This design comes from an exercise in tuning for small area and a short achievable clock period on the open sky130 flow, not from production work. RTL that was checked went through simulation tests only; none was proved equivalent to the original. Some runs may be left out. An edit can pass the tests and still lose a function that they never use. For run 8, only the layout was checked, not whether the RTL still works.

Fig. 1: run 1, path with the least slack
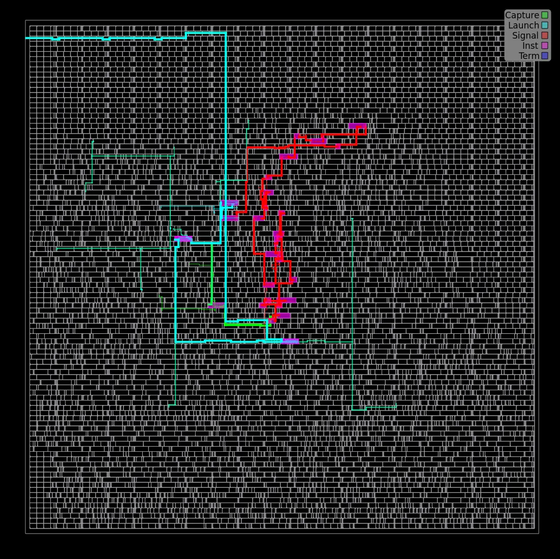
Fig. 2: run 1, power grid
Scale: 1.5 px per µm. Pins as bars on the die edge.
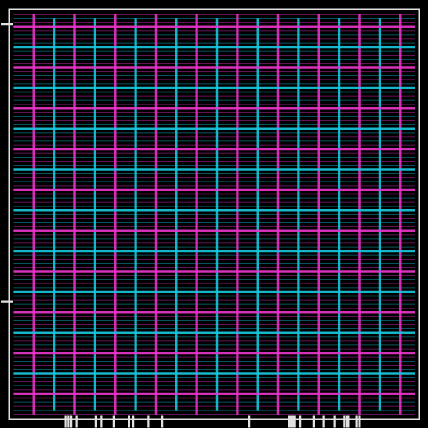
Fig. 3: run 1, clock routing
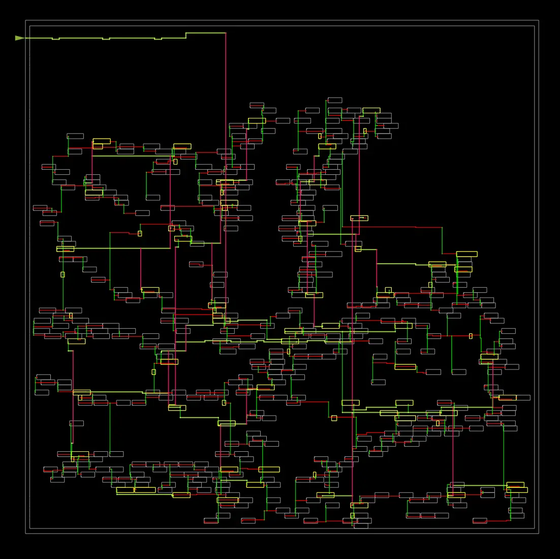
--- flow/design.v: outline only ---
// module top: 1741 lines
// module fa: 4 lines
// module ha: 4 lines
module top (input logic clk, rst,
            input logic enable, din,
            input logic signed [10:0] x,
            output logic signed [11:0] q,
            output logic spike);
  // ...
==> flow/flow/run.sh <==
#!/bin/bash
# Standard ORFS layout (standard.sh), with timing repair aimed at a
# setup slack of 8.0 ns at the design's 12 ns clock, so that the resizer keeps
# improving paths that already meet 12 ns.  Logs: standard.log and orfs/logs.
set -euo pipefail
bash standard.sh SETUP_SLACK_MARGIN=8.0 BUFFER_PORTS_ARGS="-buffer_cell sky130_fd_sc_hd__buf_2" finish > standard.log 2>&1
==> flow/standard.sh <==
#!/bin/bash
# synth_recipe.tcl (not shown) runs the flow's synth.tcl, then flattens the netlist and writes it again
# the make line also repeats each setting of config.mk as NAME=value (left out here)
make -C /OpenROAD-flow-scripts/flow DESIGN_CONFIG=/design/flow/config.mk WORK_HOME=/design/flow/orfs CLKGATE_MAP_FILE= SYNTH_SCRIPT=/design/flow/synth_recipe.tcl "${@:-finish}"
==> flow/config.mk <==
export PLATFORM = sky130hd
export DESIGN_NAME = top
export DESIGN_NICKNAME = top
export VERILOG_FILES = /design/flow/design.v
export SDC_FILE = /design/flow/constraint.sdc
export NUM_CORES = 4
export LEC_CHECK = 0
export CAP_MARGIN = 20
export CORE_MARGIN = 2
export CORE_UTILIZATION = 40
export SETUP_SLACK_MARGIN = 5
export SLEW_MARGIN = 60
export SYNTH_HIERARCHICAL = 1
export SYNTH_MINIMUM_KEEP_SIZE = 0
==> flow/constraint.sdc <==
create_clock -name core_clock -period 12.0 [get_ports {clk}]
set_input_delay 2.4000 -clock core_clock [delete_from_list [all_inputs] [get_ports {clk}]]
set_output_delay 2.4000 -clock core_clock [all_outputs]
set_load 0.01 [all_outputs]
==> impl_metrics.yaml, run 1 <==
sta:
  tightest_slew_ps: 566
  tns_ps: 0
  finalClockSkew_ps: 16.2
  fmaxAchievable_ghz: 0.251
  rsz0062_at_grt: "yes"
  slew_headroom: 0.623
  hold_violations: 0
critical_path:
  worstPathArrival_ps: 4460
  reg2reg_setup_slack_ps: 8010
  crit_type: "flop to flop"
  endpoint_kind: "flop"
  reg2reg_depth: 23
  startpoint_type: "flop"
global_routing:
  first_global_vias: 20400
  track_usage: 0.175
  grt_max_degree: 77
synth:
  synth_area_um2: 28800
  synthFlopType: "dfxtp_1"
  syn_inst: 2766
  synth.area.top_cells: "dfxtp_1, fa_1, ha_1"
  synth_edf_count: 0
  yosys.area_share.simple: 0.128
  synth_commonest_cells: "dfxtp_1, fa_1, ha_1"
  avgSynthCellArea_um2: 10.4
  synthAdderAreaFrac: 0.382
  ys_seq_area_frac: 0.280
hold_path:
  hold_depth: 1
  hold_path_class: "flop to flop"
detailed_routing:
  first_iter_violations: 852
  wl_met1_um: 29600
  ant_nets: 0
  wl_per_cell_um: 16.7
  totalWireLength_um: 64600
  drc: 0
cts:
  clock_path_buffers: 3
  htree_num_levels: 2
  cts_hold_buf: 0
  clk_latency_ps: 580
job:
  drv_cap: 0
floorplan:
  core_um2: 71400
  io_pins: 28
  die_area_um2: 74100
finish:
  multi_input_area_um2: 20400
  regArea_um2: 8290
  num-fill-cells: 6640
placement:
  dp_hpwl_um: 47100
outcome:
  status: "timing/DRC/antenna clean"
-- Fig. 1 (at the start) --
Layout Utilization: 0.469
non-filler instance count after layout: 3,857
worst setup margin: 8010 ps

-- Fig. 2 (at the start) --
Key: VDD = cyan; VSS = magenta
19 straps on met5. 99 met1 rails follow the rows. The core has 98 rows.

-- Fig. 3 (at the start) --
Num CTS Buffers: 45
clock sink count: 403

## run 1: critical path, stage by stage (launching register included)
cell       delay [ps]
dfxtp_4           360
inv_4              60
ha_4              140
inv_2              40
fa_2              350
a21o_1            220
a221oi_4          290
a21oi_2           130
nand2_1           100
a2bb2oi_2         190
o21a_4            200
clkinv_8           70
nor2_4             80
a21oi_2            40
ha_2              190
inv_2              70
ha_4              170
a21oi_2            70
o21bai_2          200
a21oi_2           100
buf_4             160
a2111oi_4         300
a211oi_1           80
a211o_1           250
## run 1: timing repair
action | 4_1_cts | 5_1_grt
pin swaps | 16 | 65
resized for setup | 112 | 137
setup endpoints to repair | 44 | 42
setup buffers | 59 | 62
## run 1: cell families (layout without fill, tap and decap cells)
kind of cell	Yosys count	after routing
and+or+nand+nor	739	739
xor gates and xnor gates	136	136
other	1	2
buffers and inverters	323	463
muxes	99	99
adders and majority gates	665	665
AOI/OAI and AO/OA	400	400
DFF	403	403
## run 1: cells in the final DEF, fill, tap and decap left out, types with 22 or more instances in the layout
cell type	count
dfxtp_2	28
a21oi_1	92
mux2i_1	96
dfxtp_1	326
a21o_1	42
nor2b_1	156
xor2_1	48
and3_1	24
o21ai_0	61
inv_1	220
xnor2_1	84
nor2_1	219
buf_4	116
nand2b_1	31
buf_2	26
nand3_1	22
nor3_1	57
ha_1	281
fa_1	347
ha_4	22
dfxtp_4	49
and2_1	27
clkbuf_16	45
nand2_1	129
## run 1: per-stage QoR
step	hold slack, ps	setup WS (ps)	cells	util	cell area [µm²]
3_5_place_dp	424	7040	3658	0.422	30100
6_report	433	8010	3857	0.469	33500
3_3_place_gp	421	6900	3655	0.420	29900
5_1_grt	453	7850	3857	0.469	33500
2_1_floorplan	414	7930	2767	-	29000
4_1_cts	438	7950	3795	0.453	32400
## run 1: area by class of cell
class,instances,share of cell area
tap,950,0.0355
timing repair buffer,155,0.0371
clock buffer,56,0.0355
clock inverter,22,0.00901
multi-input combinational,2041,0.609
sequential,403,0.247
inverter,230,0.0263
## run 1: per-layer routing
metal / up-vias / global-route usage
met4: 0 / 0.0502
met1: 9601 / 0.230
met2: 238 / 0.304
met5: - / 0
li1: 9442 / -
met3: 85 / 0.0207
Fig. 4: run 1, clock distribution
Scale: 2 px per µm.
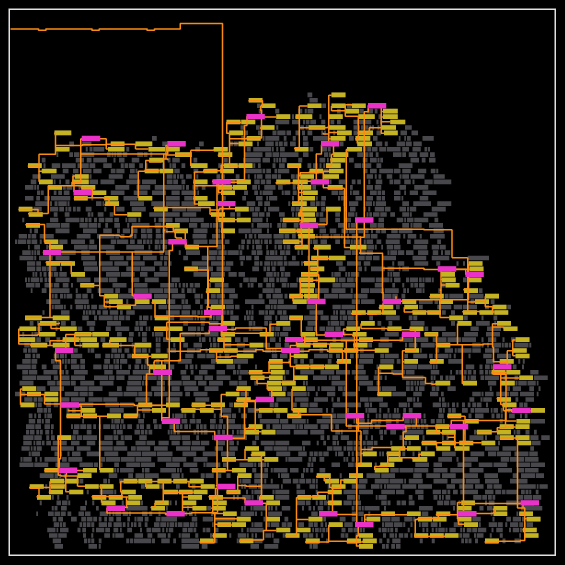

## Run 2: what changed since run 1
--- a/flow/config.mk
+++ b/flow/config.mk
@@ -5,9 +5,13 @@
 export SDC_FILE = /design/flow/constraint.sdc
 export NUM_CORES = 4
 export LEC_CHECK = 0
+export ABC_AREA = 1
 export CAP_MARGIN = 20
 export CORE_MARGIN = 2
-export CORE_UTILIZATION = 40
+export CORE_UTILIZATION = 55
+export CTS_CLUSTER_DIAMETER = 60
+export CTS_CLUSTER_SIZE = 30
+export PLACE_DENSITY = 0.65
 export SETUP_SLACK_MARGIN = 5
 export SLEW_MARGIN = 60
 export SYNTH_HIERARCHICAL = 1
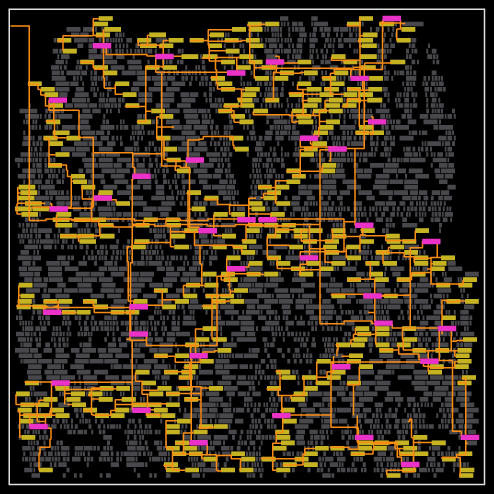
Fig. 5. Clock distribution (run 2).
Scale: 2 px per µm.
Key: clock drivers = magenta [count 38]; clock wires = orange [length 5,300 µm]; flip-flops = yellow [count 403]
Position of the flops: all over the die.

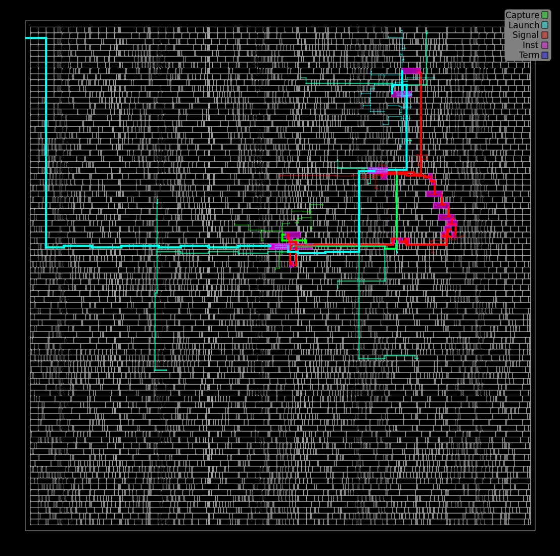
Fig. 6. Path with the least slack (run 2).
post-layout minimum cycle time: 3840 ps
non-filler instance count after layout: 4,168
worst setup margin: 8160 ps
Setup TNS: 0 ps
Layout Utilization: 0.605

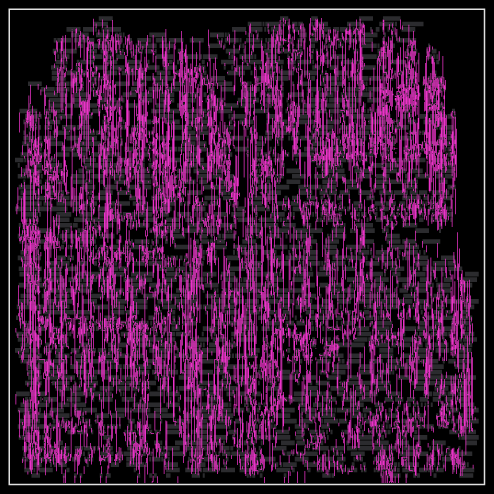
Fig. 7. Signal wires on met2 (run 2).
Scale: 2 px per µm. Cells faint in the background.
The longest straight run is 58.8 µm. The wires run mostly vertical. The layer holds 48% of the routed length.

==> run 2 against run 1 <==
Effect of this change:
- critical path depth fell by 8
- clock-buffer cell count down 12
- hold slack worse by 32 ps
- wire length increased by 8.1%
- flip-flop and latch count did not move
- non-clock buffer count decreased by 103
- final cell count rose by 8.1%
- critical path type unchanged
- global-route usage up 8.0 points
- still clean on timing, DRC and antenna
- core utilization up 14 points
- worst setup slack better by 150 ps
- first-iteration DRC count up 57%
- critical endpoint is now p[11]
==> impl_metrics.yaml, run 2 <==
outcome:
  status: "timing/DRC/antenna clean"
detailed_routing:
  totalWireLength_um: 69800
  first_iter_violations: 1335
  wl_per_cell_um: 16.7
  ant_nets: 0
  drc: 0
synth:
  synthFlopType: "dfxtp_1"
  synth.area.top_cells: "dfxtp_1, fa_1, ha_1"
  synth_area_um2: 29800
  synth_top_cell_by_area: "dfxtp_1"
  ys_seq_area_frac: 0.271
  avgSynthCellArea_um2: 8.73
  syn_inst: 3414
  synth_edf_count: 0
  synth_commonest_cells: "inv_1, nand2_1, dfxtp_1"
critical_path:
  crit_cells: 15
  slowest_delay_ps: 570
  worstPathArrival_ps: 4310
  crit_type: "flop to flop"
  reg2reg_setup_slack_ps: 8160
  endpoint_kind: "flop"
  path_cells: "clkinvlp_4 -> o21ai_0 -> o21ai_0 -> fa_1 -> fa_1 -> fa_1 -> ha_1 -> a21oi_1 -> o21ai_0 -> a21oi_2 -> inv_1 -> a21oi_1 -> nand2_1 -> o21ai_1 -> a21oi_1"
  worst-path-buf-inv: 2
sta:
  rsz0062_at_grt: "yes"
  slew_headroom: 0.620
  hold_ws_ps: 401
  finalClockSkew_ps: 23.0
  hold_violations: 0
  fmaxAchievable_ghz: 0.260
  tightest_slew_ps: 570
job:
  drv_cap: 0
finish:
  layout_common_cells: "inv_1, nand2_1, fa_1"
  multi_input_area_um2: 19700
  final_common_cell: "inv_1"
  num-fill-cells: 4671
  regArea_um2: 8180
cts:
  cts_sinks: 403
  cts_made_buffers: 38
  clk_pin_slew_ps: 90
  htree_num_levels: 2
  cts_hold_buf: 0
  clock_path_buffers: 3
  clk_latency_ps: 580
global_routing:
  track_usage: 0.255
  grt_max_degree: 93
  first_global_vias: 22900
hold_path:
  hold_depth: 2
  hold_path_class: "flop to flop"
placement:
  dp_hpwl_um: 54900
  dp.cells: 4079
floorplan:
  core_um2: 53700
-- run 2: cell families after synthesis --
logic type	synth area share
and+or+nand+nor	0.142
other	0.000126
xor gates and xnor gates	0.00411
AOI/OAI and AO/OA	0.140
buffers and inverters	0.0750
adders and majority gates	0.369
DFF	0.271
-- run 2: cell type report --
type | instances | share of cell area
multi-input combinational | 2419 | 0.605
sequential | 403 | 0.252
inverter | 528 | 0.0619
clock buffer | 44 | 0.0319
tap | 696 | 0.0268
timing repair buffer | 52 | 0.0120
clock inverter | 26 | 0.0112
-- run 2: worst min-delay path, cell delays in order, from the launching register on --
cell	delay (ps)
dfxtp_1	300
inv_1	40
nor2_1	30
-- run 2: routing by layer --
| metal | share of wire | vias up | global-route usage |
|---|---|---|---|
| met2 | 0.48 | 503 | 0.435 |
| met5 | 0 | - | 0 |
| met3 | 0.042 | 122 | 0.0269 |
| met4 | 0.027 | 0 | 0.0758 |
| li1 | - | 11200 | - |
| met1 | 0.45 | 10900 | 0.346 |
-- run 2: repair_timing --
action	CTS	global route
endpoints found under the hold margin	0	0
buffers inserted	0	19
gates resized for setup	16	82
setup endpoints to repair	9	25
pin swaps	2	8
-- run 2: metrics by stage --
| stage | setup WS, ps | utilization | instance area (µm²) |
|---|---|---|---|
| finish | 8160 | 0.605 | 32500 |
| global route | 7960 | 0.605 | 32500 |
| CTS | 7980 | 0.599 | 32200 |
| detailed placement | 7650 | 0.572 | 30700 |
| global placement | 7240 | 0.570 | 30600 |
| floorplan | 8040 | - | 29800 |
Fig. 8: run 2, I/O pins on the die edge
Scale: 2 px per µm. Pins as bars across the die edge, other pins in gray.
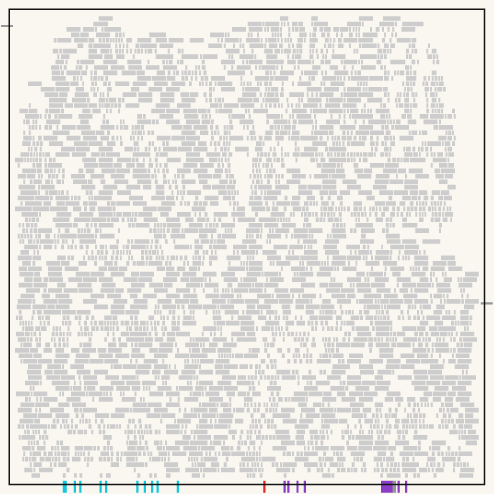

## Run 3: what changed since run 2
==> flow/flow/run.sh (replaced) <==
#!/bin/bash
# Standard ORFS layout (standard.sh), with timing repair aimed at a
# setup slack of 8.6 ns at the design's 12 ns clock, so that the resizer keeps
# improving paths that already meet 12 ns.  Logs: standard.log and orfs/logs.
set -euo pipefail
bash standard.sh SETUP_SLACK_MARGIN=8.6 BUFFER_PORTS_ARGS="-buffer_cell sky130_fd_sc_hd__buf_2" finish > standard.log 2>&1
--- a/flow/config.mk
+++ b/flow/config.mk
@@ -8,10 +8,7 @@
 export ABC_AREA = 1
 export CAP_MARGIN = 20
 export CORE_MARGIN = 2
-export CORE_UTILIZATION = 55
-export CTS_CLUSTER_DIAMETER = 60
-export CTS_CLUSTER_SIZE = 30
-export PLACE_DENSITY = 0.65
+export CORE_UTILIZATION = 40
 export SETUP_SLACK_MARGIN = 5
 export SLEW_MARGIN = 60
 export SYNTH_HIERARCHICAL = 1
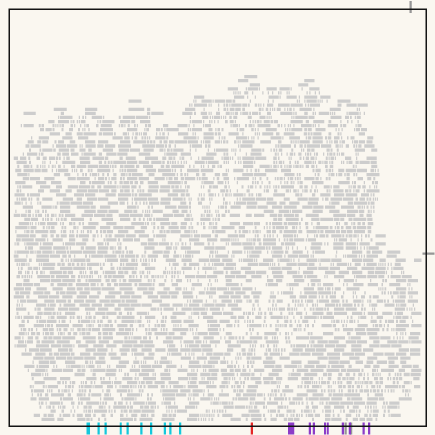
Fig. 9. I/O pins on the die edge (run 3).
Scale: 1.5 px per µm. Pins as bars across the die edge, other pins in gray.
Key: `x` = cyan [pins 11, direction input, edge south]; `q` = purple [pins 12, direction output, edge south]; `spike` = red [pins 1, direction output, edge south]
All pins by edge: 26 south, 1 north, 1 east.

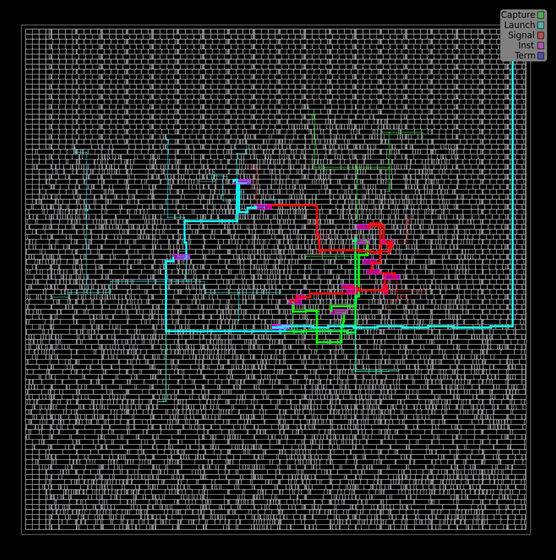
Fig. 10. Path with the least slack (run 3).
post-layout minimum cycle time: 3630 ps
non-filler instance count after layout: 4,574

==> run 3 against run 2 <==
Effect of this change:
- synthesized cell count stayed put
- flip-flop and latch count stayed put
- sequential share of layout area is 2.5 points lower
- clock-buffer cell count is 16 higher
- critical path depth is 2 lower
- clock skew is 10 ps higher
- final cell count is 9.7% higher
- design area is 13% higher
- register-to-register slack better by 210 ps
- critical endpoint is now p[9]
- highest routed layer unchanged
==> impl_metrics.yaml, run 3 <==
outcome:
  status: "timing/DRC/antenna clean"
detailed_routing:
  first_iter_violations: 1287
  wl_per_cell_um: 16.1
  drc: 0
  ant_nets: 0
  totalWireLength_um: 73500
finish:
  layout_common_cells: "inv_1, nand2_1, fa_1"
  num-fill-cells: 6874
  multi_input_area_um2: 22000
  regArea_um2: 8310
  final_common_cell: "inv_1"
  final_cell_area_um2: 36700
  final_util: 0.496
critical_path:
  reg2reg_setup_slack_ps: 8370
  crit_type: "flop to flop"
  endpoint_kind: "flop"
  reg2reg_depth: 13
hold_path:
  hold_path_class: "flop to flop"
cts:
  cts_hold_buf: 0
  clock_path_buffers: 3
  clk_pin_slew_ps: 60
  htree_num_levels: 2
sta:
  finalClockSkew_ps: 33.3
  setup_ws_ps: 8370
  fmaxAchievable_ghz: 0.275
  hold_ws_ps: 400
synth:
  ys_seq_area_frac: 0.271
  avgSynthCellArea_um2: 8.73
  synth_edf_count: 0
  synth_area_um2: 29800
  synth_top_cell_by_area: "dfxtp_1"
  syn_inst: 3414
global_routing:
  grt_max_degree: 77
  track_usage: 0.190
floorplan:
  io_pins: 28
  core_um2: 74100
  die_area_um2: 76700
  die_w_um: 277
placement:
  pre_cts_ws_ps: 7680
  dp_hpwl_um: 53800
  dp.cells: 4350
  place_area_um2: 31300
job:
  drv_cap: 0
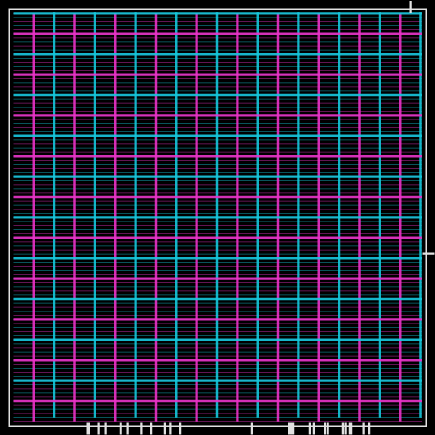
Fig. 11. Power grid (run 3).
Scale: 1.5 px per µm. Pins as bars on the die edge.
Key: VDD = cyan; VSS = magenta
28 signal pins sit on the boundary. The core has 100 rows.

[run 3: cell counts after synthesis]
No cell type changed its count.
[run 3: area by class of cell]
cell class	instances	share of cell area
inverters	528	0.0558
repair buffers	168	0.0422
clock buffers	60	0.0364
flip-flops and latches	403	0.226
clock inverters	27	0.00774
multi-input cells	2419	0.598
well taps	969	0.0330
[run 3: cell families after synthesis]
| group | Yosys count | share of synthesized area |
|---|---|---|
| AO/OA/AOI/OAI | 747 | 0.140 |
| XOR/XNOR | 14 | 0.00411 |
| other | 1 | 0.000126 |
| flip-flops | 403 | 0.271 |
| buffers and inverters | 593 | 0.0750 |
| AND/OR/NAND/NOR | 991 | 0.142 |
| adder cells (fa/ha/maj) | 665 | 0.369 |
[run 3: what timing repair did]
action	CTS	global route
buffers inserted	78	59
setup endpoints to repair	181	114
gates resized for setup	342	346
pin swaps	98	182
[run 3: layer usage]
| layer | up-vias | share of wire | track usage |
|---|---|---|---|
| met4 | 0 | 0.029 | 0.0602 |
| met2 | 401 | 0.46 | 0.307 |
| met3 | 142 | 0.037 | 0.0243 |
| met1 | 11000 | 0.48 | 0.265 |
| li1 | 11500 | - | - |
| met5 | - | 0 | 0 |
[run 3: critical path: stages (launching register included)]
cell      delay (ps)
dfxtp_4          440
nand2_1           80
o21ai_0           80
o211ai_1         160
fa_1             610
fa_1             450
fa_1             520
ha_4             340
nand2_2          110
o21a_1           250
o221a_4          230
o21ai_4           70
o21ai_1           90
a21oi_1          120
Fig. 12: run 3, clock routing
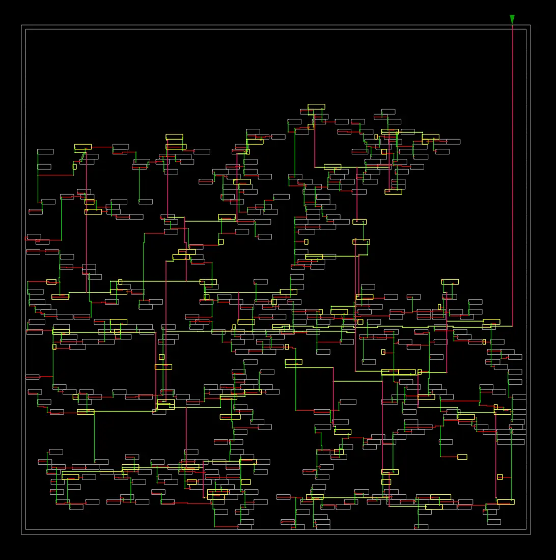

## Run 4: what changed since run 3
==> flow/flow/run.sh (replaced) <==
#!/bin/bash
# Standard ORFS layout (standard.sh), with timing repair aimed at a
# setup slack of 8.3 ns at the design's 12 ns clock, so that the resizer keeps
# improving paths that already meet 12 ns.  Logs: standard.log and orfs/logs.
set -euo pipefail
bash standard.sh SETUP_SLACK_MARGIN=8.3 BUFFER_PORTS_ARGS="-buffer_cell sky130_fd_sc_hd__buf_2" finish > standard.log 2>&1
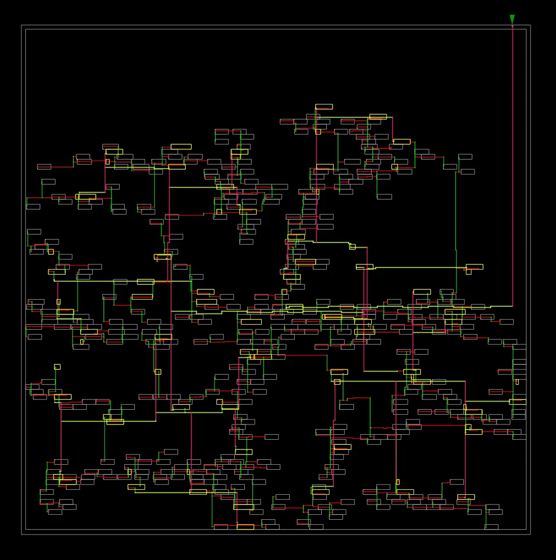
Fig. 13. Clock routing (run 4).
clock buffers: 57
clock latency on the worst-skew pair: 580 ps
flip-flop and latch count: 403
Num CTS Buffers: 47
Worst Clk Skew: 19.8 ps

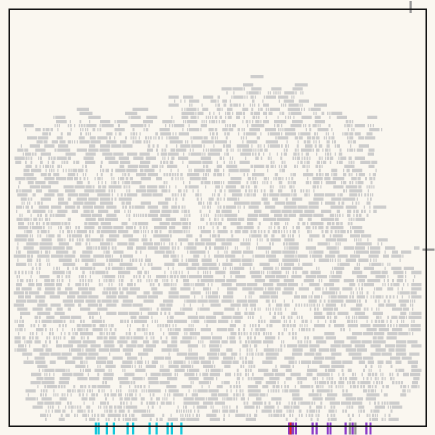
Fig. 14. I/O pins on the die edge (run 4).
Scale: 1.5 px per µm. Pins as bars across the die edge, other pins in gray.
Key: `spike` = red [pins 1, direction output, edge south]; `q` = purple [pins 12, direction output, edge south]; `x` = cyan [pins 11, direction input, edge south]

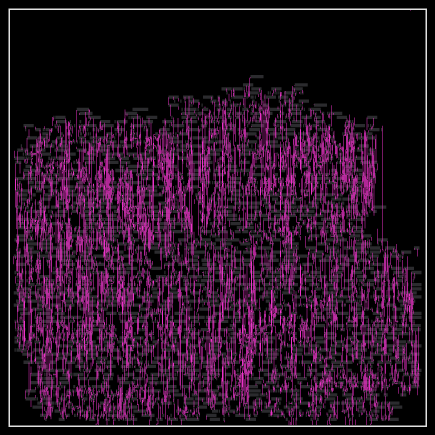
Fig. 15. Signal wires on met2 (run 4).
Scale: 1.5 px per µm. Cells faint in the background.
The layer holds 45% of the routed length. 3,389 nets have wire on it. The layer carries 31.7 mm of wire. The longest straight run is 82.4 µm. The wires run mostly vertical.

==> run 4 against run 3 <==
Effect of this change:
- sequential share of layout area up 1.5 points
- register-to-register slack worse by 40 ps
- clock-buffer cell count down 3
- first-iteration DRC count is 5.1% higher
- critical endpoint unchanged
- highest routed layer unchanged
- synthesized area did not move
- non-clock buffer count decreased by 75
- global-route usage shrank 0.58 points
==> impl_metrics.yaml, run 4 <==
detailed_routing:
  wl_per_cell_um: 15.6
  ant_nets: 0
  totalWireLength_um: 69900
  drc: 0
  first_iter_violations: 1352
critical_path:
  endpoint_kind: "flop"
  startpoint_type: "flop"
  crit_type: "flop to flop"
  reg2reg_depth: 12
  worstPathArrival_ps: 4170
  reg2reg_setup_slack_ps: 8330
sta:
  hold_violations: 0
  fmaxAchievable_ghz: 0.273
  slew_headroom: 0.627
  tns_ps: 0
  min_period_ps: 3670
  tightest_slew_ps: 560
synth:
  synthFlopType: "dfxtp_1"
  syn_inst: 3414
  synth_area_um2: 29800
  synth.area.top_cells: "dfxtp_1, fa_1, ha_1"
  avgSynthCellArea_um2: 8.73
  ys_seq_area_frac: 0.271
  synth_edf_count: 0
  synth_top_cell_by_area: "dfxtp_1"
  synth_commonest_cells: "inv_1, nand2_1, dfxtp_1"
finish:
  num-fill-cells: 7246
  regArea_um2: 8230
  multi_input_area_um2: 20200
  final_util: 0.460
  final_common_cell: "inv_1"
placement:
  place_area_um2: 31100
  dp_hpwl_um: 53300
cts:
  cts_sinks: 403
  clk_pin_slew_ps: 70
  clock_path_buffers: 3
  cts_hold_buf: 0
  htree_num_levels: 2
job:
  drv_cap: 0
outcome:
  status: "timing/DRC/antenna clean"
hold_path:
  hold_depth: 2
  hold_path_class: "flop to flop"
global_routing:
  grt_use_met1: 0.264
  use_met3: 0.0206
  met2_usage: 0.298
  grt_max_degree: 83
  track_usage: 0.184
floorplan:
  core_um2: 74100
  die_area_um2: 76700
  io_pins: 28
## run 4: cells by family (layout without fill, tap and decap cells)
group,count (synthesis),in the layout,synth area share
AOI/OAI and AO/OA,747,747,0.140
xor gates and xnor gates,14,14,0.00411
adders and majority gates,665,665,0.369
buffers and inverters,593,704,0.0750
DFF,403,403,0.271
other,1,2,0.000126
and+or+nand+nor,991,991,0.142
## run 4: critical path: stages, from the launching register on
cell        delay, ps
dfxtp_1           380
clkinvlp_4        230
o211ai_1          280
fa_1              470
fa_1              520
fa_1              450
ha_4              320
nand2_1           130
o21a_1            240
o221a_2           260
o21ai_4            80
o21ai_0           100
a21oi_1           150
## run 4: repair_timing
item,CTS,global route
endpoints found under the setup margin,38,61
resized for setup,102,152
cloned,0,0
pin swaps,8,40
setup buffers,17,43
## run 4: layout make-up
cell class,count,area share
well taps,969,0.0356
flip-flops and latches,403,0.242
multi-input cells,2419,0.594
clock inverters,26,0.0110
inverters,528,0.0594
repair buffers,93,0.0225
clock buffers,57,0.0362
## run 4: layer usage
layer	part of all wire	vias to the layer above	wire, µm
met2	0.45	368	31700
li1	-	11300	-
met4	0.020	0	1390
met3	0.036	92	2540
met5	0	-	0
met1	0.49	10600	34300
## run 4: per-stage QoR
step                std cells  setup slack (ps)
CTS                      4451              8230
global placement         4351              7230
finish                   4495              8330
detailed placement       4351              7710
floorplan                3415              8070
global route             4495              8170
Fig. 16: run 4, power grid
Scale: 1.5 px per µm. Pins as bars on the die edge.
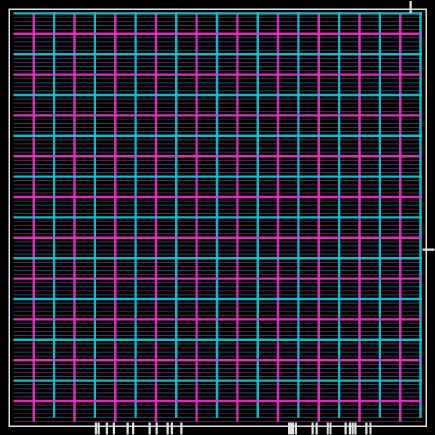

## Run 5: what changed since run 4
==> flow/flow/run.sh (replaced) <==
#!/bin/bash
# Standard ORFS layout (standard.sh), with timing repair aimed at a
# setup slack of 8.3 ns at the design's 12 ns clock, so that the resizer keeps
# improving paths that already meet 12 ns.  Logs: standard.log and orfs/logs.
set -euo pipefail
bash standard.sh SETUP_SLACK_MARGIN=8.3 TNS_END_PERCENT=30 BUFFER_PORTS_ARGS="-buffer_cell sky130_fd_sc_hd__buf_2" finish > standard.log 2>&1
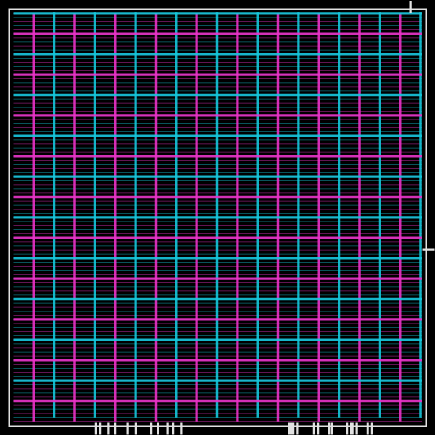
Fig. 17. Power grid (run 5).
Scale: 1.5 px per µm. Pins as bars on the die edge.
Key: VDD = cyan; VSS = magenta
101 met1 rails follow the rows. 20 straps on met4. The core has 100 rows. 20 straps on met5. 28 signal pins sit on the boundary.

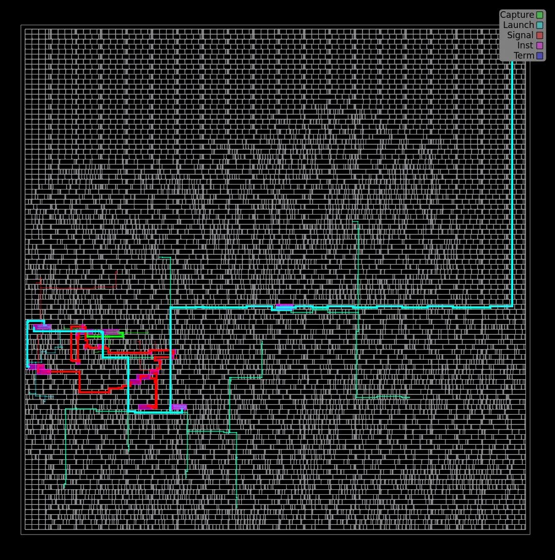
Fig. 18. Path with the least slack (run 5).
post-layout minimum cycle time: 3650 ps
non-filler instance count after layout: 4,476

==> run 5 against run 4 <==
Effect of this change:
- flip-flop and latch count did not move
- maximum frequency rose by 0.62%
- largest cell class unchanged
- final cell count fell by 0.42%
- clock-buffer cell count rose by 2
- hold slack improved by 1.6 ps
- die area did not move
- still clean
- synthesized cell count did not move
- first-iteration DRC count rose by 4.7%
- via count rose by 0.28%
- wire length barely moved
==> impl_metrics.yaml, run 5 <==
job:
  drv_cap: 0
global_routing:
  grt_max_degree: 78
outcome:
  status: "timing/DRC/antenna clean"
synth:
  synthFlopType: "dfxtp_1"
  synth_area_um2: 29800
  avgSynthCellArea_um2: 8.73
detailed_routing:
  drc: 0
  first_iter_violations: 1416
critical_path:
  worstPathArrival_ps: 4140
  worst-path-buf-inv: 2
  slowest_stage: "fa_1"
  reg2reg_depth: 14
  endpoint_kind: "flop"
  reg2reg_setup_slack_ps: 8350
floorplan:
  die_w_um: 277
  core_um2: 74100
  io_pins: 28
cts:
  clk_pin_slew_ps: 60
sta:
  finalClockSkew_ps: 17.1
  fmaxAchievable_ghz: 0.274
  tns_ps: 0
  hold_ws_ps: 396
finish:
  layout_common_cells: "inv_1, nand2_1, fa_1"
hold_path:
  hold_path_class: "flop to flop"
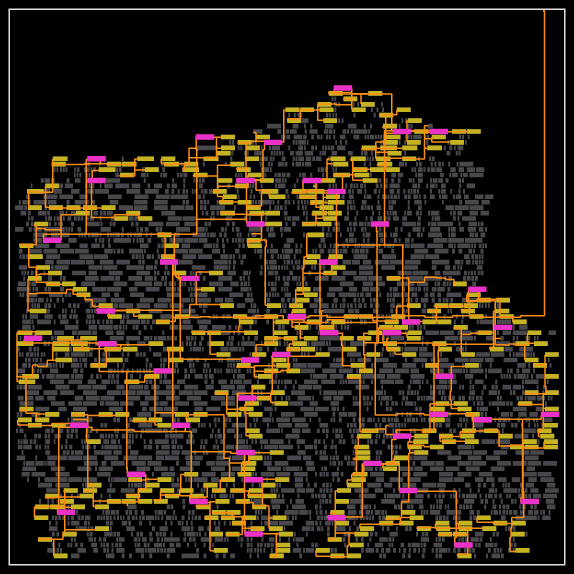
Fig. 19. Clock distribution (run 5).
Scale: 2 px per µm.
Key: clock drivers = magenta [count 47]; flip-flops = yellow [count 403]; clock wires = orange [length 5,910 µm]
There are 48 routed clock nets. Position of the flops: all over the die.

[run 5: layout make-up]
type,instances,area (µm²)
Inverter,528,2010
Sequential cell,403,8230
Tap cell,969,1210
Clock inverter,25,358
Timing Repair Buffer,73,581
Fill cell,7244,40300
Clock buffer,59,1300
Multi-Input combinational cell,2419,20000
[run 5: what timing repair did]
item	CTS	global route
hold buffers	0	0
pin swaps	8	35
gates cloned	0	0
endpoints found under the setup margin	37	68
buffers inserted	10	31
gates resized for setup	83	135
[run 5: per-layer routing]
metal	global-route usage	routed length, µm	share of wire	up-vias
li1	-	-	-	11300
met1	0.264	33800	0.48	10600
met2	0.293	31800	0.45	397
met3	0.0187	2540	0.036	114
met4	0.0562	1780	0.026	0
met5	0	0	0	-
[run 5: kinds of logic after synthesis]
family,count (synthesis),synth area share
flops,403,0.271
compound gates,747,0.140
xor+xnor,14,0.00411
other cells,1,0.000126
simple gates,991,0.142
buf+inv,593,0.0750
fa+ha+maj,665,0.369
[run 5: worst reg2reg max path: stages, from the launching register on]
cell and delay [ps]:
dfxtp_4 380, buf_12 140, fa_1 460, fa_1 530, fa_1 440, ha_1 370
nand2_1 130, o21ai_0 180, a21oi_1 80, o21ai_0 350, nand3_1 160, nand2_1 100
nand2_1 70, nand3_1 90, inv_1 50
[run 5: stage by stage]
step / utilization / area [µm²] / setup WS [ps] / cells
floorplan: - / 29800 / 8060 / 3415
global placement: 0.418 / 31000 / 7370 / 4349
detailed placement: 0.419 / 31100 / 7700 / 4351
CTS: 0.446 / 33000 / 8190 / 4445
global route: 0.455 / 33700 / 8130 / 4476
finish: 0.455 / 33700 / 8350 / 4476
Fig. 20: run 5, clock routing
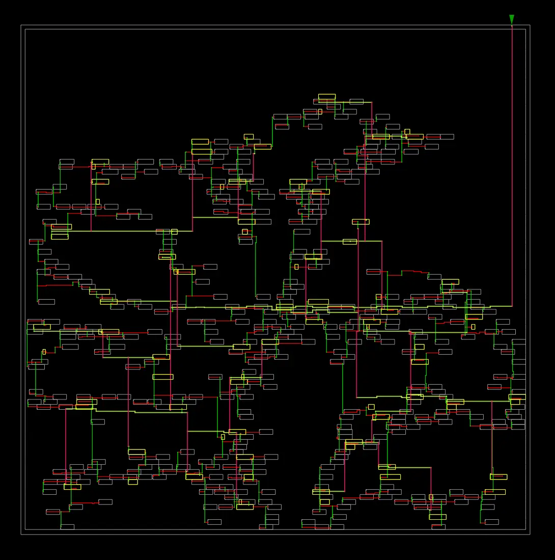

## Run 6: what changed since run 5
--- a/flow/config.mk
+++ b/flow/config.mk
@@ -10,6 +10,6 @@
 export CORE_MARGIN = 2
 export CORE_UTILIZATION = 40
 export SETUP_SLACK_MARGIN = 5
-export SLEW_MARGIN = 60
+export SLEW_MARGIN = 20
 export SYNTH_HIERARCHICAL = 1
 export SYNTH_MINIMUM_KEEP_SIZE = 0
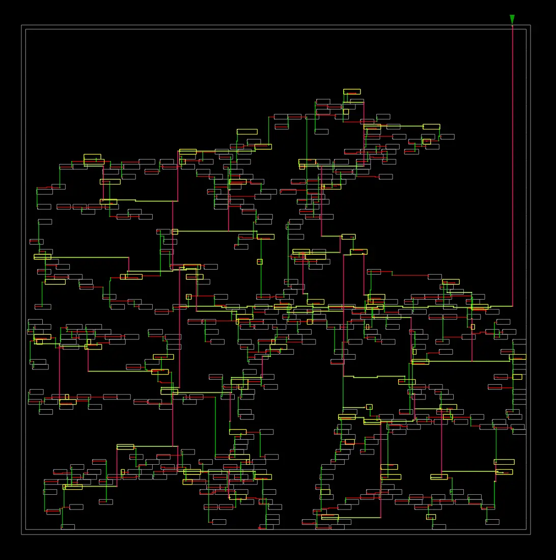
Fig. 21. Clock routing (run 6).
clock latency on the worst-skew pair: 600 ps
clock buffers: 58
Worst Clk Skew: 25.3 ps

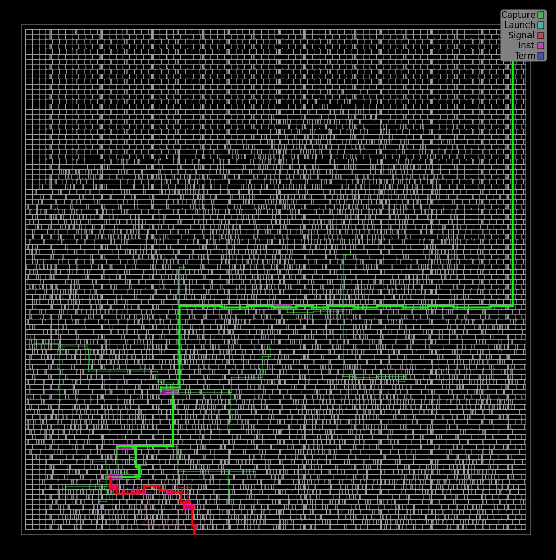
Fig. 22. Path with the least slack (run 6).
non-filler instance count after layout: 4,503
Layout Utilization: 0.460

==> run 6 against run 5 <==
Effect of this change:
- still clean on timing, DRC and antenna
- critical path depth down 3
- register-to-register slack about the same
- hold slack worse by 0.91 ps
- critical path type is now primary input to flop
- largest cell class unchanged
==> impl_metrics.yaml, run 6 <==
synth:
  synth.area.top_cells: "dfxtp_1, fa_1, ha_1"
  synth_area_um2: 29800
  synth_commonest_cells: "inv_1, nand2_1, dfxtp_1"
  synth_top_family_by_area: "adder cells"
  ys_seq_area_frac: 0.271
  avgSynthCellArea_um2: 8.73
  synthAdderAreaFrac: 0.369
  synthFlopType: "dfxtp_1"
  yosys.area_share.simple: 0.142
job:
  drv_cap: 0
detailed_routing:
  first_iter_violations: 1464
  drc: 0
placement:
  dp_hpwl_um: 53300
  pre_cts_ws_ps: 7360
critical_path:
  slowest_delay_ps: 350
  cp_top_family: "compound AO/OA/AOI/OAI gates"
  worstPathArrival_ps: 4190
  worst-path-buf-inv: 2
  reg2reg_setup_slack_ps: 8360
  reg2reg_depth: 12
  startpoint_type: "primary input"
  endpoint_kind: "flop"
outcome:
  status: "timing/DRC/antenna clean"
sta:
  min_period_ps: 3650
  tightest_slew_ps: 783
  hold_violations: 0
  fmaxAchievable_ghz: 0.274
floorplan:
  io_pins: 28
cts:
  cts_hold_buf: 0
  cts_sinks: 403
finish:
  final_common_cell: "inv_1"
  num-fill-cells: 7186
hold_path:
  hold_depth: 2
global_routing:
  track_usage: 0.183
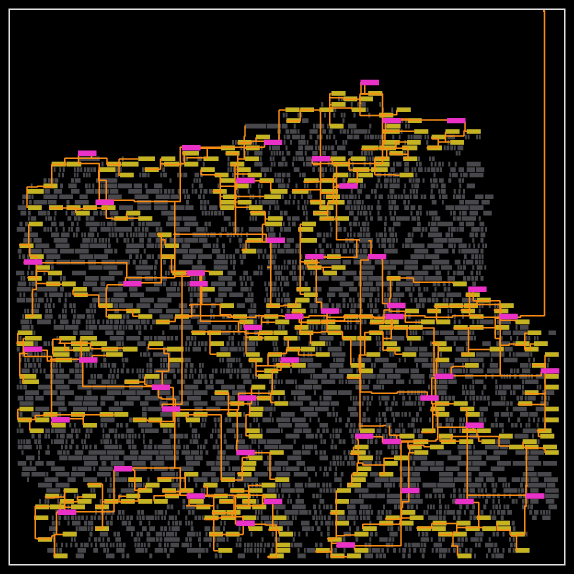
Fig. 23. Clock distribution (run 6).
Scale: 2 px per µm.
Key: clock drivers = magenta [count 47]; clock wires = orange [length 5,980 µm]; flip-flops = yellow [count 403]
Position of the flops: all over the die. There are 48 routed clock nets.

==> run 6: cell counts after synthesis <==
No cell type changed its count.
==> run 6: area by class of cell <==
class	count	area share
tap	969	0.0356
timing repair inverter	1	0.000221
multi-input combinational	2419	0.592
clock inverter	29	0.0125
inverter	528	0.0594
antenna	1	0.0000735
clock buffer	58	0.0378
timing repair buffer	95	0.0204
sequential	403	0.242
==> run 6: timing repair <==
action	4_1_cts	5_1_grt
buffers inserted	10	55
endpoints found under the setup margin	117	121
resized for setup	118	168
pin swaps	8	56
cloned	1	0
==> run 6: cells by family (layout without fill, tap and decap cells) <==
kind of cell / after synthesis / count (layout)
buffers and inverters: 593 / 711
AOI/OAI and AO/OA: 747 / 747
and+or+nand+nor: 991 / 991
adders and majority gates: 665 / 665
other: 1 / 3
xor gates and xnor gates: 14 / 14
DFF: 403 / 403
==> run 6: per-stage QoR <==
step                instance area [µm²]
global placement                  31000
CTS                               33000
global route                      34000
floorplan                         29800
finish                            34000
detailed placement                31000
==> run 6: per-layer routing <==
layer,part of all wire,GRT usage,routed length (µm)
met3,0.043,0.0224,2960
met1,0.48,0.263,33700
met4,0.022,0.0485,1560
met5,0,0,0
met2,0.45,0.292,31400
==> run 6: tightest hold or removal path, cell delays in order (launching register included) <==
cell and delay, ps:
dfxtp_1 290, inv_1 40, nor2_1 30
Fig. 24: run 6, signal wires on met2
Scale: 1.5 px per µm. Cells faint in the background.
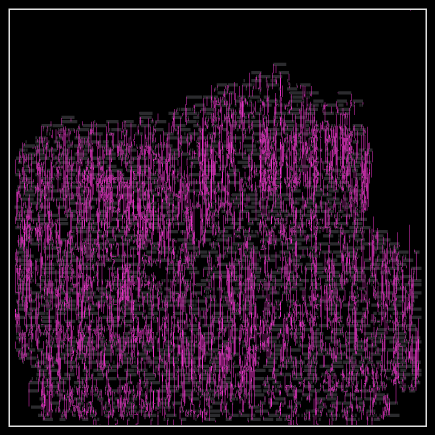

## Run 7: what changed since run 6
--- a/flow/config.mk
+++ b/flow/config.mk
@@ -8,7 +8,8 @@
 export ABC_AREA = 1
 export CAP_MARGIN = 20
 export CORE_MARGIN = 2
-export CORE_UTILIZATION = 40
+export CORE_UTILIZATION = 55
+export PLACE_DENSITY = 0.65
 export SETUP_SLACK_MARGIN = 5
 export SLEW_MARGIN = 20
 export SYNTH_HIERARCHICAL = 1
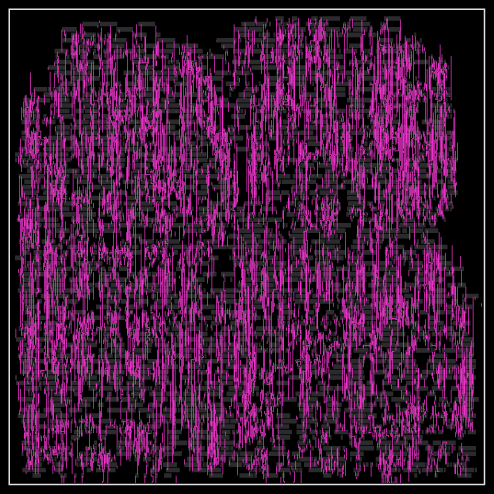
Fig. 25. Signal wires on met2 (run 7).
Scale: 2 px per µm. Cells faint in the background.
The layer holds 47% of the routed length. 3,493 nets have wire on it.

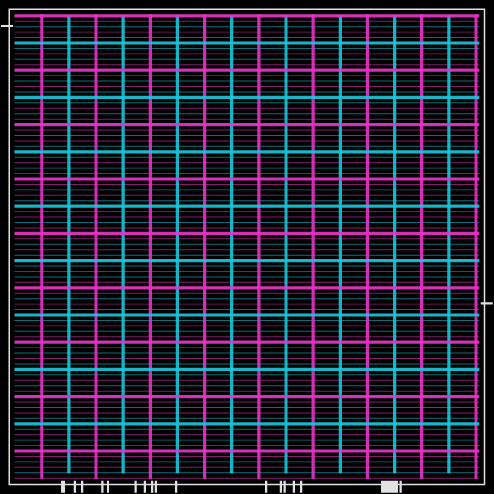
Fig. 26. Power grid (run 7).
Scale: 2 px per µm. Pins as bars on the die edge.
Key: VDD = cyan; VSS = magenta
86 met1 rails follow the rows. 17 straps on met5. 28 signal pins sit on the boundary.

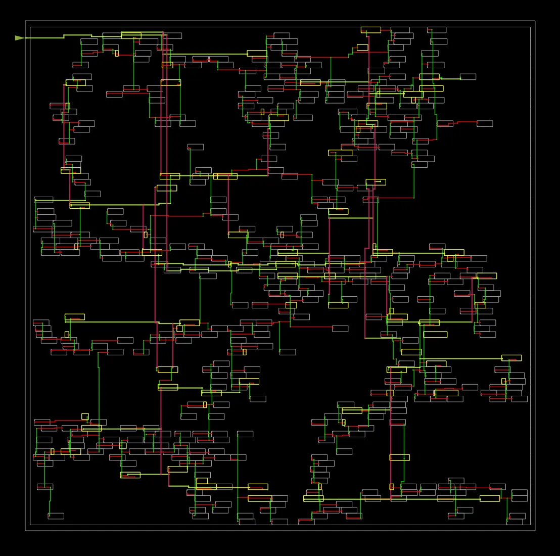
Fig. 27. Clock routing (run 7).
Worst Clk Skew: 20.6 ps
clock buffers: 68

==> run 7 against run 6 <==
Effect of this change:
- via count up 2.0%
- maximum frequency down 2.1%
- non-clock buffer count down 7
- register-to-register slack worse by 90 ps
- worst setup slack worse by 80 ps
- first-iteration DRC count up 7.2%
- hold slack better by 5.5 ps
- design area down 1.1%
- critical path type is now flop to flop
- highest routed layer unchanged
==> impl_metrics.yaml, run 7 <==
finish:
  final_common_cell: "inv_1"
  num_antenna_cells: 0
  final_util: 0.627
  final_cell_area_um2: 33700
  layout_common_cells: "inv_1, nand2_1, fa_1"
critical_path:
  worstPathArrival_ps: 4180
  reg2reg_depth: 14
  startpoint_type: "flop"
  crit_type: "flop to flop"
synth:
  synth_area_um2: 29800
  avgSynthCellArea_um2: 8.73
  synth_top_cell_by_area: "dfxtp_1"
placement:
  dp.cells: 4077
  pre_cts_ws_ps: 7250
detailed_routing:
  first_iter_violations: 1569
  ant_nets: 0
  totalWireLength_um: 71200
  drc: 0
job:
  drv_cap: 0
sta:
  slew_headroom: 0.587
  hold_violations: 0
  tightest_slew_ps: 614
  tns_ps: 0
global_routing:
  first_global_vias: 22900
  grt_max_degree: 86
outcome:
  status: "timing/DRC/antenna clean"
floorplan:
  die_area_um2: 56100
cts:
  htree_num_levels: 2
  cts_sinks: 403
[run 7: cell count changes in the layout (fill, tap and decap cells not counted), moves of 4 or more]
cell,change
a21oi_1,-8
a21oi_2,+7
buf_4,-9
bufinv_16,-4
clkbuf_1,+9
clkinvlp_4,-7
dfxtp_1,+10
dfxtp_2,-8
ha_1,-7
ha_4,+8
nand2_2,+5
o21ai_1,+5
[run 7: repair_timing]
item                                    in CTS  in global routing
cloned                                       1                  0
hold buffers                                 0                  0
setup buffers                                9                 48
resized for setup                          122                174
pin swaps                                   18                 50
endpoints found under the setup margin     183                156
[run 7: cells by family after synthesis]
family,share of synthesized area
DFF,0.271
AOI/OAI and AO/OA,0.140
adders and majority gates,0.369
xor gates and xnor gates,0.00411
other,0.000126
and+or+nand+nor,0.142
buffers and inverters,0.0750
[run 7: layout make-up]
| class | count | area [µm²] |
|---|---|---|
| Clock buffer | 68 | 1360 |
| Clock inverter | 18 | 231 |
| Fill cell | 4576 | 20000 |
| Inverter | 528 | 2010 |
| Multi-Input combinational cell | 2419 | 20300 |
| Sequential cell | 403 | 8230 |
| Tap cell | 696 | 871 |
| Timing Repair Buffer | 88 | 676 |
| Timing Repair inverter | 1 | 7.51 |
[run 7: per-layer routing]
metal | track usage | routed length (µm) | vias up
li1 | - | - | 11300
met1 | 0.351 | 32100 | 10900
met4 | 0.0886 | 2330 | 0
met2 | 0.428 | 33500 | 519
met5 | 0 | 0 | -
met3 | 0.0353 | 3380 | 146
[run 7: worst max-delay path, stage by stage (launching register included)]
cell and delay [ps]:
dfxtp_2 380, o21ai_0 240, o211ai_1 190, fa_1 540, fa_1 580, fa_1 450, ha_4 260, a21oi_4 170
o21ai_1 100, a21oi_2 170, inv_1 60, a21oi_1 130, nand2_1 140, o21ai_1 160, a21oi_1 50
Fig. 28: run 7, I/O pins on the die edge
Scale: 2 px per µm. Pins as bars across the die edge, other pins in gray.
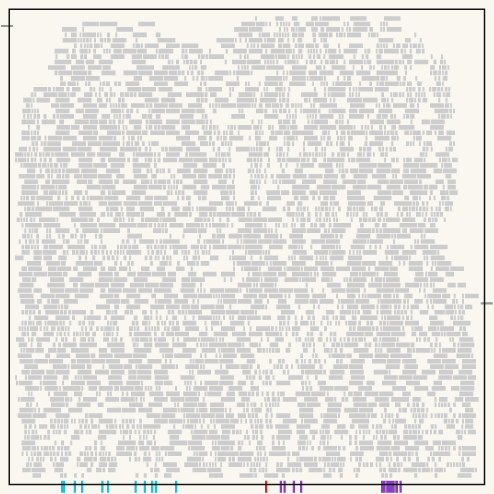

## Run 8: what changed since run 7
--- a/flow/design.v
+++ b/flow/design.v
@@ -526,7 +526,6 @@
 logic [10:0] z1;
 logic [10:0] z2;
 logic [10:0] z3;
-logic [10:0] z0n;
 logic [11:0] r5;
 logic pm_0_s;
 logic pm_0_c;
@@ -1322,7 +1321,7 @@
 assign btn_n[4] = tb[10] & ~tb[9] & ~tb[8];
 assign zs = {y2a[10], y2a};
 assign za = {z0[10], z0, 1'b0};
-assign zb = ~{z0n[10], z0n, 1'b1};
+assign zb = za;
 assign pp0[0] = (bop[0] & za[1]) | (bon[0] & ~za[1]) | (btp[0] & za[0]) | (btn[0] & ~za[0]);
 assign pp0[1] = (bop[0] & za[2]) | (bon[0] & ~za[2]) | (btp[0] & za[1]) | (btn[0] & ~za[1]);
 assign pp0[2] = (bop[0] & za[3]) | (bon[0] & ~za[3]) | (btp[0] & za[2]) | (btn[0] & ~za[2]);
@@ -1402,14 +1401,12 @@
     z1 <= 11'd0;
     z2 <= 11'd0;
     z3 <= 11'd0;
-    z0n <= 11'd2047;
     r5 <= 12'd3414;
   end else begin
     z0 <= y2a;
     z1 <= z0;
     z2 <= z1;
     z3 <= z2;
-    z0n <= ~y2a;
     r5 <= r5_n;
   end
 end
--- a/flow/config.mk
+++ b/flow/config.mk
@@ -8,9 +8,8 @@
 export ABC_AREA = 1
 export CAP_MARGIN = 20
 export CORE_MARGIN = 2
-export CORE_UTILIZATION = 55
-export PLACE_DENSITY = 0.65
+export CORE_UTILIZATION = 40
 export SETUP_SLACK_MARGIN = 5
-export SLEW_MARGIN = 20
+export SLEW_MARGIN = 60
 export SYNTH_HIERARCHICAL = 1
 export SYNTH_MINIMUM_KEEP_SIZE = 0
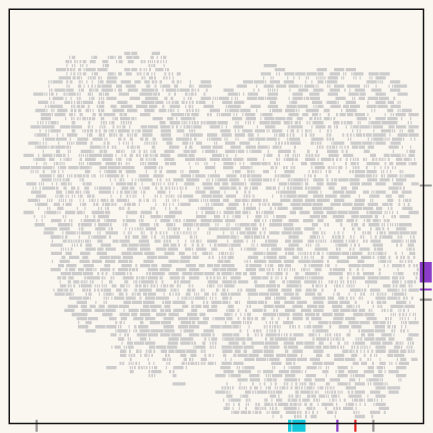
Fig. 29. I/O pins on the die edge (run 8).
Scale: 1.5 px per µm. Pins as bars across the die edge, other pins in gray.
Key: `q` = purple [pins 12, direction output, edge 11 east, 1 south]; `spike` = red [pins 1, direction output, edge south]; `x` = cyan [pins 11, direction input, edge south]

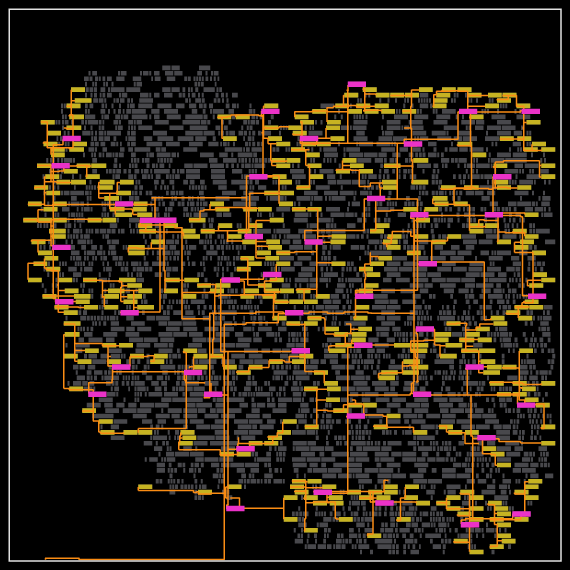
Fig. 30. Clock distribution (run 8).
Scale: 2 px per µm.
Key: clock drivers = magenta [count 45]; clock wires = orange [length 5,650 µm]; flip-flops = yellow [count 392]
Position of the flops: all over the die.

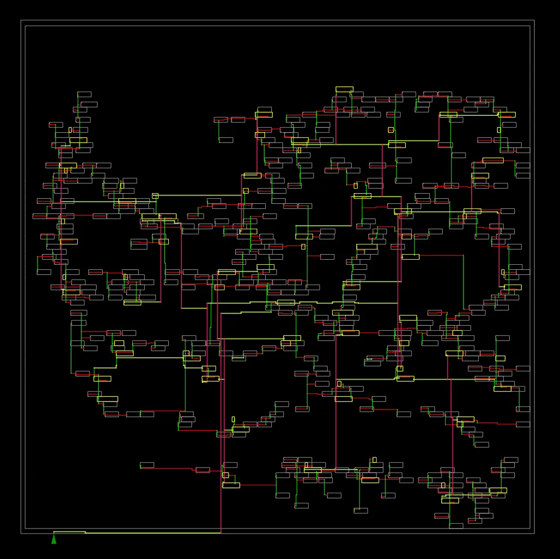
Fig. 31. Clock routing (run 8).
Worst Clk Skew: 39.1 ps
clock latency on the worst-skew pair: 610 ps

==> run 8 against run 7 <==
Effect of this change:
- wire length up 1.9%
- critical endpoint unchanged
- highest routed layer unchanged
- first-iteration DRC count increased by 2.6%
- largest cell class unchanged
- non-clock buffer count grew 18
- synthesized cell count shrank 0.91%
==> impl_metrics.yaml, run 8 <==
outcome:
  status: "timing/DRC/antenna clean"
synth:
  synth_top_cell_by_area: "dfxtp_1"
  synth.area.top_cells: "dfxtp_1, fa_1, ha_1"
  syn_inst: 3383
finish:
  num_antenna_cells: 0
  layout_common_cells: "inv_1, nand2_1, fa_1"
critical_path:
  crit_type: "flop to flop"
  reg2reg_depth: 15
  reg2reg_setup_slack_ps: 8330
  endpoint_kind: "flop"
detailed_routing:
  wl_per_cell_um: 16.3
  drc: 0
  totalWireLength_um: 72600
  ant_nets: 0
sta:
  tns_ps: 0
  rsz0062_at_grt: "yes"
  hold_violations: 0
  min_period_ps: 3670
  tightest_slew_ps: 650
floorplan:
  die_area_um2: 75700
job:
  drv_cap: 0
cts:
  cts_made_buffers: 45
  cts_sinks: 392
  clk_pin_slew_ps: 60
==> run 8: cell types whose count changed in the layout (fill, tap and decap cells not counted), sizes merged, moves of 7 or more <==
cell    delta
inv       -19
buf       +15
nand2     -13
dfxtp     -11
nor2      +11
a21oi      -7
o21ai      +7
o21bai     -7
==> run 8: through the flow <==
stage          cell area, µm²  std cells  utilization  worst slack, ps
6_report                33700       4458        0.463             8330
5_1_grt                 33700       4458        0.463             8140
4_1_cts                 32400       4396        0.445             8170
3_5_place_dp            30700       4303        0.421             7650
3_3_place_gp            30600       4302        0.420             7240
2_1_floorplan           29500       3384            -             8070
==> run 8: cell families (layout without fill, tap and decap cells) <==
kind of cell,count (synthesis),count (layout),synth area share
compound gates,735,735,0.139
xor+xnor,18,18,0.00536
fa+ha+maj,665,665,0.374
buf+inv,579,694,0.0739
flops,392,392,0.267
other cells,1,2,0.000128
simple gates,993,993,0.141
==> run 8: layout make-up <==
cell class	instances	area (µm²)
clock buffers	61	1280
clock inverters	22	249
fillers	7057	39100
inverters	505	1920
multi-input cells	2413	20200
flip-flops and latches	392	8010
well taps	959	1200
repair buffers	106	902
==> run 8: metal layers <==
metal / vias to the layer above / GRT usage / wire length (µm)
li1: 11200 / - / -
met1: 10700 / 0.275 / 35200
met2: 471 / 0.304 / 32500
met3: 92 / 0.0263 / 3260
met4: 0 / 0.0457 / 1580
met5: - / 0 / 0
==> run 8: critical path, cell delays in order (launching register included) <==
cell,delay (ps)
dfxtp_4,420
nand2_1,70
o21ai_0,70
o211ai_1,140
fa_1,540
fa_1,570
fa_1,460
ha_4,300
a21oi_4,180
o21ai_2,70
a21oi_2,150
nor2_2,60
a2111oi_2,240
nand2_2,110
nor2_2,100
nor3b_2,50
==> run 8: timing repair <==
action,CTS,global route
gates resized for setup,55,222
endpoints found under the setup margin,35,73
pin swaps,6,65
setup buffers,10,61
Fig. 32: run 8, signal wires on met2
Scale: 1.5 px per µm. Cells faint in the background.
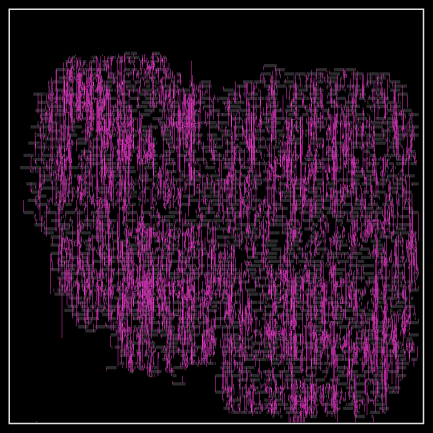

## Run 9: what changed since run 8
--- a/flow/design.v
+++ b/flow/design.v
@@ -518,14 +518,15 @@
 logic bng3;
 logic [11:0] pp4;
 logic bng4;
-logic [4:0] bop;
-logic [4:0] bon;
-logic [4:0] btp;
-logic [4:0] btn;
 logic [10:0] z0;
 logic [10:0] z1;
 logic [10:0] z2;
 logic [10:0] z3;
+logic [10:0] z0n;
+logic [4:0] bop;
+logic [4:0] bon;
+logic [4:0] btp;
+logic [4:0] btn;
 logic [11:0] r5;
 logic pm_0_s;
 logic pm_0_c;
@@ -1321,7 +1322,7 @@
 assign btn_n[4] = tb[10] & ~tb[9] & ~tb[8];
 assign zs = {y2a[10], y2a};
 assign za = {z0[10], z0, 1'b0};
-assign zb = za;
+assign zb = ~{z0n[10], z0n, 1'b1};
 assign pp0[0] = (bop[0] & za[1]) | (bon[0] & ~za[1]) | (btp[0] & za[0]) | (btn[0] & ~za[0]);
 assign pp0[1] = (bop[0] & za[2]) | (bon[0] & ~za[2]) | (btp[0] & za[1]) | (btn[0] & ~za[1]);
 assign pp0[2] = (bop[0] & za[3]) | (bon[0] & ~za[3]) | (btp[0] & za[2]) | (btn[0] & ~za[2]);
@@ -1390,23 +1391,27 @@
 assign r5p = (t1n[9] ^ t1n[10]) ? (t1n[10] ? ~zs : zs) : 12'd0;
 assign r5_n = r5p + 12'd3414 + {11'd0, ~t1n[9] & t1n[10]};
 always_ff @(posedge clk) begin
-  bop <= bop_n;
-  bon <= bon_n;
-  btp <= btp_n;
-  btn <= btn_n;
-end
-always_ff @(posedge clk) begin
   if (rst) begin
     z0 <= 11'd0;
     z1 <= 11'd0;
     z2 <= 11'd0;
     z3 <= 11'd0;
+    z0n <= 11'd2047;
+    bop <= 5'd0;
+    bon <= 5'd0;
+    btp <= 5'd0;
+    btn <= 5'd0;
     r5 <= 12'd3414;
   end else begin
     z0 <= y2a;
     z1 <= z0;
     z2 <= z1;
     z3 <= z2;
+    z0n <= ~y2a;
+    bop <= bop_n;
+    bon <= bon_n;
+    btp <= btp_n;
+    btn <= btn_n;
     r5 <= r5_n;
   end
 end
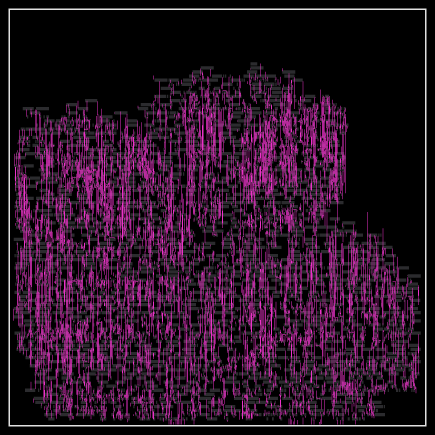
Fig. 33. Signal wires on met2 (run 9).
Scale: 1.5 px per µm. Cells faint in the background.
The layer carries 32.0 mm of wire. The longest straight run is 63.2 µm. The wires run mostly vertical. 3,397 nets have wire on it.

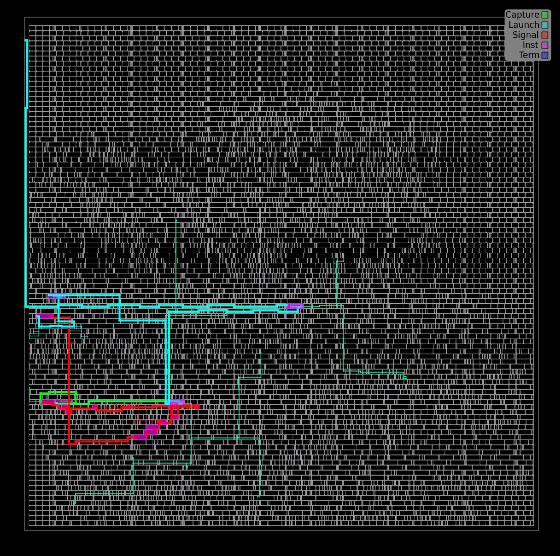
Fig. 34. Path with the least slack (run 9).
post-layout minimum cycle time: 3700 ps
non-filler instance count after layout: 4,480
worst setup margin: 8300 ps
Layout Utilization: 0.465

==> run 9 against run 8 <==
Effect of this change:
- clock skew shrank 7.1 ps
- critical endpoint is now h1[17]
- flip-flop and latch count grew 11
- synthesized cell count grew 0.68%
- worst setup slack lost 30 ps
- still clean on timing, DRC and antenna
- final cell count grew 0.49%
- die area grew 1.1%
- wire length shrank 3.0%
- design area grew 0.99%
- register-to-register slack lost 30 ps
- highest routed layer unchanged
==> impl_metrics.yaml, run 9 <==
outcome:
  status: "timing/DRC/antenna clean"
detailed_routing:
  first_iter_violations: 1404
  ant_nets: 0
global_routing:
  top_usage_layer: "met2"
  first_global_vias: 21600
  use_met3: 0.0236
sta:
  rsz0062_at_grt: "yes"
  fmaxAchievable_ghz: 0.270
floorplan:
  core_um2: 73200
  io_pins: 28
  die_area_um2: 76500
synth:
  synthFlopType: "dfxtp_1"
  ys_seq_area_frac: 0.271
  synth_top_cell_by_area: "dfxtp_1"
  synth_commonest_cells: "inv_1, nand2_1, dfxtp_1"
  synth_edf_count: 0
cts:
  clock_path_buffers: 3
finish:
  final_common_cell: "inv_1"
  layout_common_cells: "inv_1, nand2_1, fa_1"
critical_path:
  crit_type: "flop to flop"
  reg2reg_setup_slack_ps: 8300
  startpoint_type: "flop"
hold_path:
  hold_path_class: "flop to flop"
job:
  drv_cap: 0
placement:
  dp_hpwl_um: 53500
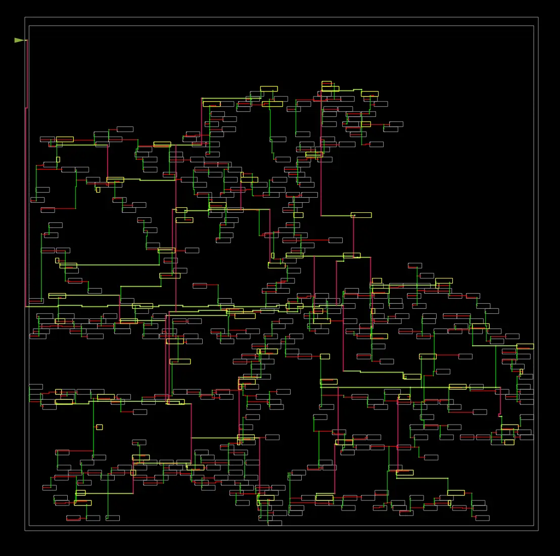
Fig. 35. Clock routing (run 9).
clock buffers: 62
Num CTS Buffers: 46
Worst Clk Skew: 32.0 ps

==> run 9: changes by cell type in the layout (fill, tap and decap cells not counted), moves of 6 or more <==
cell,change
o21a_1,+7
nor2_1,-16
ha_4,+10
o21ai_0,-24
inv_1,+30
nand2_1,+22
ha_2,-8
dfxtp_4,+6
o211ai_1,+6
nor2_2,-7
o21ai_1,+6
a21oi_1,-8
dfxtp_1,+8
==> run 9: worst max-delay path: cells and delay by family, from the launching register on <==
| family | cells | cell delay, ps |
|---|---|---|
| fa+ha+maj | 4 | 1830 |
| simple gates | 6 | 690 |
| compound gates | 3 | 520 |
| flops | 1 | 380 |
| xor+xnor | 1 | 150 |
==> run 9: kinds of logic after synthesis <==
kind of cell	share of synthesized area
adder cells (fa/ha/maj)	0.370
AND/OR/NAND/NOR	0.142
XOR/XNOR	0.00471
other	0.000126
AO/OA/AOI/OAI	0.136
buffers and inverters	0.0761
flip-flops	0.271
==> run 9: metal layers <==
layer / wire length [µm] / share of wire
met2: 32000 / 0.45
met3: 3030 / 0.043
met1: 33700 / 0.48
met5: 0 / 0
met4: 1660 / 0.024
==> run 9: area by class of cell <==
type,count,area (µm²),share of cell area
clock inverter,17,268,0.00786
clock buffer,62,1300,0.0382
timing repair buffer,101,805,0.0236
sequential,403,8250,0.242
inverter,534,2050,0.0602
tap,959,1200,0.0352
multi-input combinational,2404,20200,0.593
==> run 9: what timing repair did <==
| action | 4_1_cts | 5_1_grt |
|---|---|---|
| endpoints found under the setup margin | 39 | 66 |
| hold buffers | 0 | 0 |
| resized for setup | 86 | 186 |
| buffers inserted | 20 | 47 |
| pin swaps | 4 | 59 |
==> run 9: metrics by stage <==
step,hold slack [ps],cells,instance area [µm²],util
after floorplan,388,3407,29700,-
after global placement,389,4332,30900,0.422
after detailed placement,394,4333,31000,0.423
after CTS,400,4432,32900,0.449
after global routing,416,4480,34100,0.465
final,400,4480,34100,0.465
Fig. 36: run 9, power grid
Scale: 1.5 px per µm. Pins as bars on the die edge.
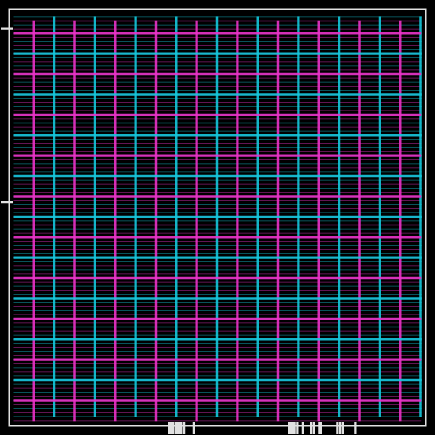

## Run 10: what changed since run 9
==> flow/flow/run.sh (replaced) <==
#!/bin/bash
# Standard ORFS layout (standard.sh), with timing repair aimed at a
# setup slack of 8.3 ns at the design's 12 ns clock, so that the resizer keeps
# improving paths that already meet 12 ns.  Logs: standard.log and orfs/logs.
set -euo pipefail
bash standard.sh SETUP_SLACK_MARGIN=8.3  BUFFER_PORTS_ARGS="-buffer_cell sky130_fd_sc_hd__buf_2" finish > standard.log 2>&1
--- a/flow/config.mk
+++ b/flow/config.mk
@@ -10,6 +10,6 @@
 export CORE_MARGIN = 2
 export CORE_UTILIZATION = 40
 export SETUP_SLACK_MARGIN = 5
-export SLEW_MARGIN = 60
+export SLEW_MARGIN = 20
 export SYNTH_HIERARCHICAL = 1
 export SYNTH_MINIMUM_KEEP_SIZE = 0
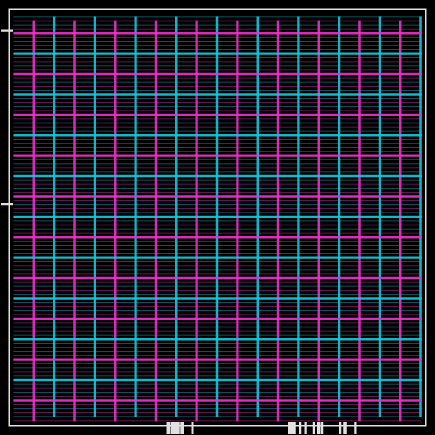
Fig. 37. Power grid (run 10).
Scale: 1.5 px per µm. Pins as bars on the die edge.
Key: VDD = cyan; VSS = magenta
19 straps on met5. 28 signal pins sit on the boundary. 100 met1 rails follow the rows.

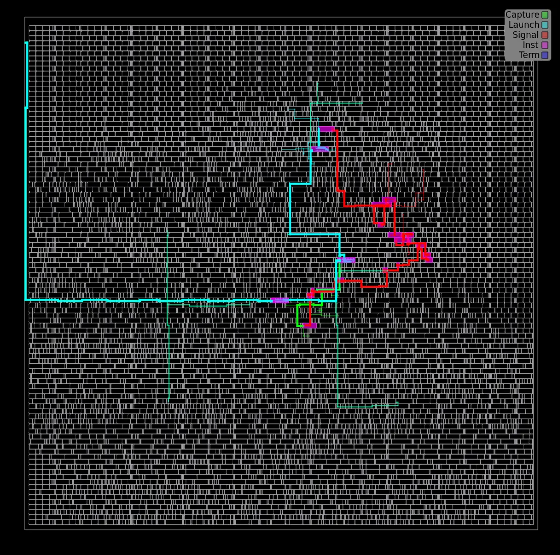
Fig. 38. Path with the least slack (run 10).
worst setup margin: 8390 ps
post-layout minimum cycle time: 3610 ps
non-filler instance count after layout: 4,494
Layout Utilization: 0.469

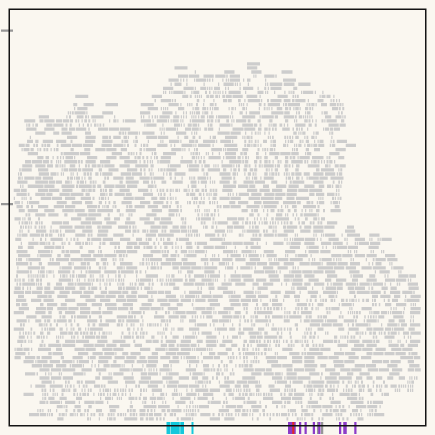
Fig. 39. I/O pins on the die edge (run 10).
Scale: 1.5 px per µm. Pins as bars across the die edge, other pins in gray.
Key: `q` = purple [pins 12, direction output, edge south]; `spike` = red [pins 1, direction output, edge south]; `x` = cyan [pins 11, direction input, edge south]

==> run 10 against run 9 <==
Effect of this change:
- sequential share of layout area shrank 0.18 points
- global-route usage grew 0.083 points
- design area grew 0.90%
- flip-flop and latch count is the same
- clock skew grew 3.5 ps
- hold slack lost 5.3 ps
- wire length grew 0.17%
- maximum frequency grew 2.5%
==> impl_metrics.yaml, run 10 <==
synth:
  synth_top_cell_by_area: "dfxtp_1"
  yosysUniqueCellTypes: 54
  ys_seq_area_frac: 0.271
  synth_area_um2: 29700
  synth.area.top_cells: "dfxtp_1, fa_1, ha_1"
  synth_edf_count: 0
  yosysTopAreaCellShare: 0.271
  synthFlopType: "dfxtp_1"
  synth_commonest_cells: "inv_1, nand2_1, dfxtp_1"
  avgSynthCellArea_um2: 8.73
  syn_inst: 3406
finish:
  num-fill-cells: 6982
  area_growth_pct: 15.6
  final_common_cell: "inv_1"
  num_antenna_cells: 0
  layout_common_cells: "inv_1, nand2_1, fa_1"
sta:
  tightest_slew_ps: 562
  slew_headroom: 0.625
  finalClockSkew_ps: 35.6
  tns_ps: 0
  hold_violations: 0
  rsz0062_at_grt: "yes"
  fmaxAchievable_ghz: 0.277
cts:
  clock_path_buffers: 3
  cts_hold_buf: 0
  cts_sinks: 403
  clk_latency_ps: 600
  cts_made_buffers: 45
  htree_num_levels: 2
  clk_pin_slew_ps: 60
floorplan:
  die_w_um: 277
  io_pins: 28
  die_area_um2: 76500
  core_um2: 73200
detailed_routing:
  ant_nets: 0
  drc: 0
  totalWireLength_um: 70500
  first_iter_violations: 1379
  wl_per_cell_um: 15.7
critical_path:
  reg2reg_depth: 16
  worstPathArrival_ps: 4070
  reg2reg_setup_slack_ps: 8390
  endpoint_kind: "flop"
  startpoint_type: "flop"
  critPathMaxFanout: 10
  crit_type: "flop to flop"
global_routing:
  grt_max_degree: 82
  track_usage: 0.185
  first_global_vias: 21800
  grt-ovfl-total: 0
placement:
  dp.cells: 4332
  pre_cts_ws_ps: 7170
  dp_hpwl_um: 53300
hold_path:
  hold_depth: 2
  hold_path_class: "flop to flop"
outcome:
  status: "timing/DRC/antenna clean"
-- run 10: cell counts after synthesis --
Identical to the previous run, type by type.
-- run 10: through the flow --
stage | cell area (µm²) | hold slack, ps
global route | 34400 | 410
finish | 34400 | 395
detailed placement | 30900 | 394
floorplan | 29800 | 388
global placement | 30900 | 389
CTS | 33000 | 391
-- run 10: final cells by class --
class / count / area [µm²] / area share
inverters: 534 / 2050 / 0.0598
well taps: 959 / 1200 / 0.0349
clock inverters: 23 / 338 / 0.00983
repair buffers: 113 / 901 / 0.0262
clock buffers: 58 / 1280 / 0.0374
flip-flops and latches: 403 / 8260 / 0.240
multi-input cells: 2404 / 20300 / 0.592
-- run 10: worst max-delay path, stage by stage (launching register included) --
cell	delay [ps]
dfxtp_4	390
o21ai_0	210
o211ai_1	160
fa_2	560
fa_1	450
fa_1	570
ha_4	240
nand2_4	100
nor2_4	40
nand3_2	70
o2111ai_2	140
nand2_1	120
nand2_2	80
a21oi_2	180
nand2_1	70
nand2_1	70
nor2_2	50
-- run 10: metal layers --
layer,track usage,vias to the layer above,share of wire
met5,0,-,0
met4,0.0485,0,0.024
met3,0.0213,110,0.039
met2,0.298,417,0.46
met1,0.263,10700,0.48
li1,-,11300,-
-- run 10: logic make-up after synthesis --
kind of cell,count (synthesis),share of synthesized area
and+or+nand+nor,998,0.142
DFF,403,0.271
buffers and inverters,600,0.0761
xor gates and xnor gates,16,0.00471
adders and majority gates,665,0.370
other,1,0.000126
AOI/OAI and AO/OA,723,0.136
-- run 10: repair_timing --
item,4_1_cts,5_1_grt
setup endpoints to repair,204,146
setup buffers,22,59
pin swaps,10,85
gates resized for setup,134,226
Fig. 40: run 10, clock distribution
Scale: 2 px per µm.
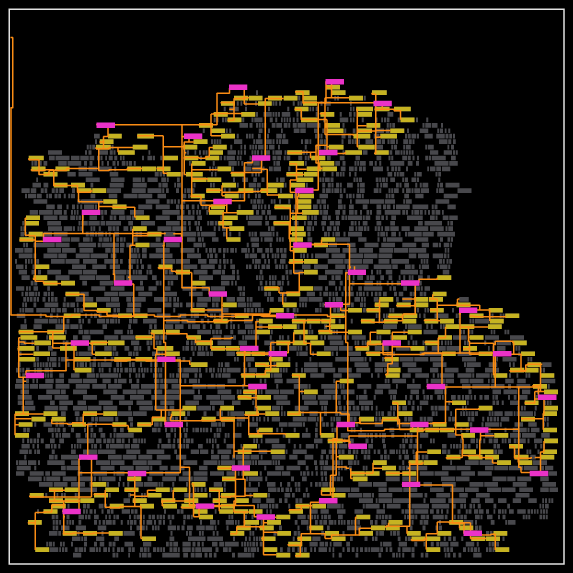

## Run 11: what changed since run 10
--- a/flow/config.mk
+++ b/flow/config.mk
@@ -5,7 +5,6 @@
 export SDC_FILE = /design/flow/constraint.sdc
 export NUM_CORES = 4
 export LEC_CHECK = 0
-export ABC_AREA = 1
 export CAP_MARGIN = 20
 export CORE_MARGIN = 2
 export CORE_UTILIZATION = 40
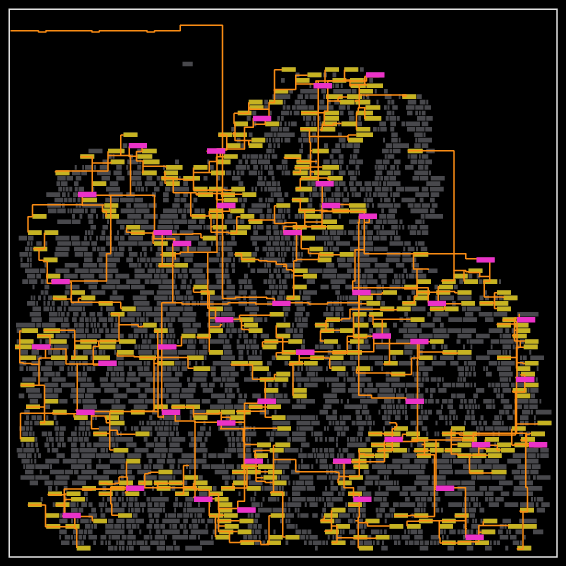
Fig. 41. Clock distribution (run 11).
Scale: 2 px per µm.
Key: clock wires = orange [length 5,970 µm]; flip-flops = yellow [count 403]; clock drivers = magenta [count 44]
Position of the flops: all over the die. There are 45 routed clock nets.

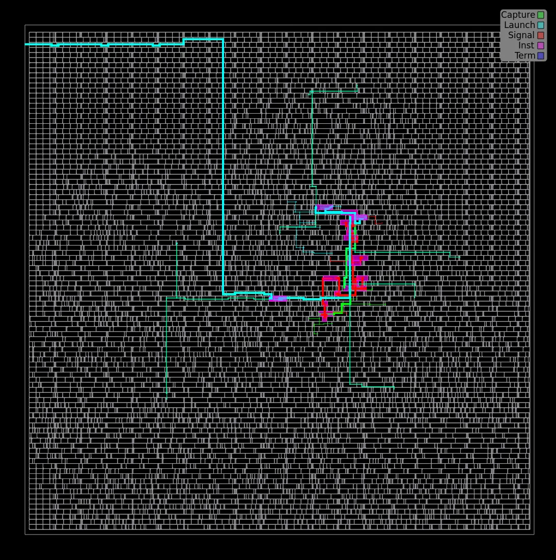
Fig. 42. Path with the least slack (run 11).
Layout Utilization: 0.485
worst setup margin: 8070 ps

==> run 11 against run 10 <==
Effect of this change:
- non-clock buffer count rose by 70
- worst setup slack got worse by 320 ps
- register-to-register slack got worse by 320 ps
- core utilization rose by 1.6 points
- highest routed layer unchanged
- largest cell class unchanged
- synthesized area fell by 2.5%
- critical path depth fell by 2
- via count fell by 10%
- clock skew fell by 21 ps
==> impl_metrics.yaml, run 11 <==
outcome:
  status: "timing/DRC/antenna clean"
cts:
  htree_num_levels: 2
  clk_latency_ps: 600
  clock_path_buffers: 3
  cts_made_buffers: 44
placement:
  place_area_um2: 30300
  dp_hpwl_um: 48300
finish:
  layout_common_cells: "fa_1, dfxtp_1, ha_1"
  num_antenna_cells: 0
sta:
  fmaxAchievable_ghz: 0.254
  hold_violations: 0
  min_period_ps: 3930
  slew_headroom: 0.395
  rsz0062_at_grt: "yes"
  tns_ps: 0
  tightest_slew_ps: 900
global_routing:
  grt_max_degree: 100
  first_global_vias: 21300
detailed_routing:
  first_iter_violations: 883
  drc: 0
synth:
  synthMuxAreaShare: 0.0395
  synth_edf_count: 0
  synth_top_family_by_area: "adder cells"
  synth-xor-area-share: 0.0351
  yosysTopAreaCellShare: 0.278
  synth_commonest_cells: "dfxtp_1, fa_1, ha_1"
  syn_inst: 2785
floorplan:
  die_w_um: 273
  core_um2: 71600
job:
  drv_cap: 0
critical_path:
  critPathMaxFanout: 4
  worstPathArrival_ps: 4410
hold_path:
  hold_depth: 1
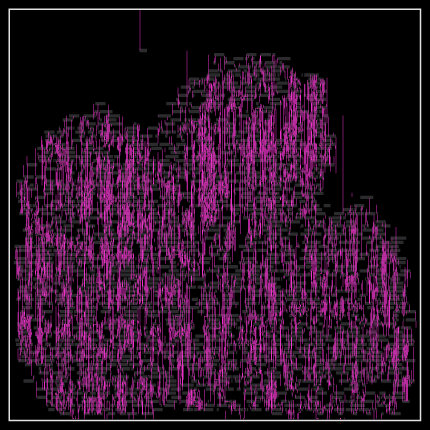
Fig. 43. Signal wires on met2 (run 11).
Scale: 1.5 px per µm. Cells faint in the background.
3,157 nets have wire on it. The wires run mostly vertical. The layer holds 50% of the routed length. The layer carries 33.8 mm of wire.

run 11: final cells by class:
class / instances / area, µm²
multi-input combinational: 2067 / 21300
timing repair buffer: 183 / 1510
inverter: 227 / 867
sequential: 403 / 8310
fill: 6463 / 36900
clock buffer: 55 / 1230
clock inverter: 26 / 384
tap: 950 / 1190
run 11: per-layer routing:
layer	track usage	wire length, µm
met1	0.236	30300
met2	0.312	33800
met3	0.0222	2040
met4	0.0565	1880
met5	0	0
run 11: metrics by stage:
stage	hold slack [ps]	setup WS, ps	std cells	utilization
2_1_floorplan	414	7930	2786	-
3_3_place_gp	416	7540	3681	0.424
3_5_place_dp	424	7560	3681	0.424
4_1_cts	438	8040	3838	0.465
5_1_grt	448	7900	3911	0.485
6_report	430	8070	3911	0.485
run 11: worst max-delay path, cell delays in order, from the launching register on:
cell	delay (ps)
dfxtp_4	380
mux2i_1	180
nand2_1	90
fa_1	560
fa_1	450
fa_1	560
ha_4	210
a21o_1	200
a21oi_4	150
buf_4	150
nor2_1	40
a21oi_1	220
o31ai_4	130
or3_1	320
and3_1	180
run 11: cell families after synthesis:
logic type / count (synthesis)
buffers and inverters: 316
AOI/OAI and AO/OA: 418
adders and majority gates: 665
other: 1
DFF: 403
muxes: 113
and+or+nand+nor: 753
xor gates and xnor gates: 116
run 11: repair_timing:
item / in CTS / in global routing
hold buffers: 0 / 0
setup buffers: 76 / 73
endpoints found under the setup margin: 84 / 82
gates resized for setup: 215 / 172
pin swaps: 73 / 128
Fig. 44: run 11, I/O pins on the die edge
Scale: 1.5 px per µm. Pins as bars across the die edge, other pins in gray.
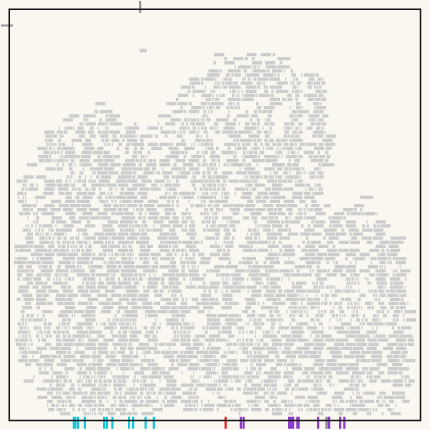

## Run 12: what changed since run 11
--- a/flow/config.mk
+++ b/flow/config.mk
@@ -5,9 +5,11 @@
 export SDC_FILE = /design/flow/constraint.sdc
 export NUM_CORES = 4
 export LEC_CHECK = 0
+export ABC_AREA = 1
 export CAP_MARGIN = 20
 export CORE_MARGIN = 2
 export CORE_UTILIZATION = 40
+export CTS_BUF_LIST = sky130_fd_sc_hd__clkbuf_8
 export SETUP_SLACK_MARGIN = 5
 export SLEW_MARGIN = 20
 export SYNTH_HIERARCHICAL = 1
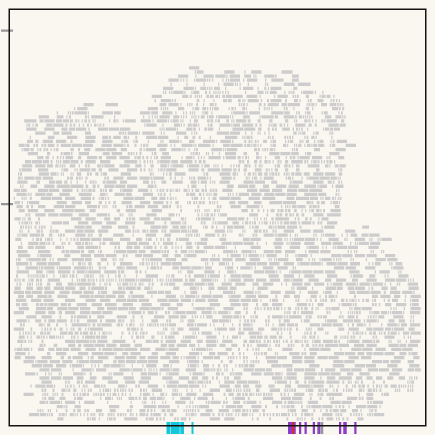
Fig. 45. I/O pins on the die edge (run 12).
Scale: 1.5 px per µm. Pins as bars across the die edge, other pins in gray.
Key: `spike` = red [pins 1, direction output, edge south]; `q` = purple [pins 12, direction output, edge south]; `x` = cyan [pins 11, direction input, edge south]
All pins by edge: 26 south, 2 west.

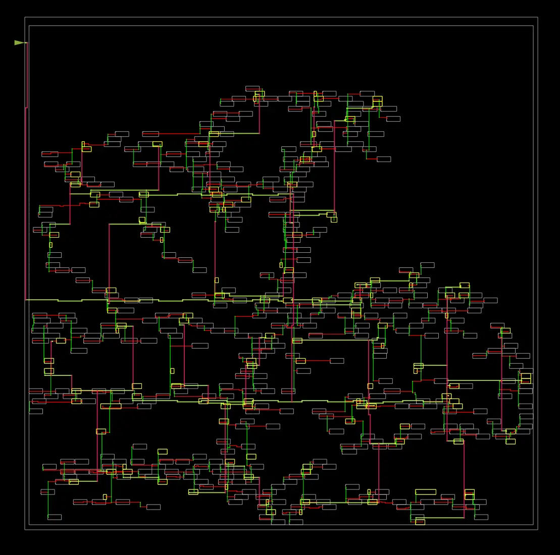
Fig. 46. Clock routing (run 12).
clock latency on the worst-skew pair: 660 ps
clock buffers: 97
Num CTS Buffers: 73

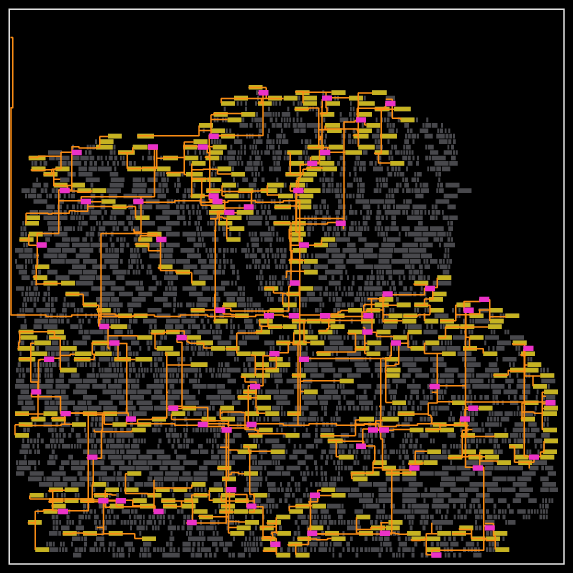
Fig. 47. Clock distribution (run 12).
Scale: 2 px per µm.
Key: flip-flops = yellow [count 403]; clock wires = orange [length 6,390 µm]; clock drivers = magenta [count 73]
There are 74 routed clock nets. Position of the flops: all over the die.

==> run 12 against run 11 <==
Effect of this change:
- hold slack worse by 34 ps
- maximum frequency is 6.5% higher
- worst setup slack better by 240 ps
- via count is 11% higher
- die area is 2.5% higher
- critical endpoint is now p[5]
==> impl_metrics.yaml, run 12 <==
placement:
  dp.cells: 4332
critical_path:
  crit_cells: 16
  endpoint_kind: "flop"
  slowest_stage: "fa_1"
  crit_type: "flop to flop"
  path_cells: "clkinvlp_4 -> buf_6 -> o211ai_1 -> fa_2 -> fa_1 -> fa_2 -> ha_4 -> nand2_8 -> nor2_4 -> nand3_2 -> o2111ai_4 -> nand2_2 -> nand2_2 -> buf_6 -> o21ai_0 -> a21oi_1"
  critPathMaxFanout: 4
global_routing:
  track_usage: 0.186
  grt-ovfl-total: 0
sta:
  hold_violations: 0
  hold_ws_ps: 396
  slew_headroom: 0.601
  rsz0062_at_grt: "yes"
  finalClockSkew_ps: 55.8
  setup_ws_ps: 8310
  tns_ps: 0
synth:
  synth-xor-area-share: 0.00471
  synth.area.top_cells: "dfxtp_1, fa_1, ha_1"
  yosys.area_share.simple: 0.142
  synthAdderAreaFrac: 0.370
  synth_top_family_by_area: "adder cells"
  ys_seq_area_frac: 0.271
  yosysUniqueCellTypes: 54
  synth_top_cell_by_area: "dfxtp_1"
  synthFlopType: "dfxtp_1"
  synthMuxAreaShare: 0
  synth_area_um2: 29700
finish:
  num-fill-cells: 7014
job:
  drv_cap: 0
hold_path:
  hold_depth: 2
outcome:
  status: "timing/DRC/antenna clean"
detailed_routing:
  drc: 0
cts:
  cts_hold_buf: 0
floorplan:
  core_um2: 73200
  io_pins: 28
-- run 12: changes by cell type in the layout (fill, tap and decap cells not counted), sizes merged, moves of 36 or more --
cell | previous run | this run
clkbuf | 56 | 99
o211ai | 9 | 47
nor2b | 165 | 0
mux2i | 103 | 0
nor3 | 63 | 27
xor2 | 50 | 9
xnor2 | 66 | 7
nand2 | 127 | 498
nor2 | 218 | 312
inv | 233 | 548
a21oi | 97 | 319
buf | 182 | 100
o21ai | 90 | 249
nand3 | 35 | 102
-- run 12: kinds of logic (layout without fill, tap and decap cells) --
kind of cell             Yosys count  in the layout
XOR/XNOR                          16             16
buffers and inverters            600            762
adder cells (fa/ha/maj)          665            665
flip-flops                       403            403
other                              1              3
AO/OA/AOI/OAI                    723            723
AND/OR/NAND/NOR                  998            998
-- run 12: worst min-delay path: stages (launching register included) --
cell and delay, ps:
dfxtp_1 290, inv_1 40, nor2_1 30
-- run 12: per-layer routing --
| metal | vias to the layer above | GRT usage | wire length, µm | part of all wire |
|---|---|---|---|---|
| li1 | 11300 | - | - | - |
| met1 | 10600 | 0.263 | 33800 | 0.48 |
| met2 | 454 | 0.293 | 31500 | 0.45 |
| met3 | 119 | 0.0285 | 3190 | 0.045 |
| met4 | 0 | 0.0560 | 2000 | 0.028 |
| met5 | - | 0 | 0 | 0 |
-- run 12: area by class of cell --
class	count	area, µm²	area share
inverters	534	2050	0.0601
clock buffers	97	1340	0.0391
diodes	1	2.50	0.0000732
clock inverters	29	196	0.00575
repair buffers	102	791	0.0231
multi-input cells	2404	20300	0.595
well taps	959	1200	0.0351
flip-flops and latches	403	8260	0.242
-- run 12: timing repair --
action,in CTS,in global routing
endpoints found under the setup margin,203,186
hold endpoints to repair,0,0
cloned,0,0
resized for setup,136,219
buffers inserted,18,52
pin swaps,10,86
-- run 12: stage by stage --
step                      instance area [µm²]
after global routing                    34200
after detailed placement                30900
after global placement                  30900
final                                   34200
after floorplan                         29800
after CTS                               32900
Fig. 48: run 12, path with the least slack
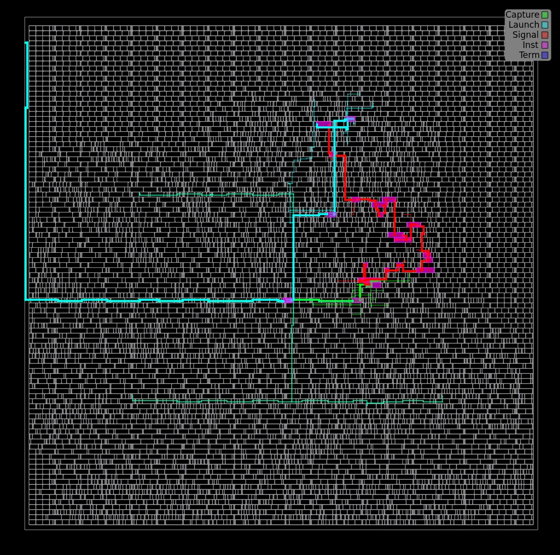

## Run 13: what changed since run 12
--- a/flow/config.mk
+++ b/flow/config.mk
@@ -9,7 +9,8 @@
 export CAP_MARGIN = 20
 export CORE_MARGIN = 2
 export CORE_UTILIZATION = 40
-export CTS_BUF_LIST = sky130_fd_sc_hd__clkbuf_8
+export CTS_BUF_LIST = sky130_fd_sc_hd__clkbuf_4 sky130_fd_sc_hd__clkbuf_8
+export CTS_CLUSTER_SIZE = 20
 export SETUP_SLACK_MARGIN = 5
 export SLEW_MARGIN = 20
 export SYNTH_HIERARCHICAL = 1
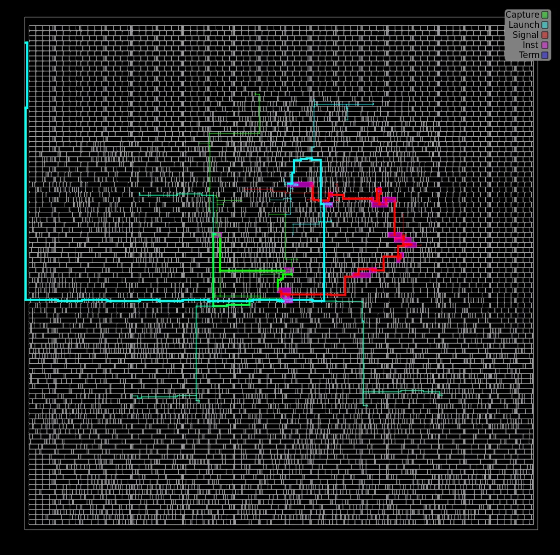
Fig. 49. Path with the least slack (run 13).
Layout Utilization: 0.466
post-layout minimum cycle time: 3650 ps
non-filler instance count after layout: 4,523
worst setup margin: 8350 ps

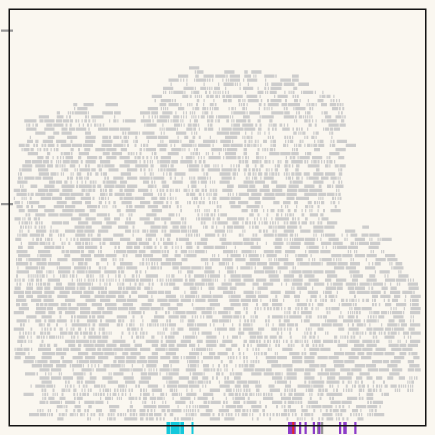
Fig. 50. I/O pins on the die edge (run 13).
Scale: 1.5 px per µm. Pins as bars across the die edge, other pins in gray.
Key: `spike` = red [pins 1, direction output, edge south]; `x` = cyan [pins 11, direction input, edge south]; `q` = purple [pins 12, direction output, edge south]

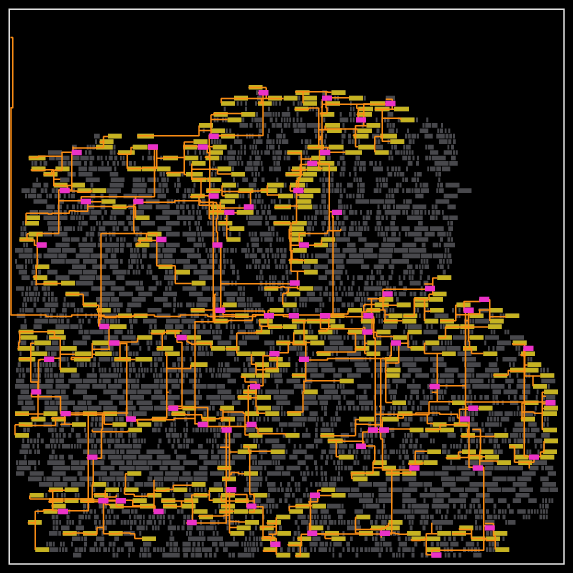
Fig. 51. Clock distribution (run 13).
Scale: 2 px per µm.
Key: flip-flops = yellow [count 403]; clock drivers = magenta [count 73]; clock wires = orange [length 6,370 µm]
There are 74 routed clock nets. Position of the flops: all over the die.

==> run 13 against run 12 <==
Effect of this change:
- still clean on timing, DRC and antenna
- synthesized area is the same
- hold slack gained 1.2 ps
- worst setup slack gained 42 ps
- final cell count shrank 0.13%
- critical path type unchanged
==> impl_metrics.yaml, run 13 <==
detailed_routing:
  drc: 0
  wl_per_cell_um: 15.6
  totalWireLength_um: 70600
cts:
  clk_pin_slew_ps: 60
  clock_path_buffers: 3
sta:
  finalClockSkew_ps: 60.2
  slew_headroom: 0.598
  fmaxAchievable_ghz: 0.274
hold_path:
  hold_path_class: "flop to flop"
floorplan:
  die_area_um2: 76500
  io_pins: 28
  core_um2: 73200
critical_path:
  critPathMaxFanout: 9
  path_cells: "inv_4 -> o21ai_0 -> o21ai_1 -> fa_2 -> fa_1 -> fa_1 -> ha_4 -> a21oi_4 -> o21ai_1 -> a21oi_1 -> inv_1 -> nand2_2 -> o2111ai_4 -> o21ai_1 -> a21oi_1"
  cp_top_family: "adder cells"
  slowest_stage: "fa_2"
  slowest_delay_ps: 590
finish:
  layout_common_cells: "inv_1, nand2_1, fa_1"
  final_common_cell: "inv_1"
synth:
  synth_area_um2: 29700
  ys_seq_area_frac: 0.271
  yosysUniqueCellTypes: 54
  synth_commonest_cells: "inv_1, nand2_1, dfxtp_1"
outcome:
  status: "timing/DRC/antenna clean"
global_routing:
  grt-ovfl-total: 0
## run 13: changes by cell type in the layout (fill, tap and decap cells not counted), moves of 4 or more
cell      previous run  this run
buf_4               66        61
buf_6                6         2
clkbuf_4             1        17
dfxtp_2             31        35
inv_1              528       513
nand2_1            461       467
nand2_2             29        24
nor2_2               9        13
o21ai_1             34        30
## run 13: cells by family (layout without fill, tap and decap cells)
| family | after synthesis | after routing | synth area share |
|---|---|---|---|
| AND/OR/NAND/NOR | 998 | 998 | 0.142 |
| AO/OA/AOI/OAI | 723 | 723 | 0.136 |
| adder cells (fa/ha/maj) | 665 | 665 | 0.370 |
| buffers and inverters | 600 | 756 | 0.0761 |
| flip-flops | 403 | 403 | 0.271 |
| XOR/XNOR | 16 | 16 | 0.00471 |
| other | 1 | 3 | 0.000126 |
## run 13: worst reg2reg max path, delay by kind of cell, from the launching register on
family          cells  cell delay [ps]
compound gates      8             1080
flops               1              400
buf+inv             2              150
simple gates        1               80
fa+ha+maj           4             1840
## run 13: metal layers
metal  wire length, µm  track usage  part of all wire
met1             34100        0.263              0.48
met2             31700        0.295              0.45
met4              1930       0.0598             0.027
met5                 0            0                 0
met3              2860       0.0250             0.040
## run 13: cell type report
cell class	instances	area [µm²]	area share
inverter	534	2060	0.0603
antenna	1	2.50	0.0000733
clock buffer	113	1460	0.0426
multi-input combinational	2404	20300	0.594
timing repair inverter	2	12.5	0.000367
sequential	403	8250	0.242
clock inverter	13	136	0.00400
tap	959	1200	0.0352
timing repair buffer	94	743	0.0218
## run 13: through the flow
step	std cells	util	instance area (µm²)
final	4523	0.466	34100
after global routing	4523	0.466	34100
after CTS	4477	0.450	33000
after detailed placement	4332	0.422	30900
after global placement	4332	0.422	30900
after floorplan	3407	-	29800
## run 13: what timing repair did
action                                  4_1_cts  5_1_grt
endpoints found under the setup margin      203      195
gates resized for setup                     137      204
buffers inserted                             19       43
pin swaps                                    10       72
cloned                                        0        2
Fig. 52: run 13, signal wires on met2
Scale: 1.5 px per µm. Cells faint in the background.
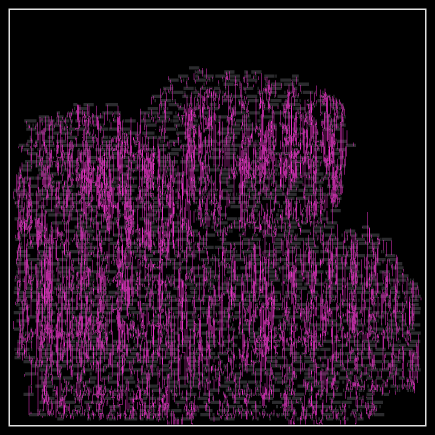

## Run 14: what changed since run 13
--- a/flow/design.v
+++ b/flow/design.v
@@ -518,15 +518,15 @@
 logic bng3;
 logic [11:0] pp4;
 logic bng4;
+logic [4:0] bop;
+logic [4:0] bon;
+logic [4:0] btp;
+logic [4:0] btn;
 logic [10:0] z0;
 logic [10:0] z1;
 logic [10:0] z2;
 logic [10:0] z3;
 logic [10:0] z0n;
-logic [4:0] bop;
-logic [4:0] bon;
-logic [4:0] btp;
-logic [4:0] btn;
 logic [11:0] r5;
 logic pm_0_s;
 logic pm_0_c;
@@ -1391,16 +1391,18 @@
 assign r5p = (t1n[9] ^ t1n[10]) ? (t1n[10] ? ~zs : zs) : 12'd0;
 assign r5_n = r5p + 12'd3414 + {11'd0, ~t1n[9] & t1n[10]};
 always_ff @(posedge clk) begin
+  bop <= bop_n;
+  bon <= bon_n;
+  btp <= btp_n;
+  btn <= btn_n;
+end
+always_ff @(posedge clk) begin
   if (rst) begin
     z0 <= 11'd0;
     z1 <= 11'd0;
     z2 <= 11'd0;
     z3 <= 11'd0;
     z0n <= 11'd2047;
-    bop <= 5'd0;
-    bon <= 5'd0;
-    btp <= 5'd0;
-    btn <= 5'd0;
     r5 <= 12'd3414;
   end else begin
     z0 <= y2a;
@@ -1408,10 +1410,6 @@
     z2 <= z1;
     z3 <= z2;
     z0n <= ~y2a;
-    bop <= bop_n;
-    bon <= bon_n;
-    btp <= btp_n;
-    btn <= btn_n;
     r5 <= r5_n;
   end
 end
--- a/flow/config.mk
+++ b/flow/config.mk
@@ -9,8 +9,6 @@
 export CAP_MARGIN = 20
 export CORE_MARGIN = 2
 export CORE_UTILIZATION = 40
-export CTS_BUF_LIST = sky130_fd_sc_hd__clkbuf_4 sky130_fd_sc_hd__clkbuf_8
-export CTS_CLUSTER_SIZE = 20
 export SETUP_SLACK_MARGIN = 5
 export SLEW_MARGIN = 20
 export SYNTH_HIERARCHICAL = 1
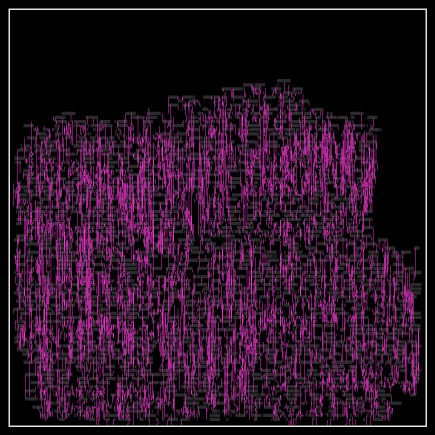
Fig. 53. Signal wires on met2 (run 14).
Scale: 1.5 px per µm. Cells faint in the background.
The longest straight run is 53.7 µm. The wires run mostly vertical.

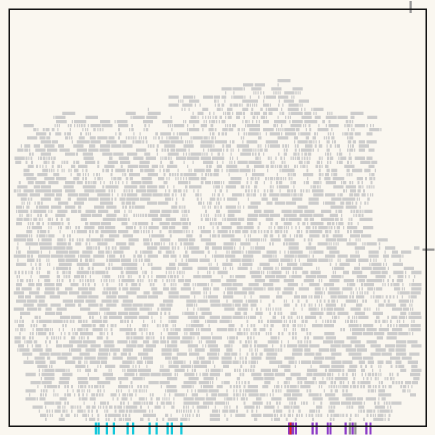
Fig. 54. I/O pins on the die edge (run 14).
Scale: 1.5 px per µm. Pins as bars across the die edge, other pins in gray.
Key: `x` = cyan [pins 11, direction input, edge south]; `spike` = red [pins 1, direction output, edge south]; `q` = purple [pins 12, direction output, edge south]
All pins by edge: 26 south, 1 north, 1 east.

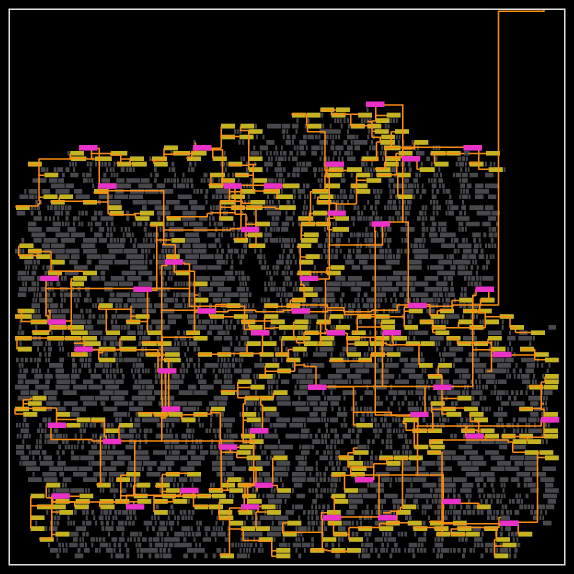
Fig. 55. Clock distribution (run 14).
Scale: 2 px per µm.
Key: flip-flops = yellow [count 403]; clock drivers = magenta [count 47]; clock wires = orange [length 5,940 µm]
There are 48 routed clock nets.

==> run 14 against run 13 <==
Effect of this change:
- still clean on timing, DRC and antenna
- global-route usage decreased by 0.21 points
- clock skew is 38 ps lower
- final cell count down 0.88%
- first-iteration DRC count is 15% lower
- synthesized area rose by 0.28%
- clock-buffer cell count is 48 lower
- worst setup slack better by 24 ps
- critical path depth fell by 2
- non-clock buffer count is 16 lower
- hold slack better by 2.5 ps
==> impl_metrics.yaml, run 14 <==
placement:
  dp_hpwl_um: 53400
global_routing:
  grt_max_degree: 83
  grt-ovfl-total: 0
  track_usage: 0.184
  first_global_vias: 21900
cts:
  clock_path_buffers: 3
  clk_latency_ps: 600
  cts_sinks: 403
  clk_pin_slew_ps: 60
finish:
  num-fill-cells: 7267
  regArea_um2: 8240
  multi_input_area_um2: 20300
  fin_cells: 4483
  layout_common_cells: "inv_1, nand2_1, fa_1"
  final_common_cell: "inv_1"
  area_growth_pct: 14.1
  final_util: 0.459
synth:
  synth_area_um2: 29800
  synth_top_cell_by_area: "dfxtp_1"
  synthFlopType: "dfxtp_1"
  syn_inst: 3414
  ys_seq_area_frac: 0.271
  synth_edf_count: 0
  synthAdderAreaFrac: 0.369
  synth_compound_area_frac: 0.140
  synth.area.top_cells: "dfxtp_1, fa_1, ha_1"
  synth_top_family_by_area: "adder cells"
  yosysUniqueCellTypes: 55
  yosys.area_share.simple: 0.142
sta:
  fmaxAchievable_ghz: 0.276
  tns_ps: 0
  rsz0062_at_grt: "yes"
  finalClockSkew_ps: 22.6
  min_period_ps: 3630
  hold_violations: 0
  slew_headroom: 0.619
floorplan:
  core_um2: 74100
  die_area_um2: 76700
  die_w_um: 277
outcome:
  status: "timing/DRC/antenna clean"
critical_path:
  endpoint_kind: "flop"
  reg2reg_depth: 13
  critPathMaxFanout: 7
  worstPathArrival_ps: 4110
  startpoint_type: "flop"
detailed_routing:
  drc: 0
  first_iter_violations: 1236
  totalWireLength_um: 69700
  ant_nets: 0
hold_path:
  hold_path_class: "flop to flop"
job:
  drv_cap: 0
-- run 14: cells by family after synthesis --
logic type	Yosys count
buf+inv	593
flops	403
xor+xnor	14
compound gates	747
other cells	1
fa+ha+maj	665
simple gates	991
-- run 14: per-layer routing --
metal | wire (µm) | GRT usage
met1 | 33700 | 0.263
met2 | 31600 | 0.297
met3 | 3030 | 0.0229
met4 | 1300 | 0.0424
met5 | 0 | 0
-- run 14: cell type report --
class / count / share of cell area
Sequential cell: 403 / 0.242
Clock buffer: 65 / 0.0404
Inverter: 528 / 0.0596
Multi-Input combinational cell: 2419 / 0.596
Tap cell: 969 / 0.0356
Timing Repair Buffer: 78 / 0.0177
Clock inverter: 21 / 0.00853
-- run 14: timing repair --
action,4_1_cts,5_1_grt
resized for setup,145,169
pin swaps,9,52
endpoints found under the setup margin,204,124
buffers inserted,12,34
endpoints found under the hold margin,0,0
-- run 14: through the flow --
step / area (µm²) / setup WS (ps)
5_1_grt: 34000 / 8180
4_1_cts: 33200 / 8270
3_3_place_gp: 31000 / 7230
3_5_place_dp: 31000 / 7210
6_report: 34000 / 8370
2_1_floorplan: 29900 / 8070
-- run 14: critical path: stages, from the launching register on --
cell	delay [ps]
dfxtp_4	390
ha_1	320
fa_1	400
fa_1	470
fa_1	390
ha_1	380
a21oi_1	150
inv_1	70
a221oi_1	310
o21ai_2	140
a21oi_2	200
o21ai_1	90
a21oi_1	120
o21ai_0	90
Fig. 56: run 14, clock routing
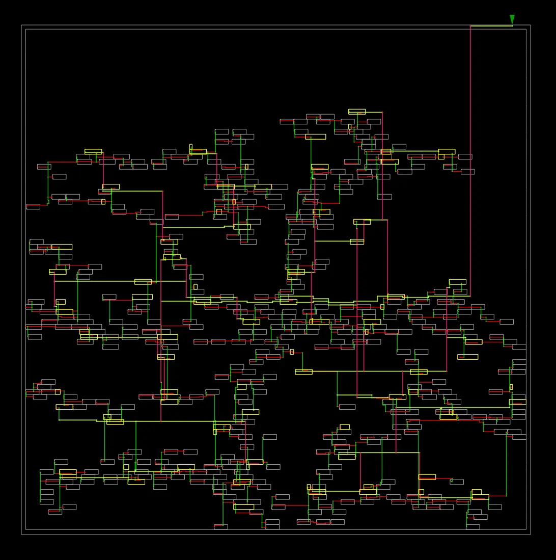

## Run 15: what changed since run 14
--- a/flow/design.v
+++ b/flow/design.v
@@ -518,15 +518,15 @@
 logic bng3;
 logic [11:0] pp4;
 logic bng4;
-logic [4:0] bop;
-logic [4:0] bon;
-logic [4:0] btp;
-logic [4:0] btn;
 logic [10:0] z0;
 logic [10:0] z1;
 logic [10:0] z2;
 logic [10:0] z3;
 logic [10:0] z0n;
+logic [4:0] bop;
+logic [4:0] bon;
+logic [4:0] btp;
+logic [4:0] btn;
 logic [11:0] r5;
 logic pm_0_s;
 logic pm_0_c;
@@ -1391,18 +1391,16 @@
 assign r5p = (t1n[9] ^ t1n[10]) ? (t1n[10] ? ~zs : zs) : 12'd0;
 assign r5_n = r5p + 12'd3414 + {11'd0, ~t1n[9] & t1n[10]};
 always_ff @(posedge clk) begin
-  bop <= bop_n;
-  bon <= bon_n;
-  btp <= btp_n;
-  btn <= btn_n;
-end
-always_ff @(posedge clk) begin
   if (rst) begin
     z0 <= 11'd0;
     z1 <= 11'd0;
     z2 <= 11'd0;
     z3 <= 11'd0;
     z0n <= 11'd2047;
+    bop <= 5'd0;
+    bon <= 5'd0;
+    btp <= 5'd0;
+    btn <= 5'd0;
     r5 <= 12'd3414;
   end else begin
     z0 <= y2a;
@@ -1410,6 +1408,10 @@
     z2 <= z1;
     z3 <= z2;
     z0n <= ~y2a;
+    bop <= bop_n;
+    bon <= bon_n;
+    btp <= btp_n;
+    btn <= btn_n;
     r5 <= r5_n;
   end
 end
==> flow/flow/run.sh (replaced) <==
#!/bin/bash
# Standard ORFS layout (standard.sh), with timing repair aimed at a
# setup slack of 8.4 ns at the design's 12 ns clock, so that the resizer keeps
# improving paths that already meet 12 ns.  Logs: standard.log and orfs/logs.
set -euo pipefail
bash standard.sh SETUP_SLACK_MARGIN=8.4  BUFFER_PORTS_ARGS="-buffer_cell sky130_fd_sc_hd__buf_2" finish > standard.log 2>&1
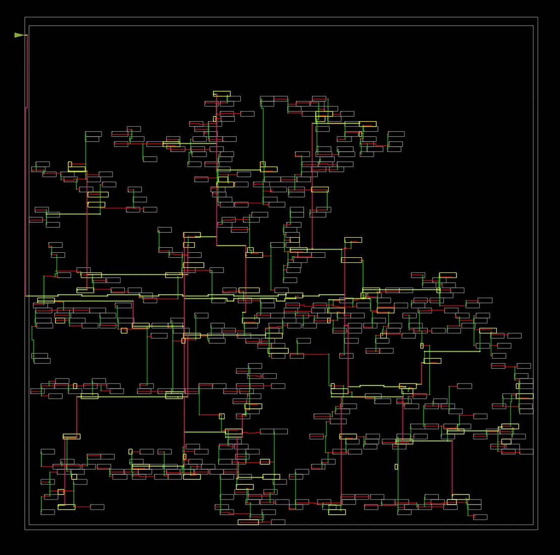
Fig. 57. Clock routing (run 15).
Num CTS Buffers: 46
Worst Clk Skew: 41.2 ps

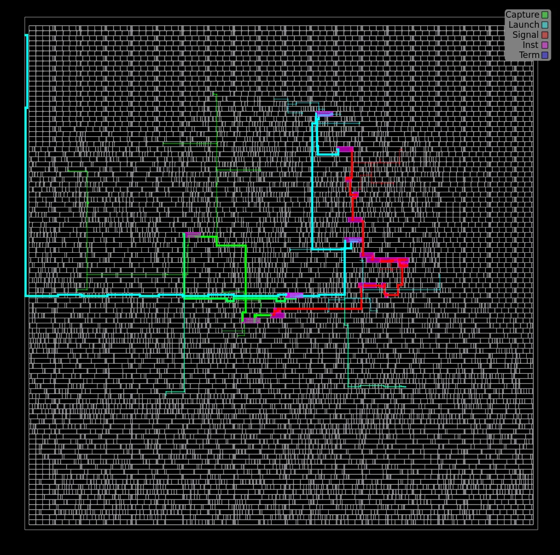
Fig. 58. Path with the least slack (run 15).
post-layout minimum cycle time: 3590 ps
Layout Utilization: 0.480
worst setup margin: 8410 ps

==> run 15 against run 14 <==
Effect of this change:
- still clean on timing, DRC and antenna
- critical path depth up 1
- die area down 0.27%
- wire length up 2.4%
- critical endpoint is now p[11]
==> impl_metrics.yaml, run 15 <==
detailed_routing:
  wl_met2_um: 32600
  first_iter_violations: 1462
  drc: 0
  ant_nets: 0
  dr_wl_met3_um: 3220
  wl_met1_um: 33700
  top_layer_used: "met4"
synth:
  yosysUniqueCellTypes: 54
  synthFlopType: "dfxtp_1"
  synth_edf_count: 0
  ys_seq_area_frac: 0.271
  synth_area_um2: 29700
  synth_commonest_cells: "inv_1, nand2_1, dfxtp_1"
  syn_inst: 3406
sta:
  slew_headroom: 0.425
  tightest_slew_ps: 862
  tns_ps: 0
  rsz0062_at_grt: "yes"
critical_path:
  reg2reg_depth: 14
  startpoint_type: "flop"
  crit_type: "flop to flop"
  critPathMaxFanout: 10
  worstPathArrival_ps: 4060
placement:
  dp_hpwl_um: 53100
  pre_cts_ws_ps: 7340
finish:
  final_common_cell: "inv_1"
  num-fill-cells: 6904
  final_cell_area_um2: 35100
hold_path:
  hold_depth: 2
floorplan:
  core_um2: 73200
  die_area_um2: 76500
global_routing:
  grt_max_degree: 158
  track_usage: 0.186
  first_global_vias: 22200
cts:
  clk_latency_ps: 620
  clock_path_buffers: 3
  cts_hold_buf: 0
  htree_num_levels: 2
  cts_sinks: 403
outcome:
  status: "timing/DRC/antenna clean"
job:
  drv_cap: 0
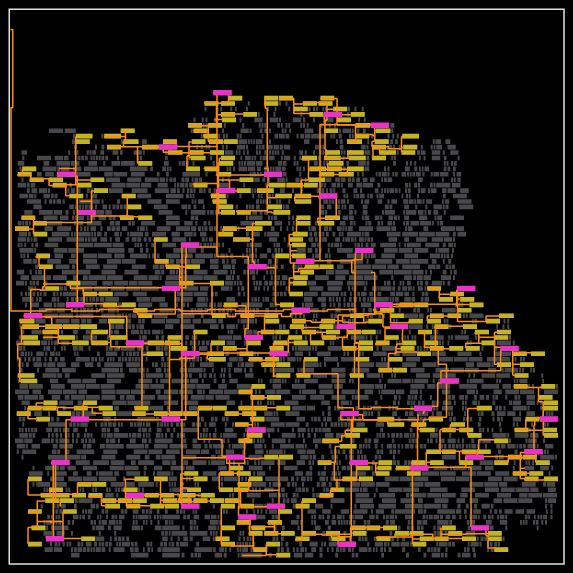
Fig. 59. Clock distribution (run 15).
Scale: 2 px per µm.
Key: flip-flops = yellow [count 403]; clock wires = orange [length 5,740 µm]; clock drivers = magenta [count 46]
There are 47 routed clock nets. Position of the flops: all over the die.

-- run 15: routing by layer --
| metal | global-route usage | vias up |
|---|---|---|
| li1 | - | 11400 |
| met1 | 0.260 | 10600 |
| met2 | 0.302 | 447 |
| met3 | 0.0251 | 108 |
| met4 | 0.0535 | 0 |
| met5 | 0 | - |
-- run 15: per-stage QoR --
step                cells  utilization
floorplan            3407            -
global placement     4333        0.423
detailed placement   4333        0.423
CTS                  4437        0.454
global route         4523        0.480
finish               4523        0.480
-- run 15: final cells by class --
cell class,instances,area (µm²),area share
clock buffer,60,1270,0.0363
clock inverter,23,338,0.00962
inverter,534,2050,0.0584
multi-input combinational,2404,20900,0.594
sequential,403,8280,0.236
tap,959,1200,0.0342
timing repair buffer,139,1100,0.0314
timing repair inverter,1,7.51,0.000214
-- run 15: repair_timing --
action                     CTS  global route
setup endpoints to repair  132            82
setup buffers               21            85
pin swaps                   17           117
gates resized for setup    179           274
gates cloned                 0             1
-- run 15: kinds of logic (layout without fill, tap and decap cells) --
group                      after synthesis  after routing  share of synthesized area
AOI/OAI and AO/OA                      723            723                      0.136
xor gates and xnor gates                16             16                    0.00471
adders and majority gates              665            665                      0.370
buffers and inverters                  600            757                     0.0761
DFF                                    403            403                      0.271
other                                    1              2                   0.000126
and+or+nand+nor                        998            998                      0.142
-- run 15: critical path, cell delays in order (launching register included) --
cell and delay (ps):
dfxtp_4 380, o21ai_2 170, o211ai_1 150, fa_1 600, fa_1 450, fa_1 570
ha_4 240, a21oi_4 150, o21ai_1 90, a21oi_2 170, inv_1 80, nand2_2 80
o2111ai_4 140, o21ai_1 170, a21oi_1 50

==> notes/layouts.md <==
Pictures saved along the way, in no particular order.

Path with the least slack.
Plate I
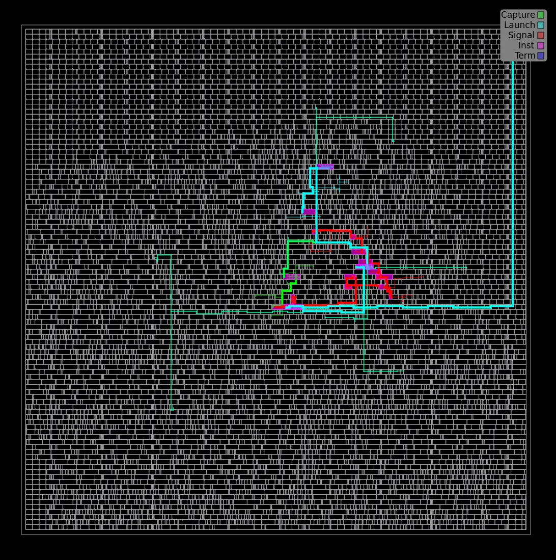
Plate II
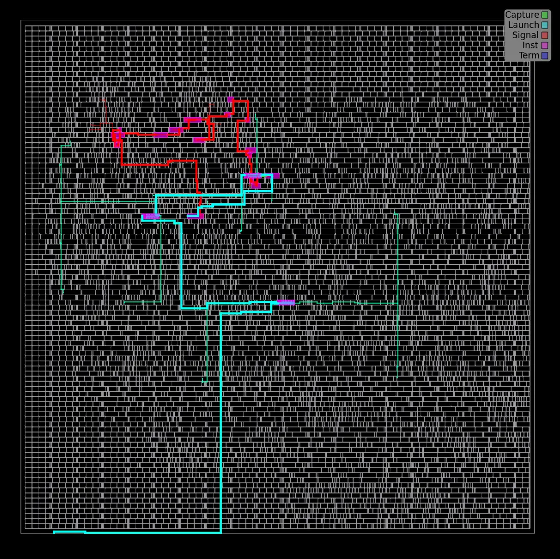
Plate III
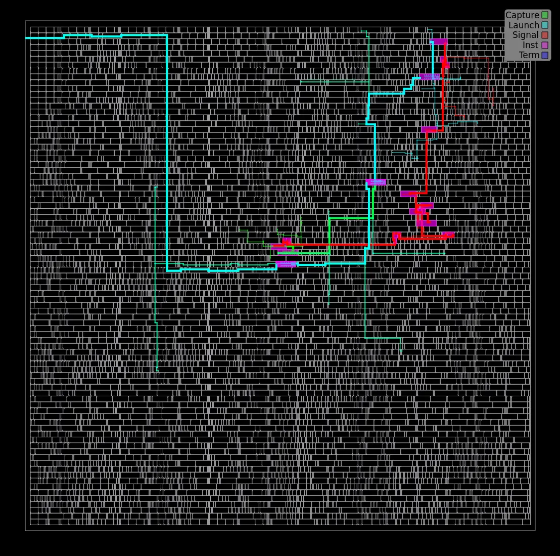
- run 8 = Plate II
- run 4 = Plate I
- run 7 = Plate III
- highest utilization: Plate III

port drivers added, routing unchanged:
The results above use ideal ports. As a check the final layouts listed here were re-extracted and re-timed, cells and wires unchanged. Step 1 (the two cells are an assumption about what drives the block):
set clk [get_ports {clk}]
set_driving_cell -lib_cell sky130_fd_sc_hd__clkbuf_16 $clk
set_driving_cell -lib_cell sky130_fd_sc_hd__buf_2 [delete_from_list [all_inputs] $clk]
Step 2, shift: input delay + t, output delay - t, t = (earliest + latest rising clock arrival at the registers) / 2. This alone moves slack from input paths to output paths. a / b / c = no drivers / after step 1 / after step 2; a / b = the first two.
| run | t (ns) | setup slack, ns | worst hold slack (ns) | latest minus earliest clock arrival (ns) |
|---|---|---|---|---|
| run 1 | 0.641 | 8.012 / 8.012 / 7.559 | 0.433 / 0.433 / 0.433 | 0.017 / 0.017 |
| run 2 | 0.629 | 8.158 / 8.158 / 7.630 | 0.401 / 0.401 / 0.401 | 0.027 / 0.027 |
| run 3 | 0.648 | 8.366 / 8.366 / 7.816 | 0.400 / 0.400 / 0.400 | 0.036 / 0.036 |
| run 4 | 0.637 | 8.331 / 8.331 / 7.832 | 0.395 / 0.395 / 0.395 | 0.023 / 0.024 |
| run 5 | 0.657 | 8.353 / 8.353 / 7.745 | 0.396 / 0.396 / 0.396 | 0.021 / 0.021 |
| run 6 | 0.647 | 8.347 / 8.358 / 7.745 | 0.395 / 0.395 / 0.395 | 0.025 / 0.026 |
| run 7 | 0.629 | 8.267 / 8.267 / 7.793 | 0.401 / 0.401 / 0.401 | 0.022 / 0.022 |
| run 8 | 0.649 | 8.329 / 8.329 / 7.709 | 0.399 / 0.399 / 0.399 | 0.039 / 0.039 |
| run 9 | 0.657 | 8.299 / 8.299 / 7.805 | 0.400 / 0.400 / 0.400 | 0.037 / 0.037 |
| run 10 | 0.643 | 8.389 / 8.389 / 7.797 | 0.395 / 0.395 / 0.395 | 0.041 / 0.041 |
| run 11 | 0.649 | 8.070 / 8.070 / 7.671 | 0.430 / 0.430 / 0.430 | 0.016 / 0.017 |
| run 12 | 0.690 | 8.308 / 8.308 / 7.737 | 0.396 / 0.396 / 0.396 | 0.056 / 0.056 |
| run 13 | 0.692 | 8.351 / 8.351 / 7.774 | 0.397 / 0.397 / 0.397 | 0.060 / 0.060 |
| run 14 | 0.655 | 8.374 / 8.374 / 7.797 | 0.400 / 0.400 / 0.400 | 0.026 / 0.026 |
| run 15 | 0.659 | 8.414 / 8.414 / 7.826 | 0.395 / 0.395 / 0.395 | 0.041 / 0.042 |
After both steps setup and hold are still met in every run listed. The setup slack of run 8, which loses most, moves by 0.000 ns with the drivers and by -0.620 ns with both steps.
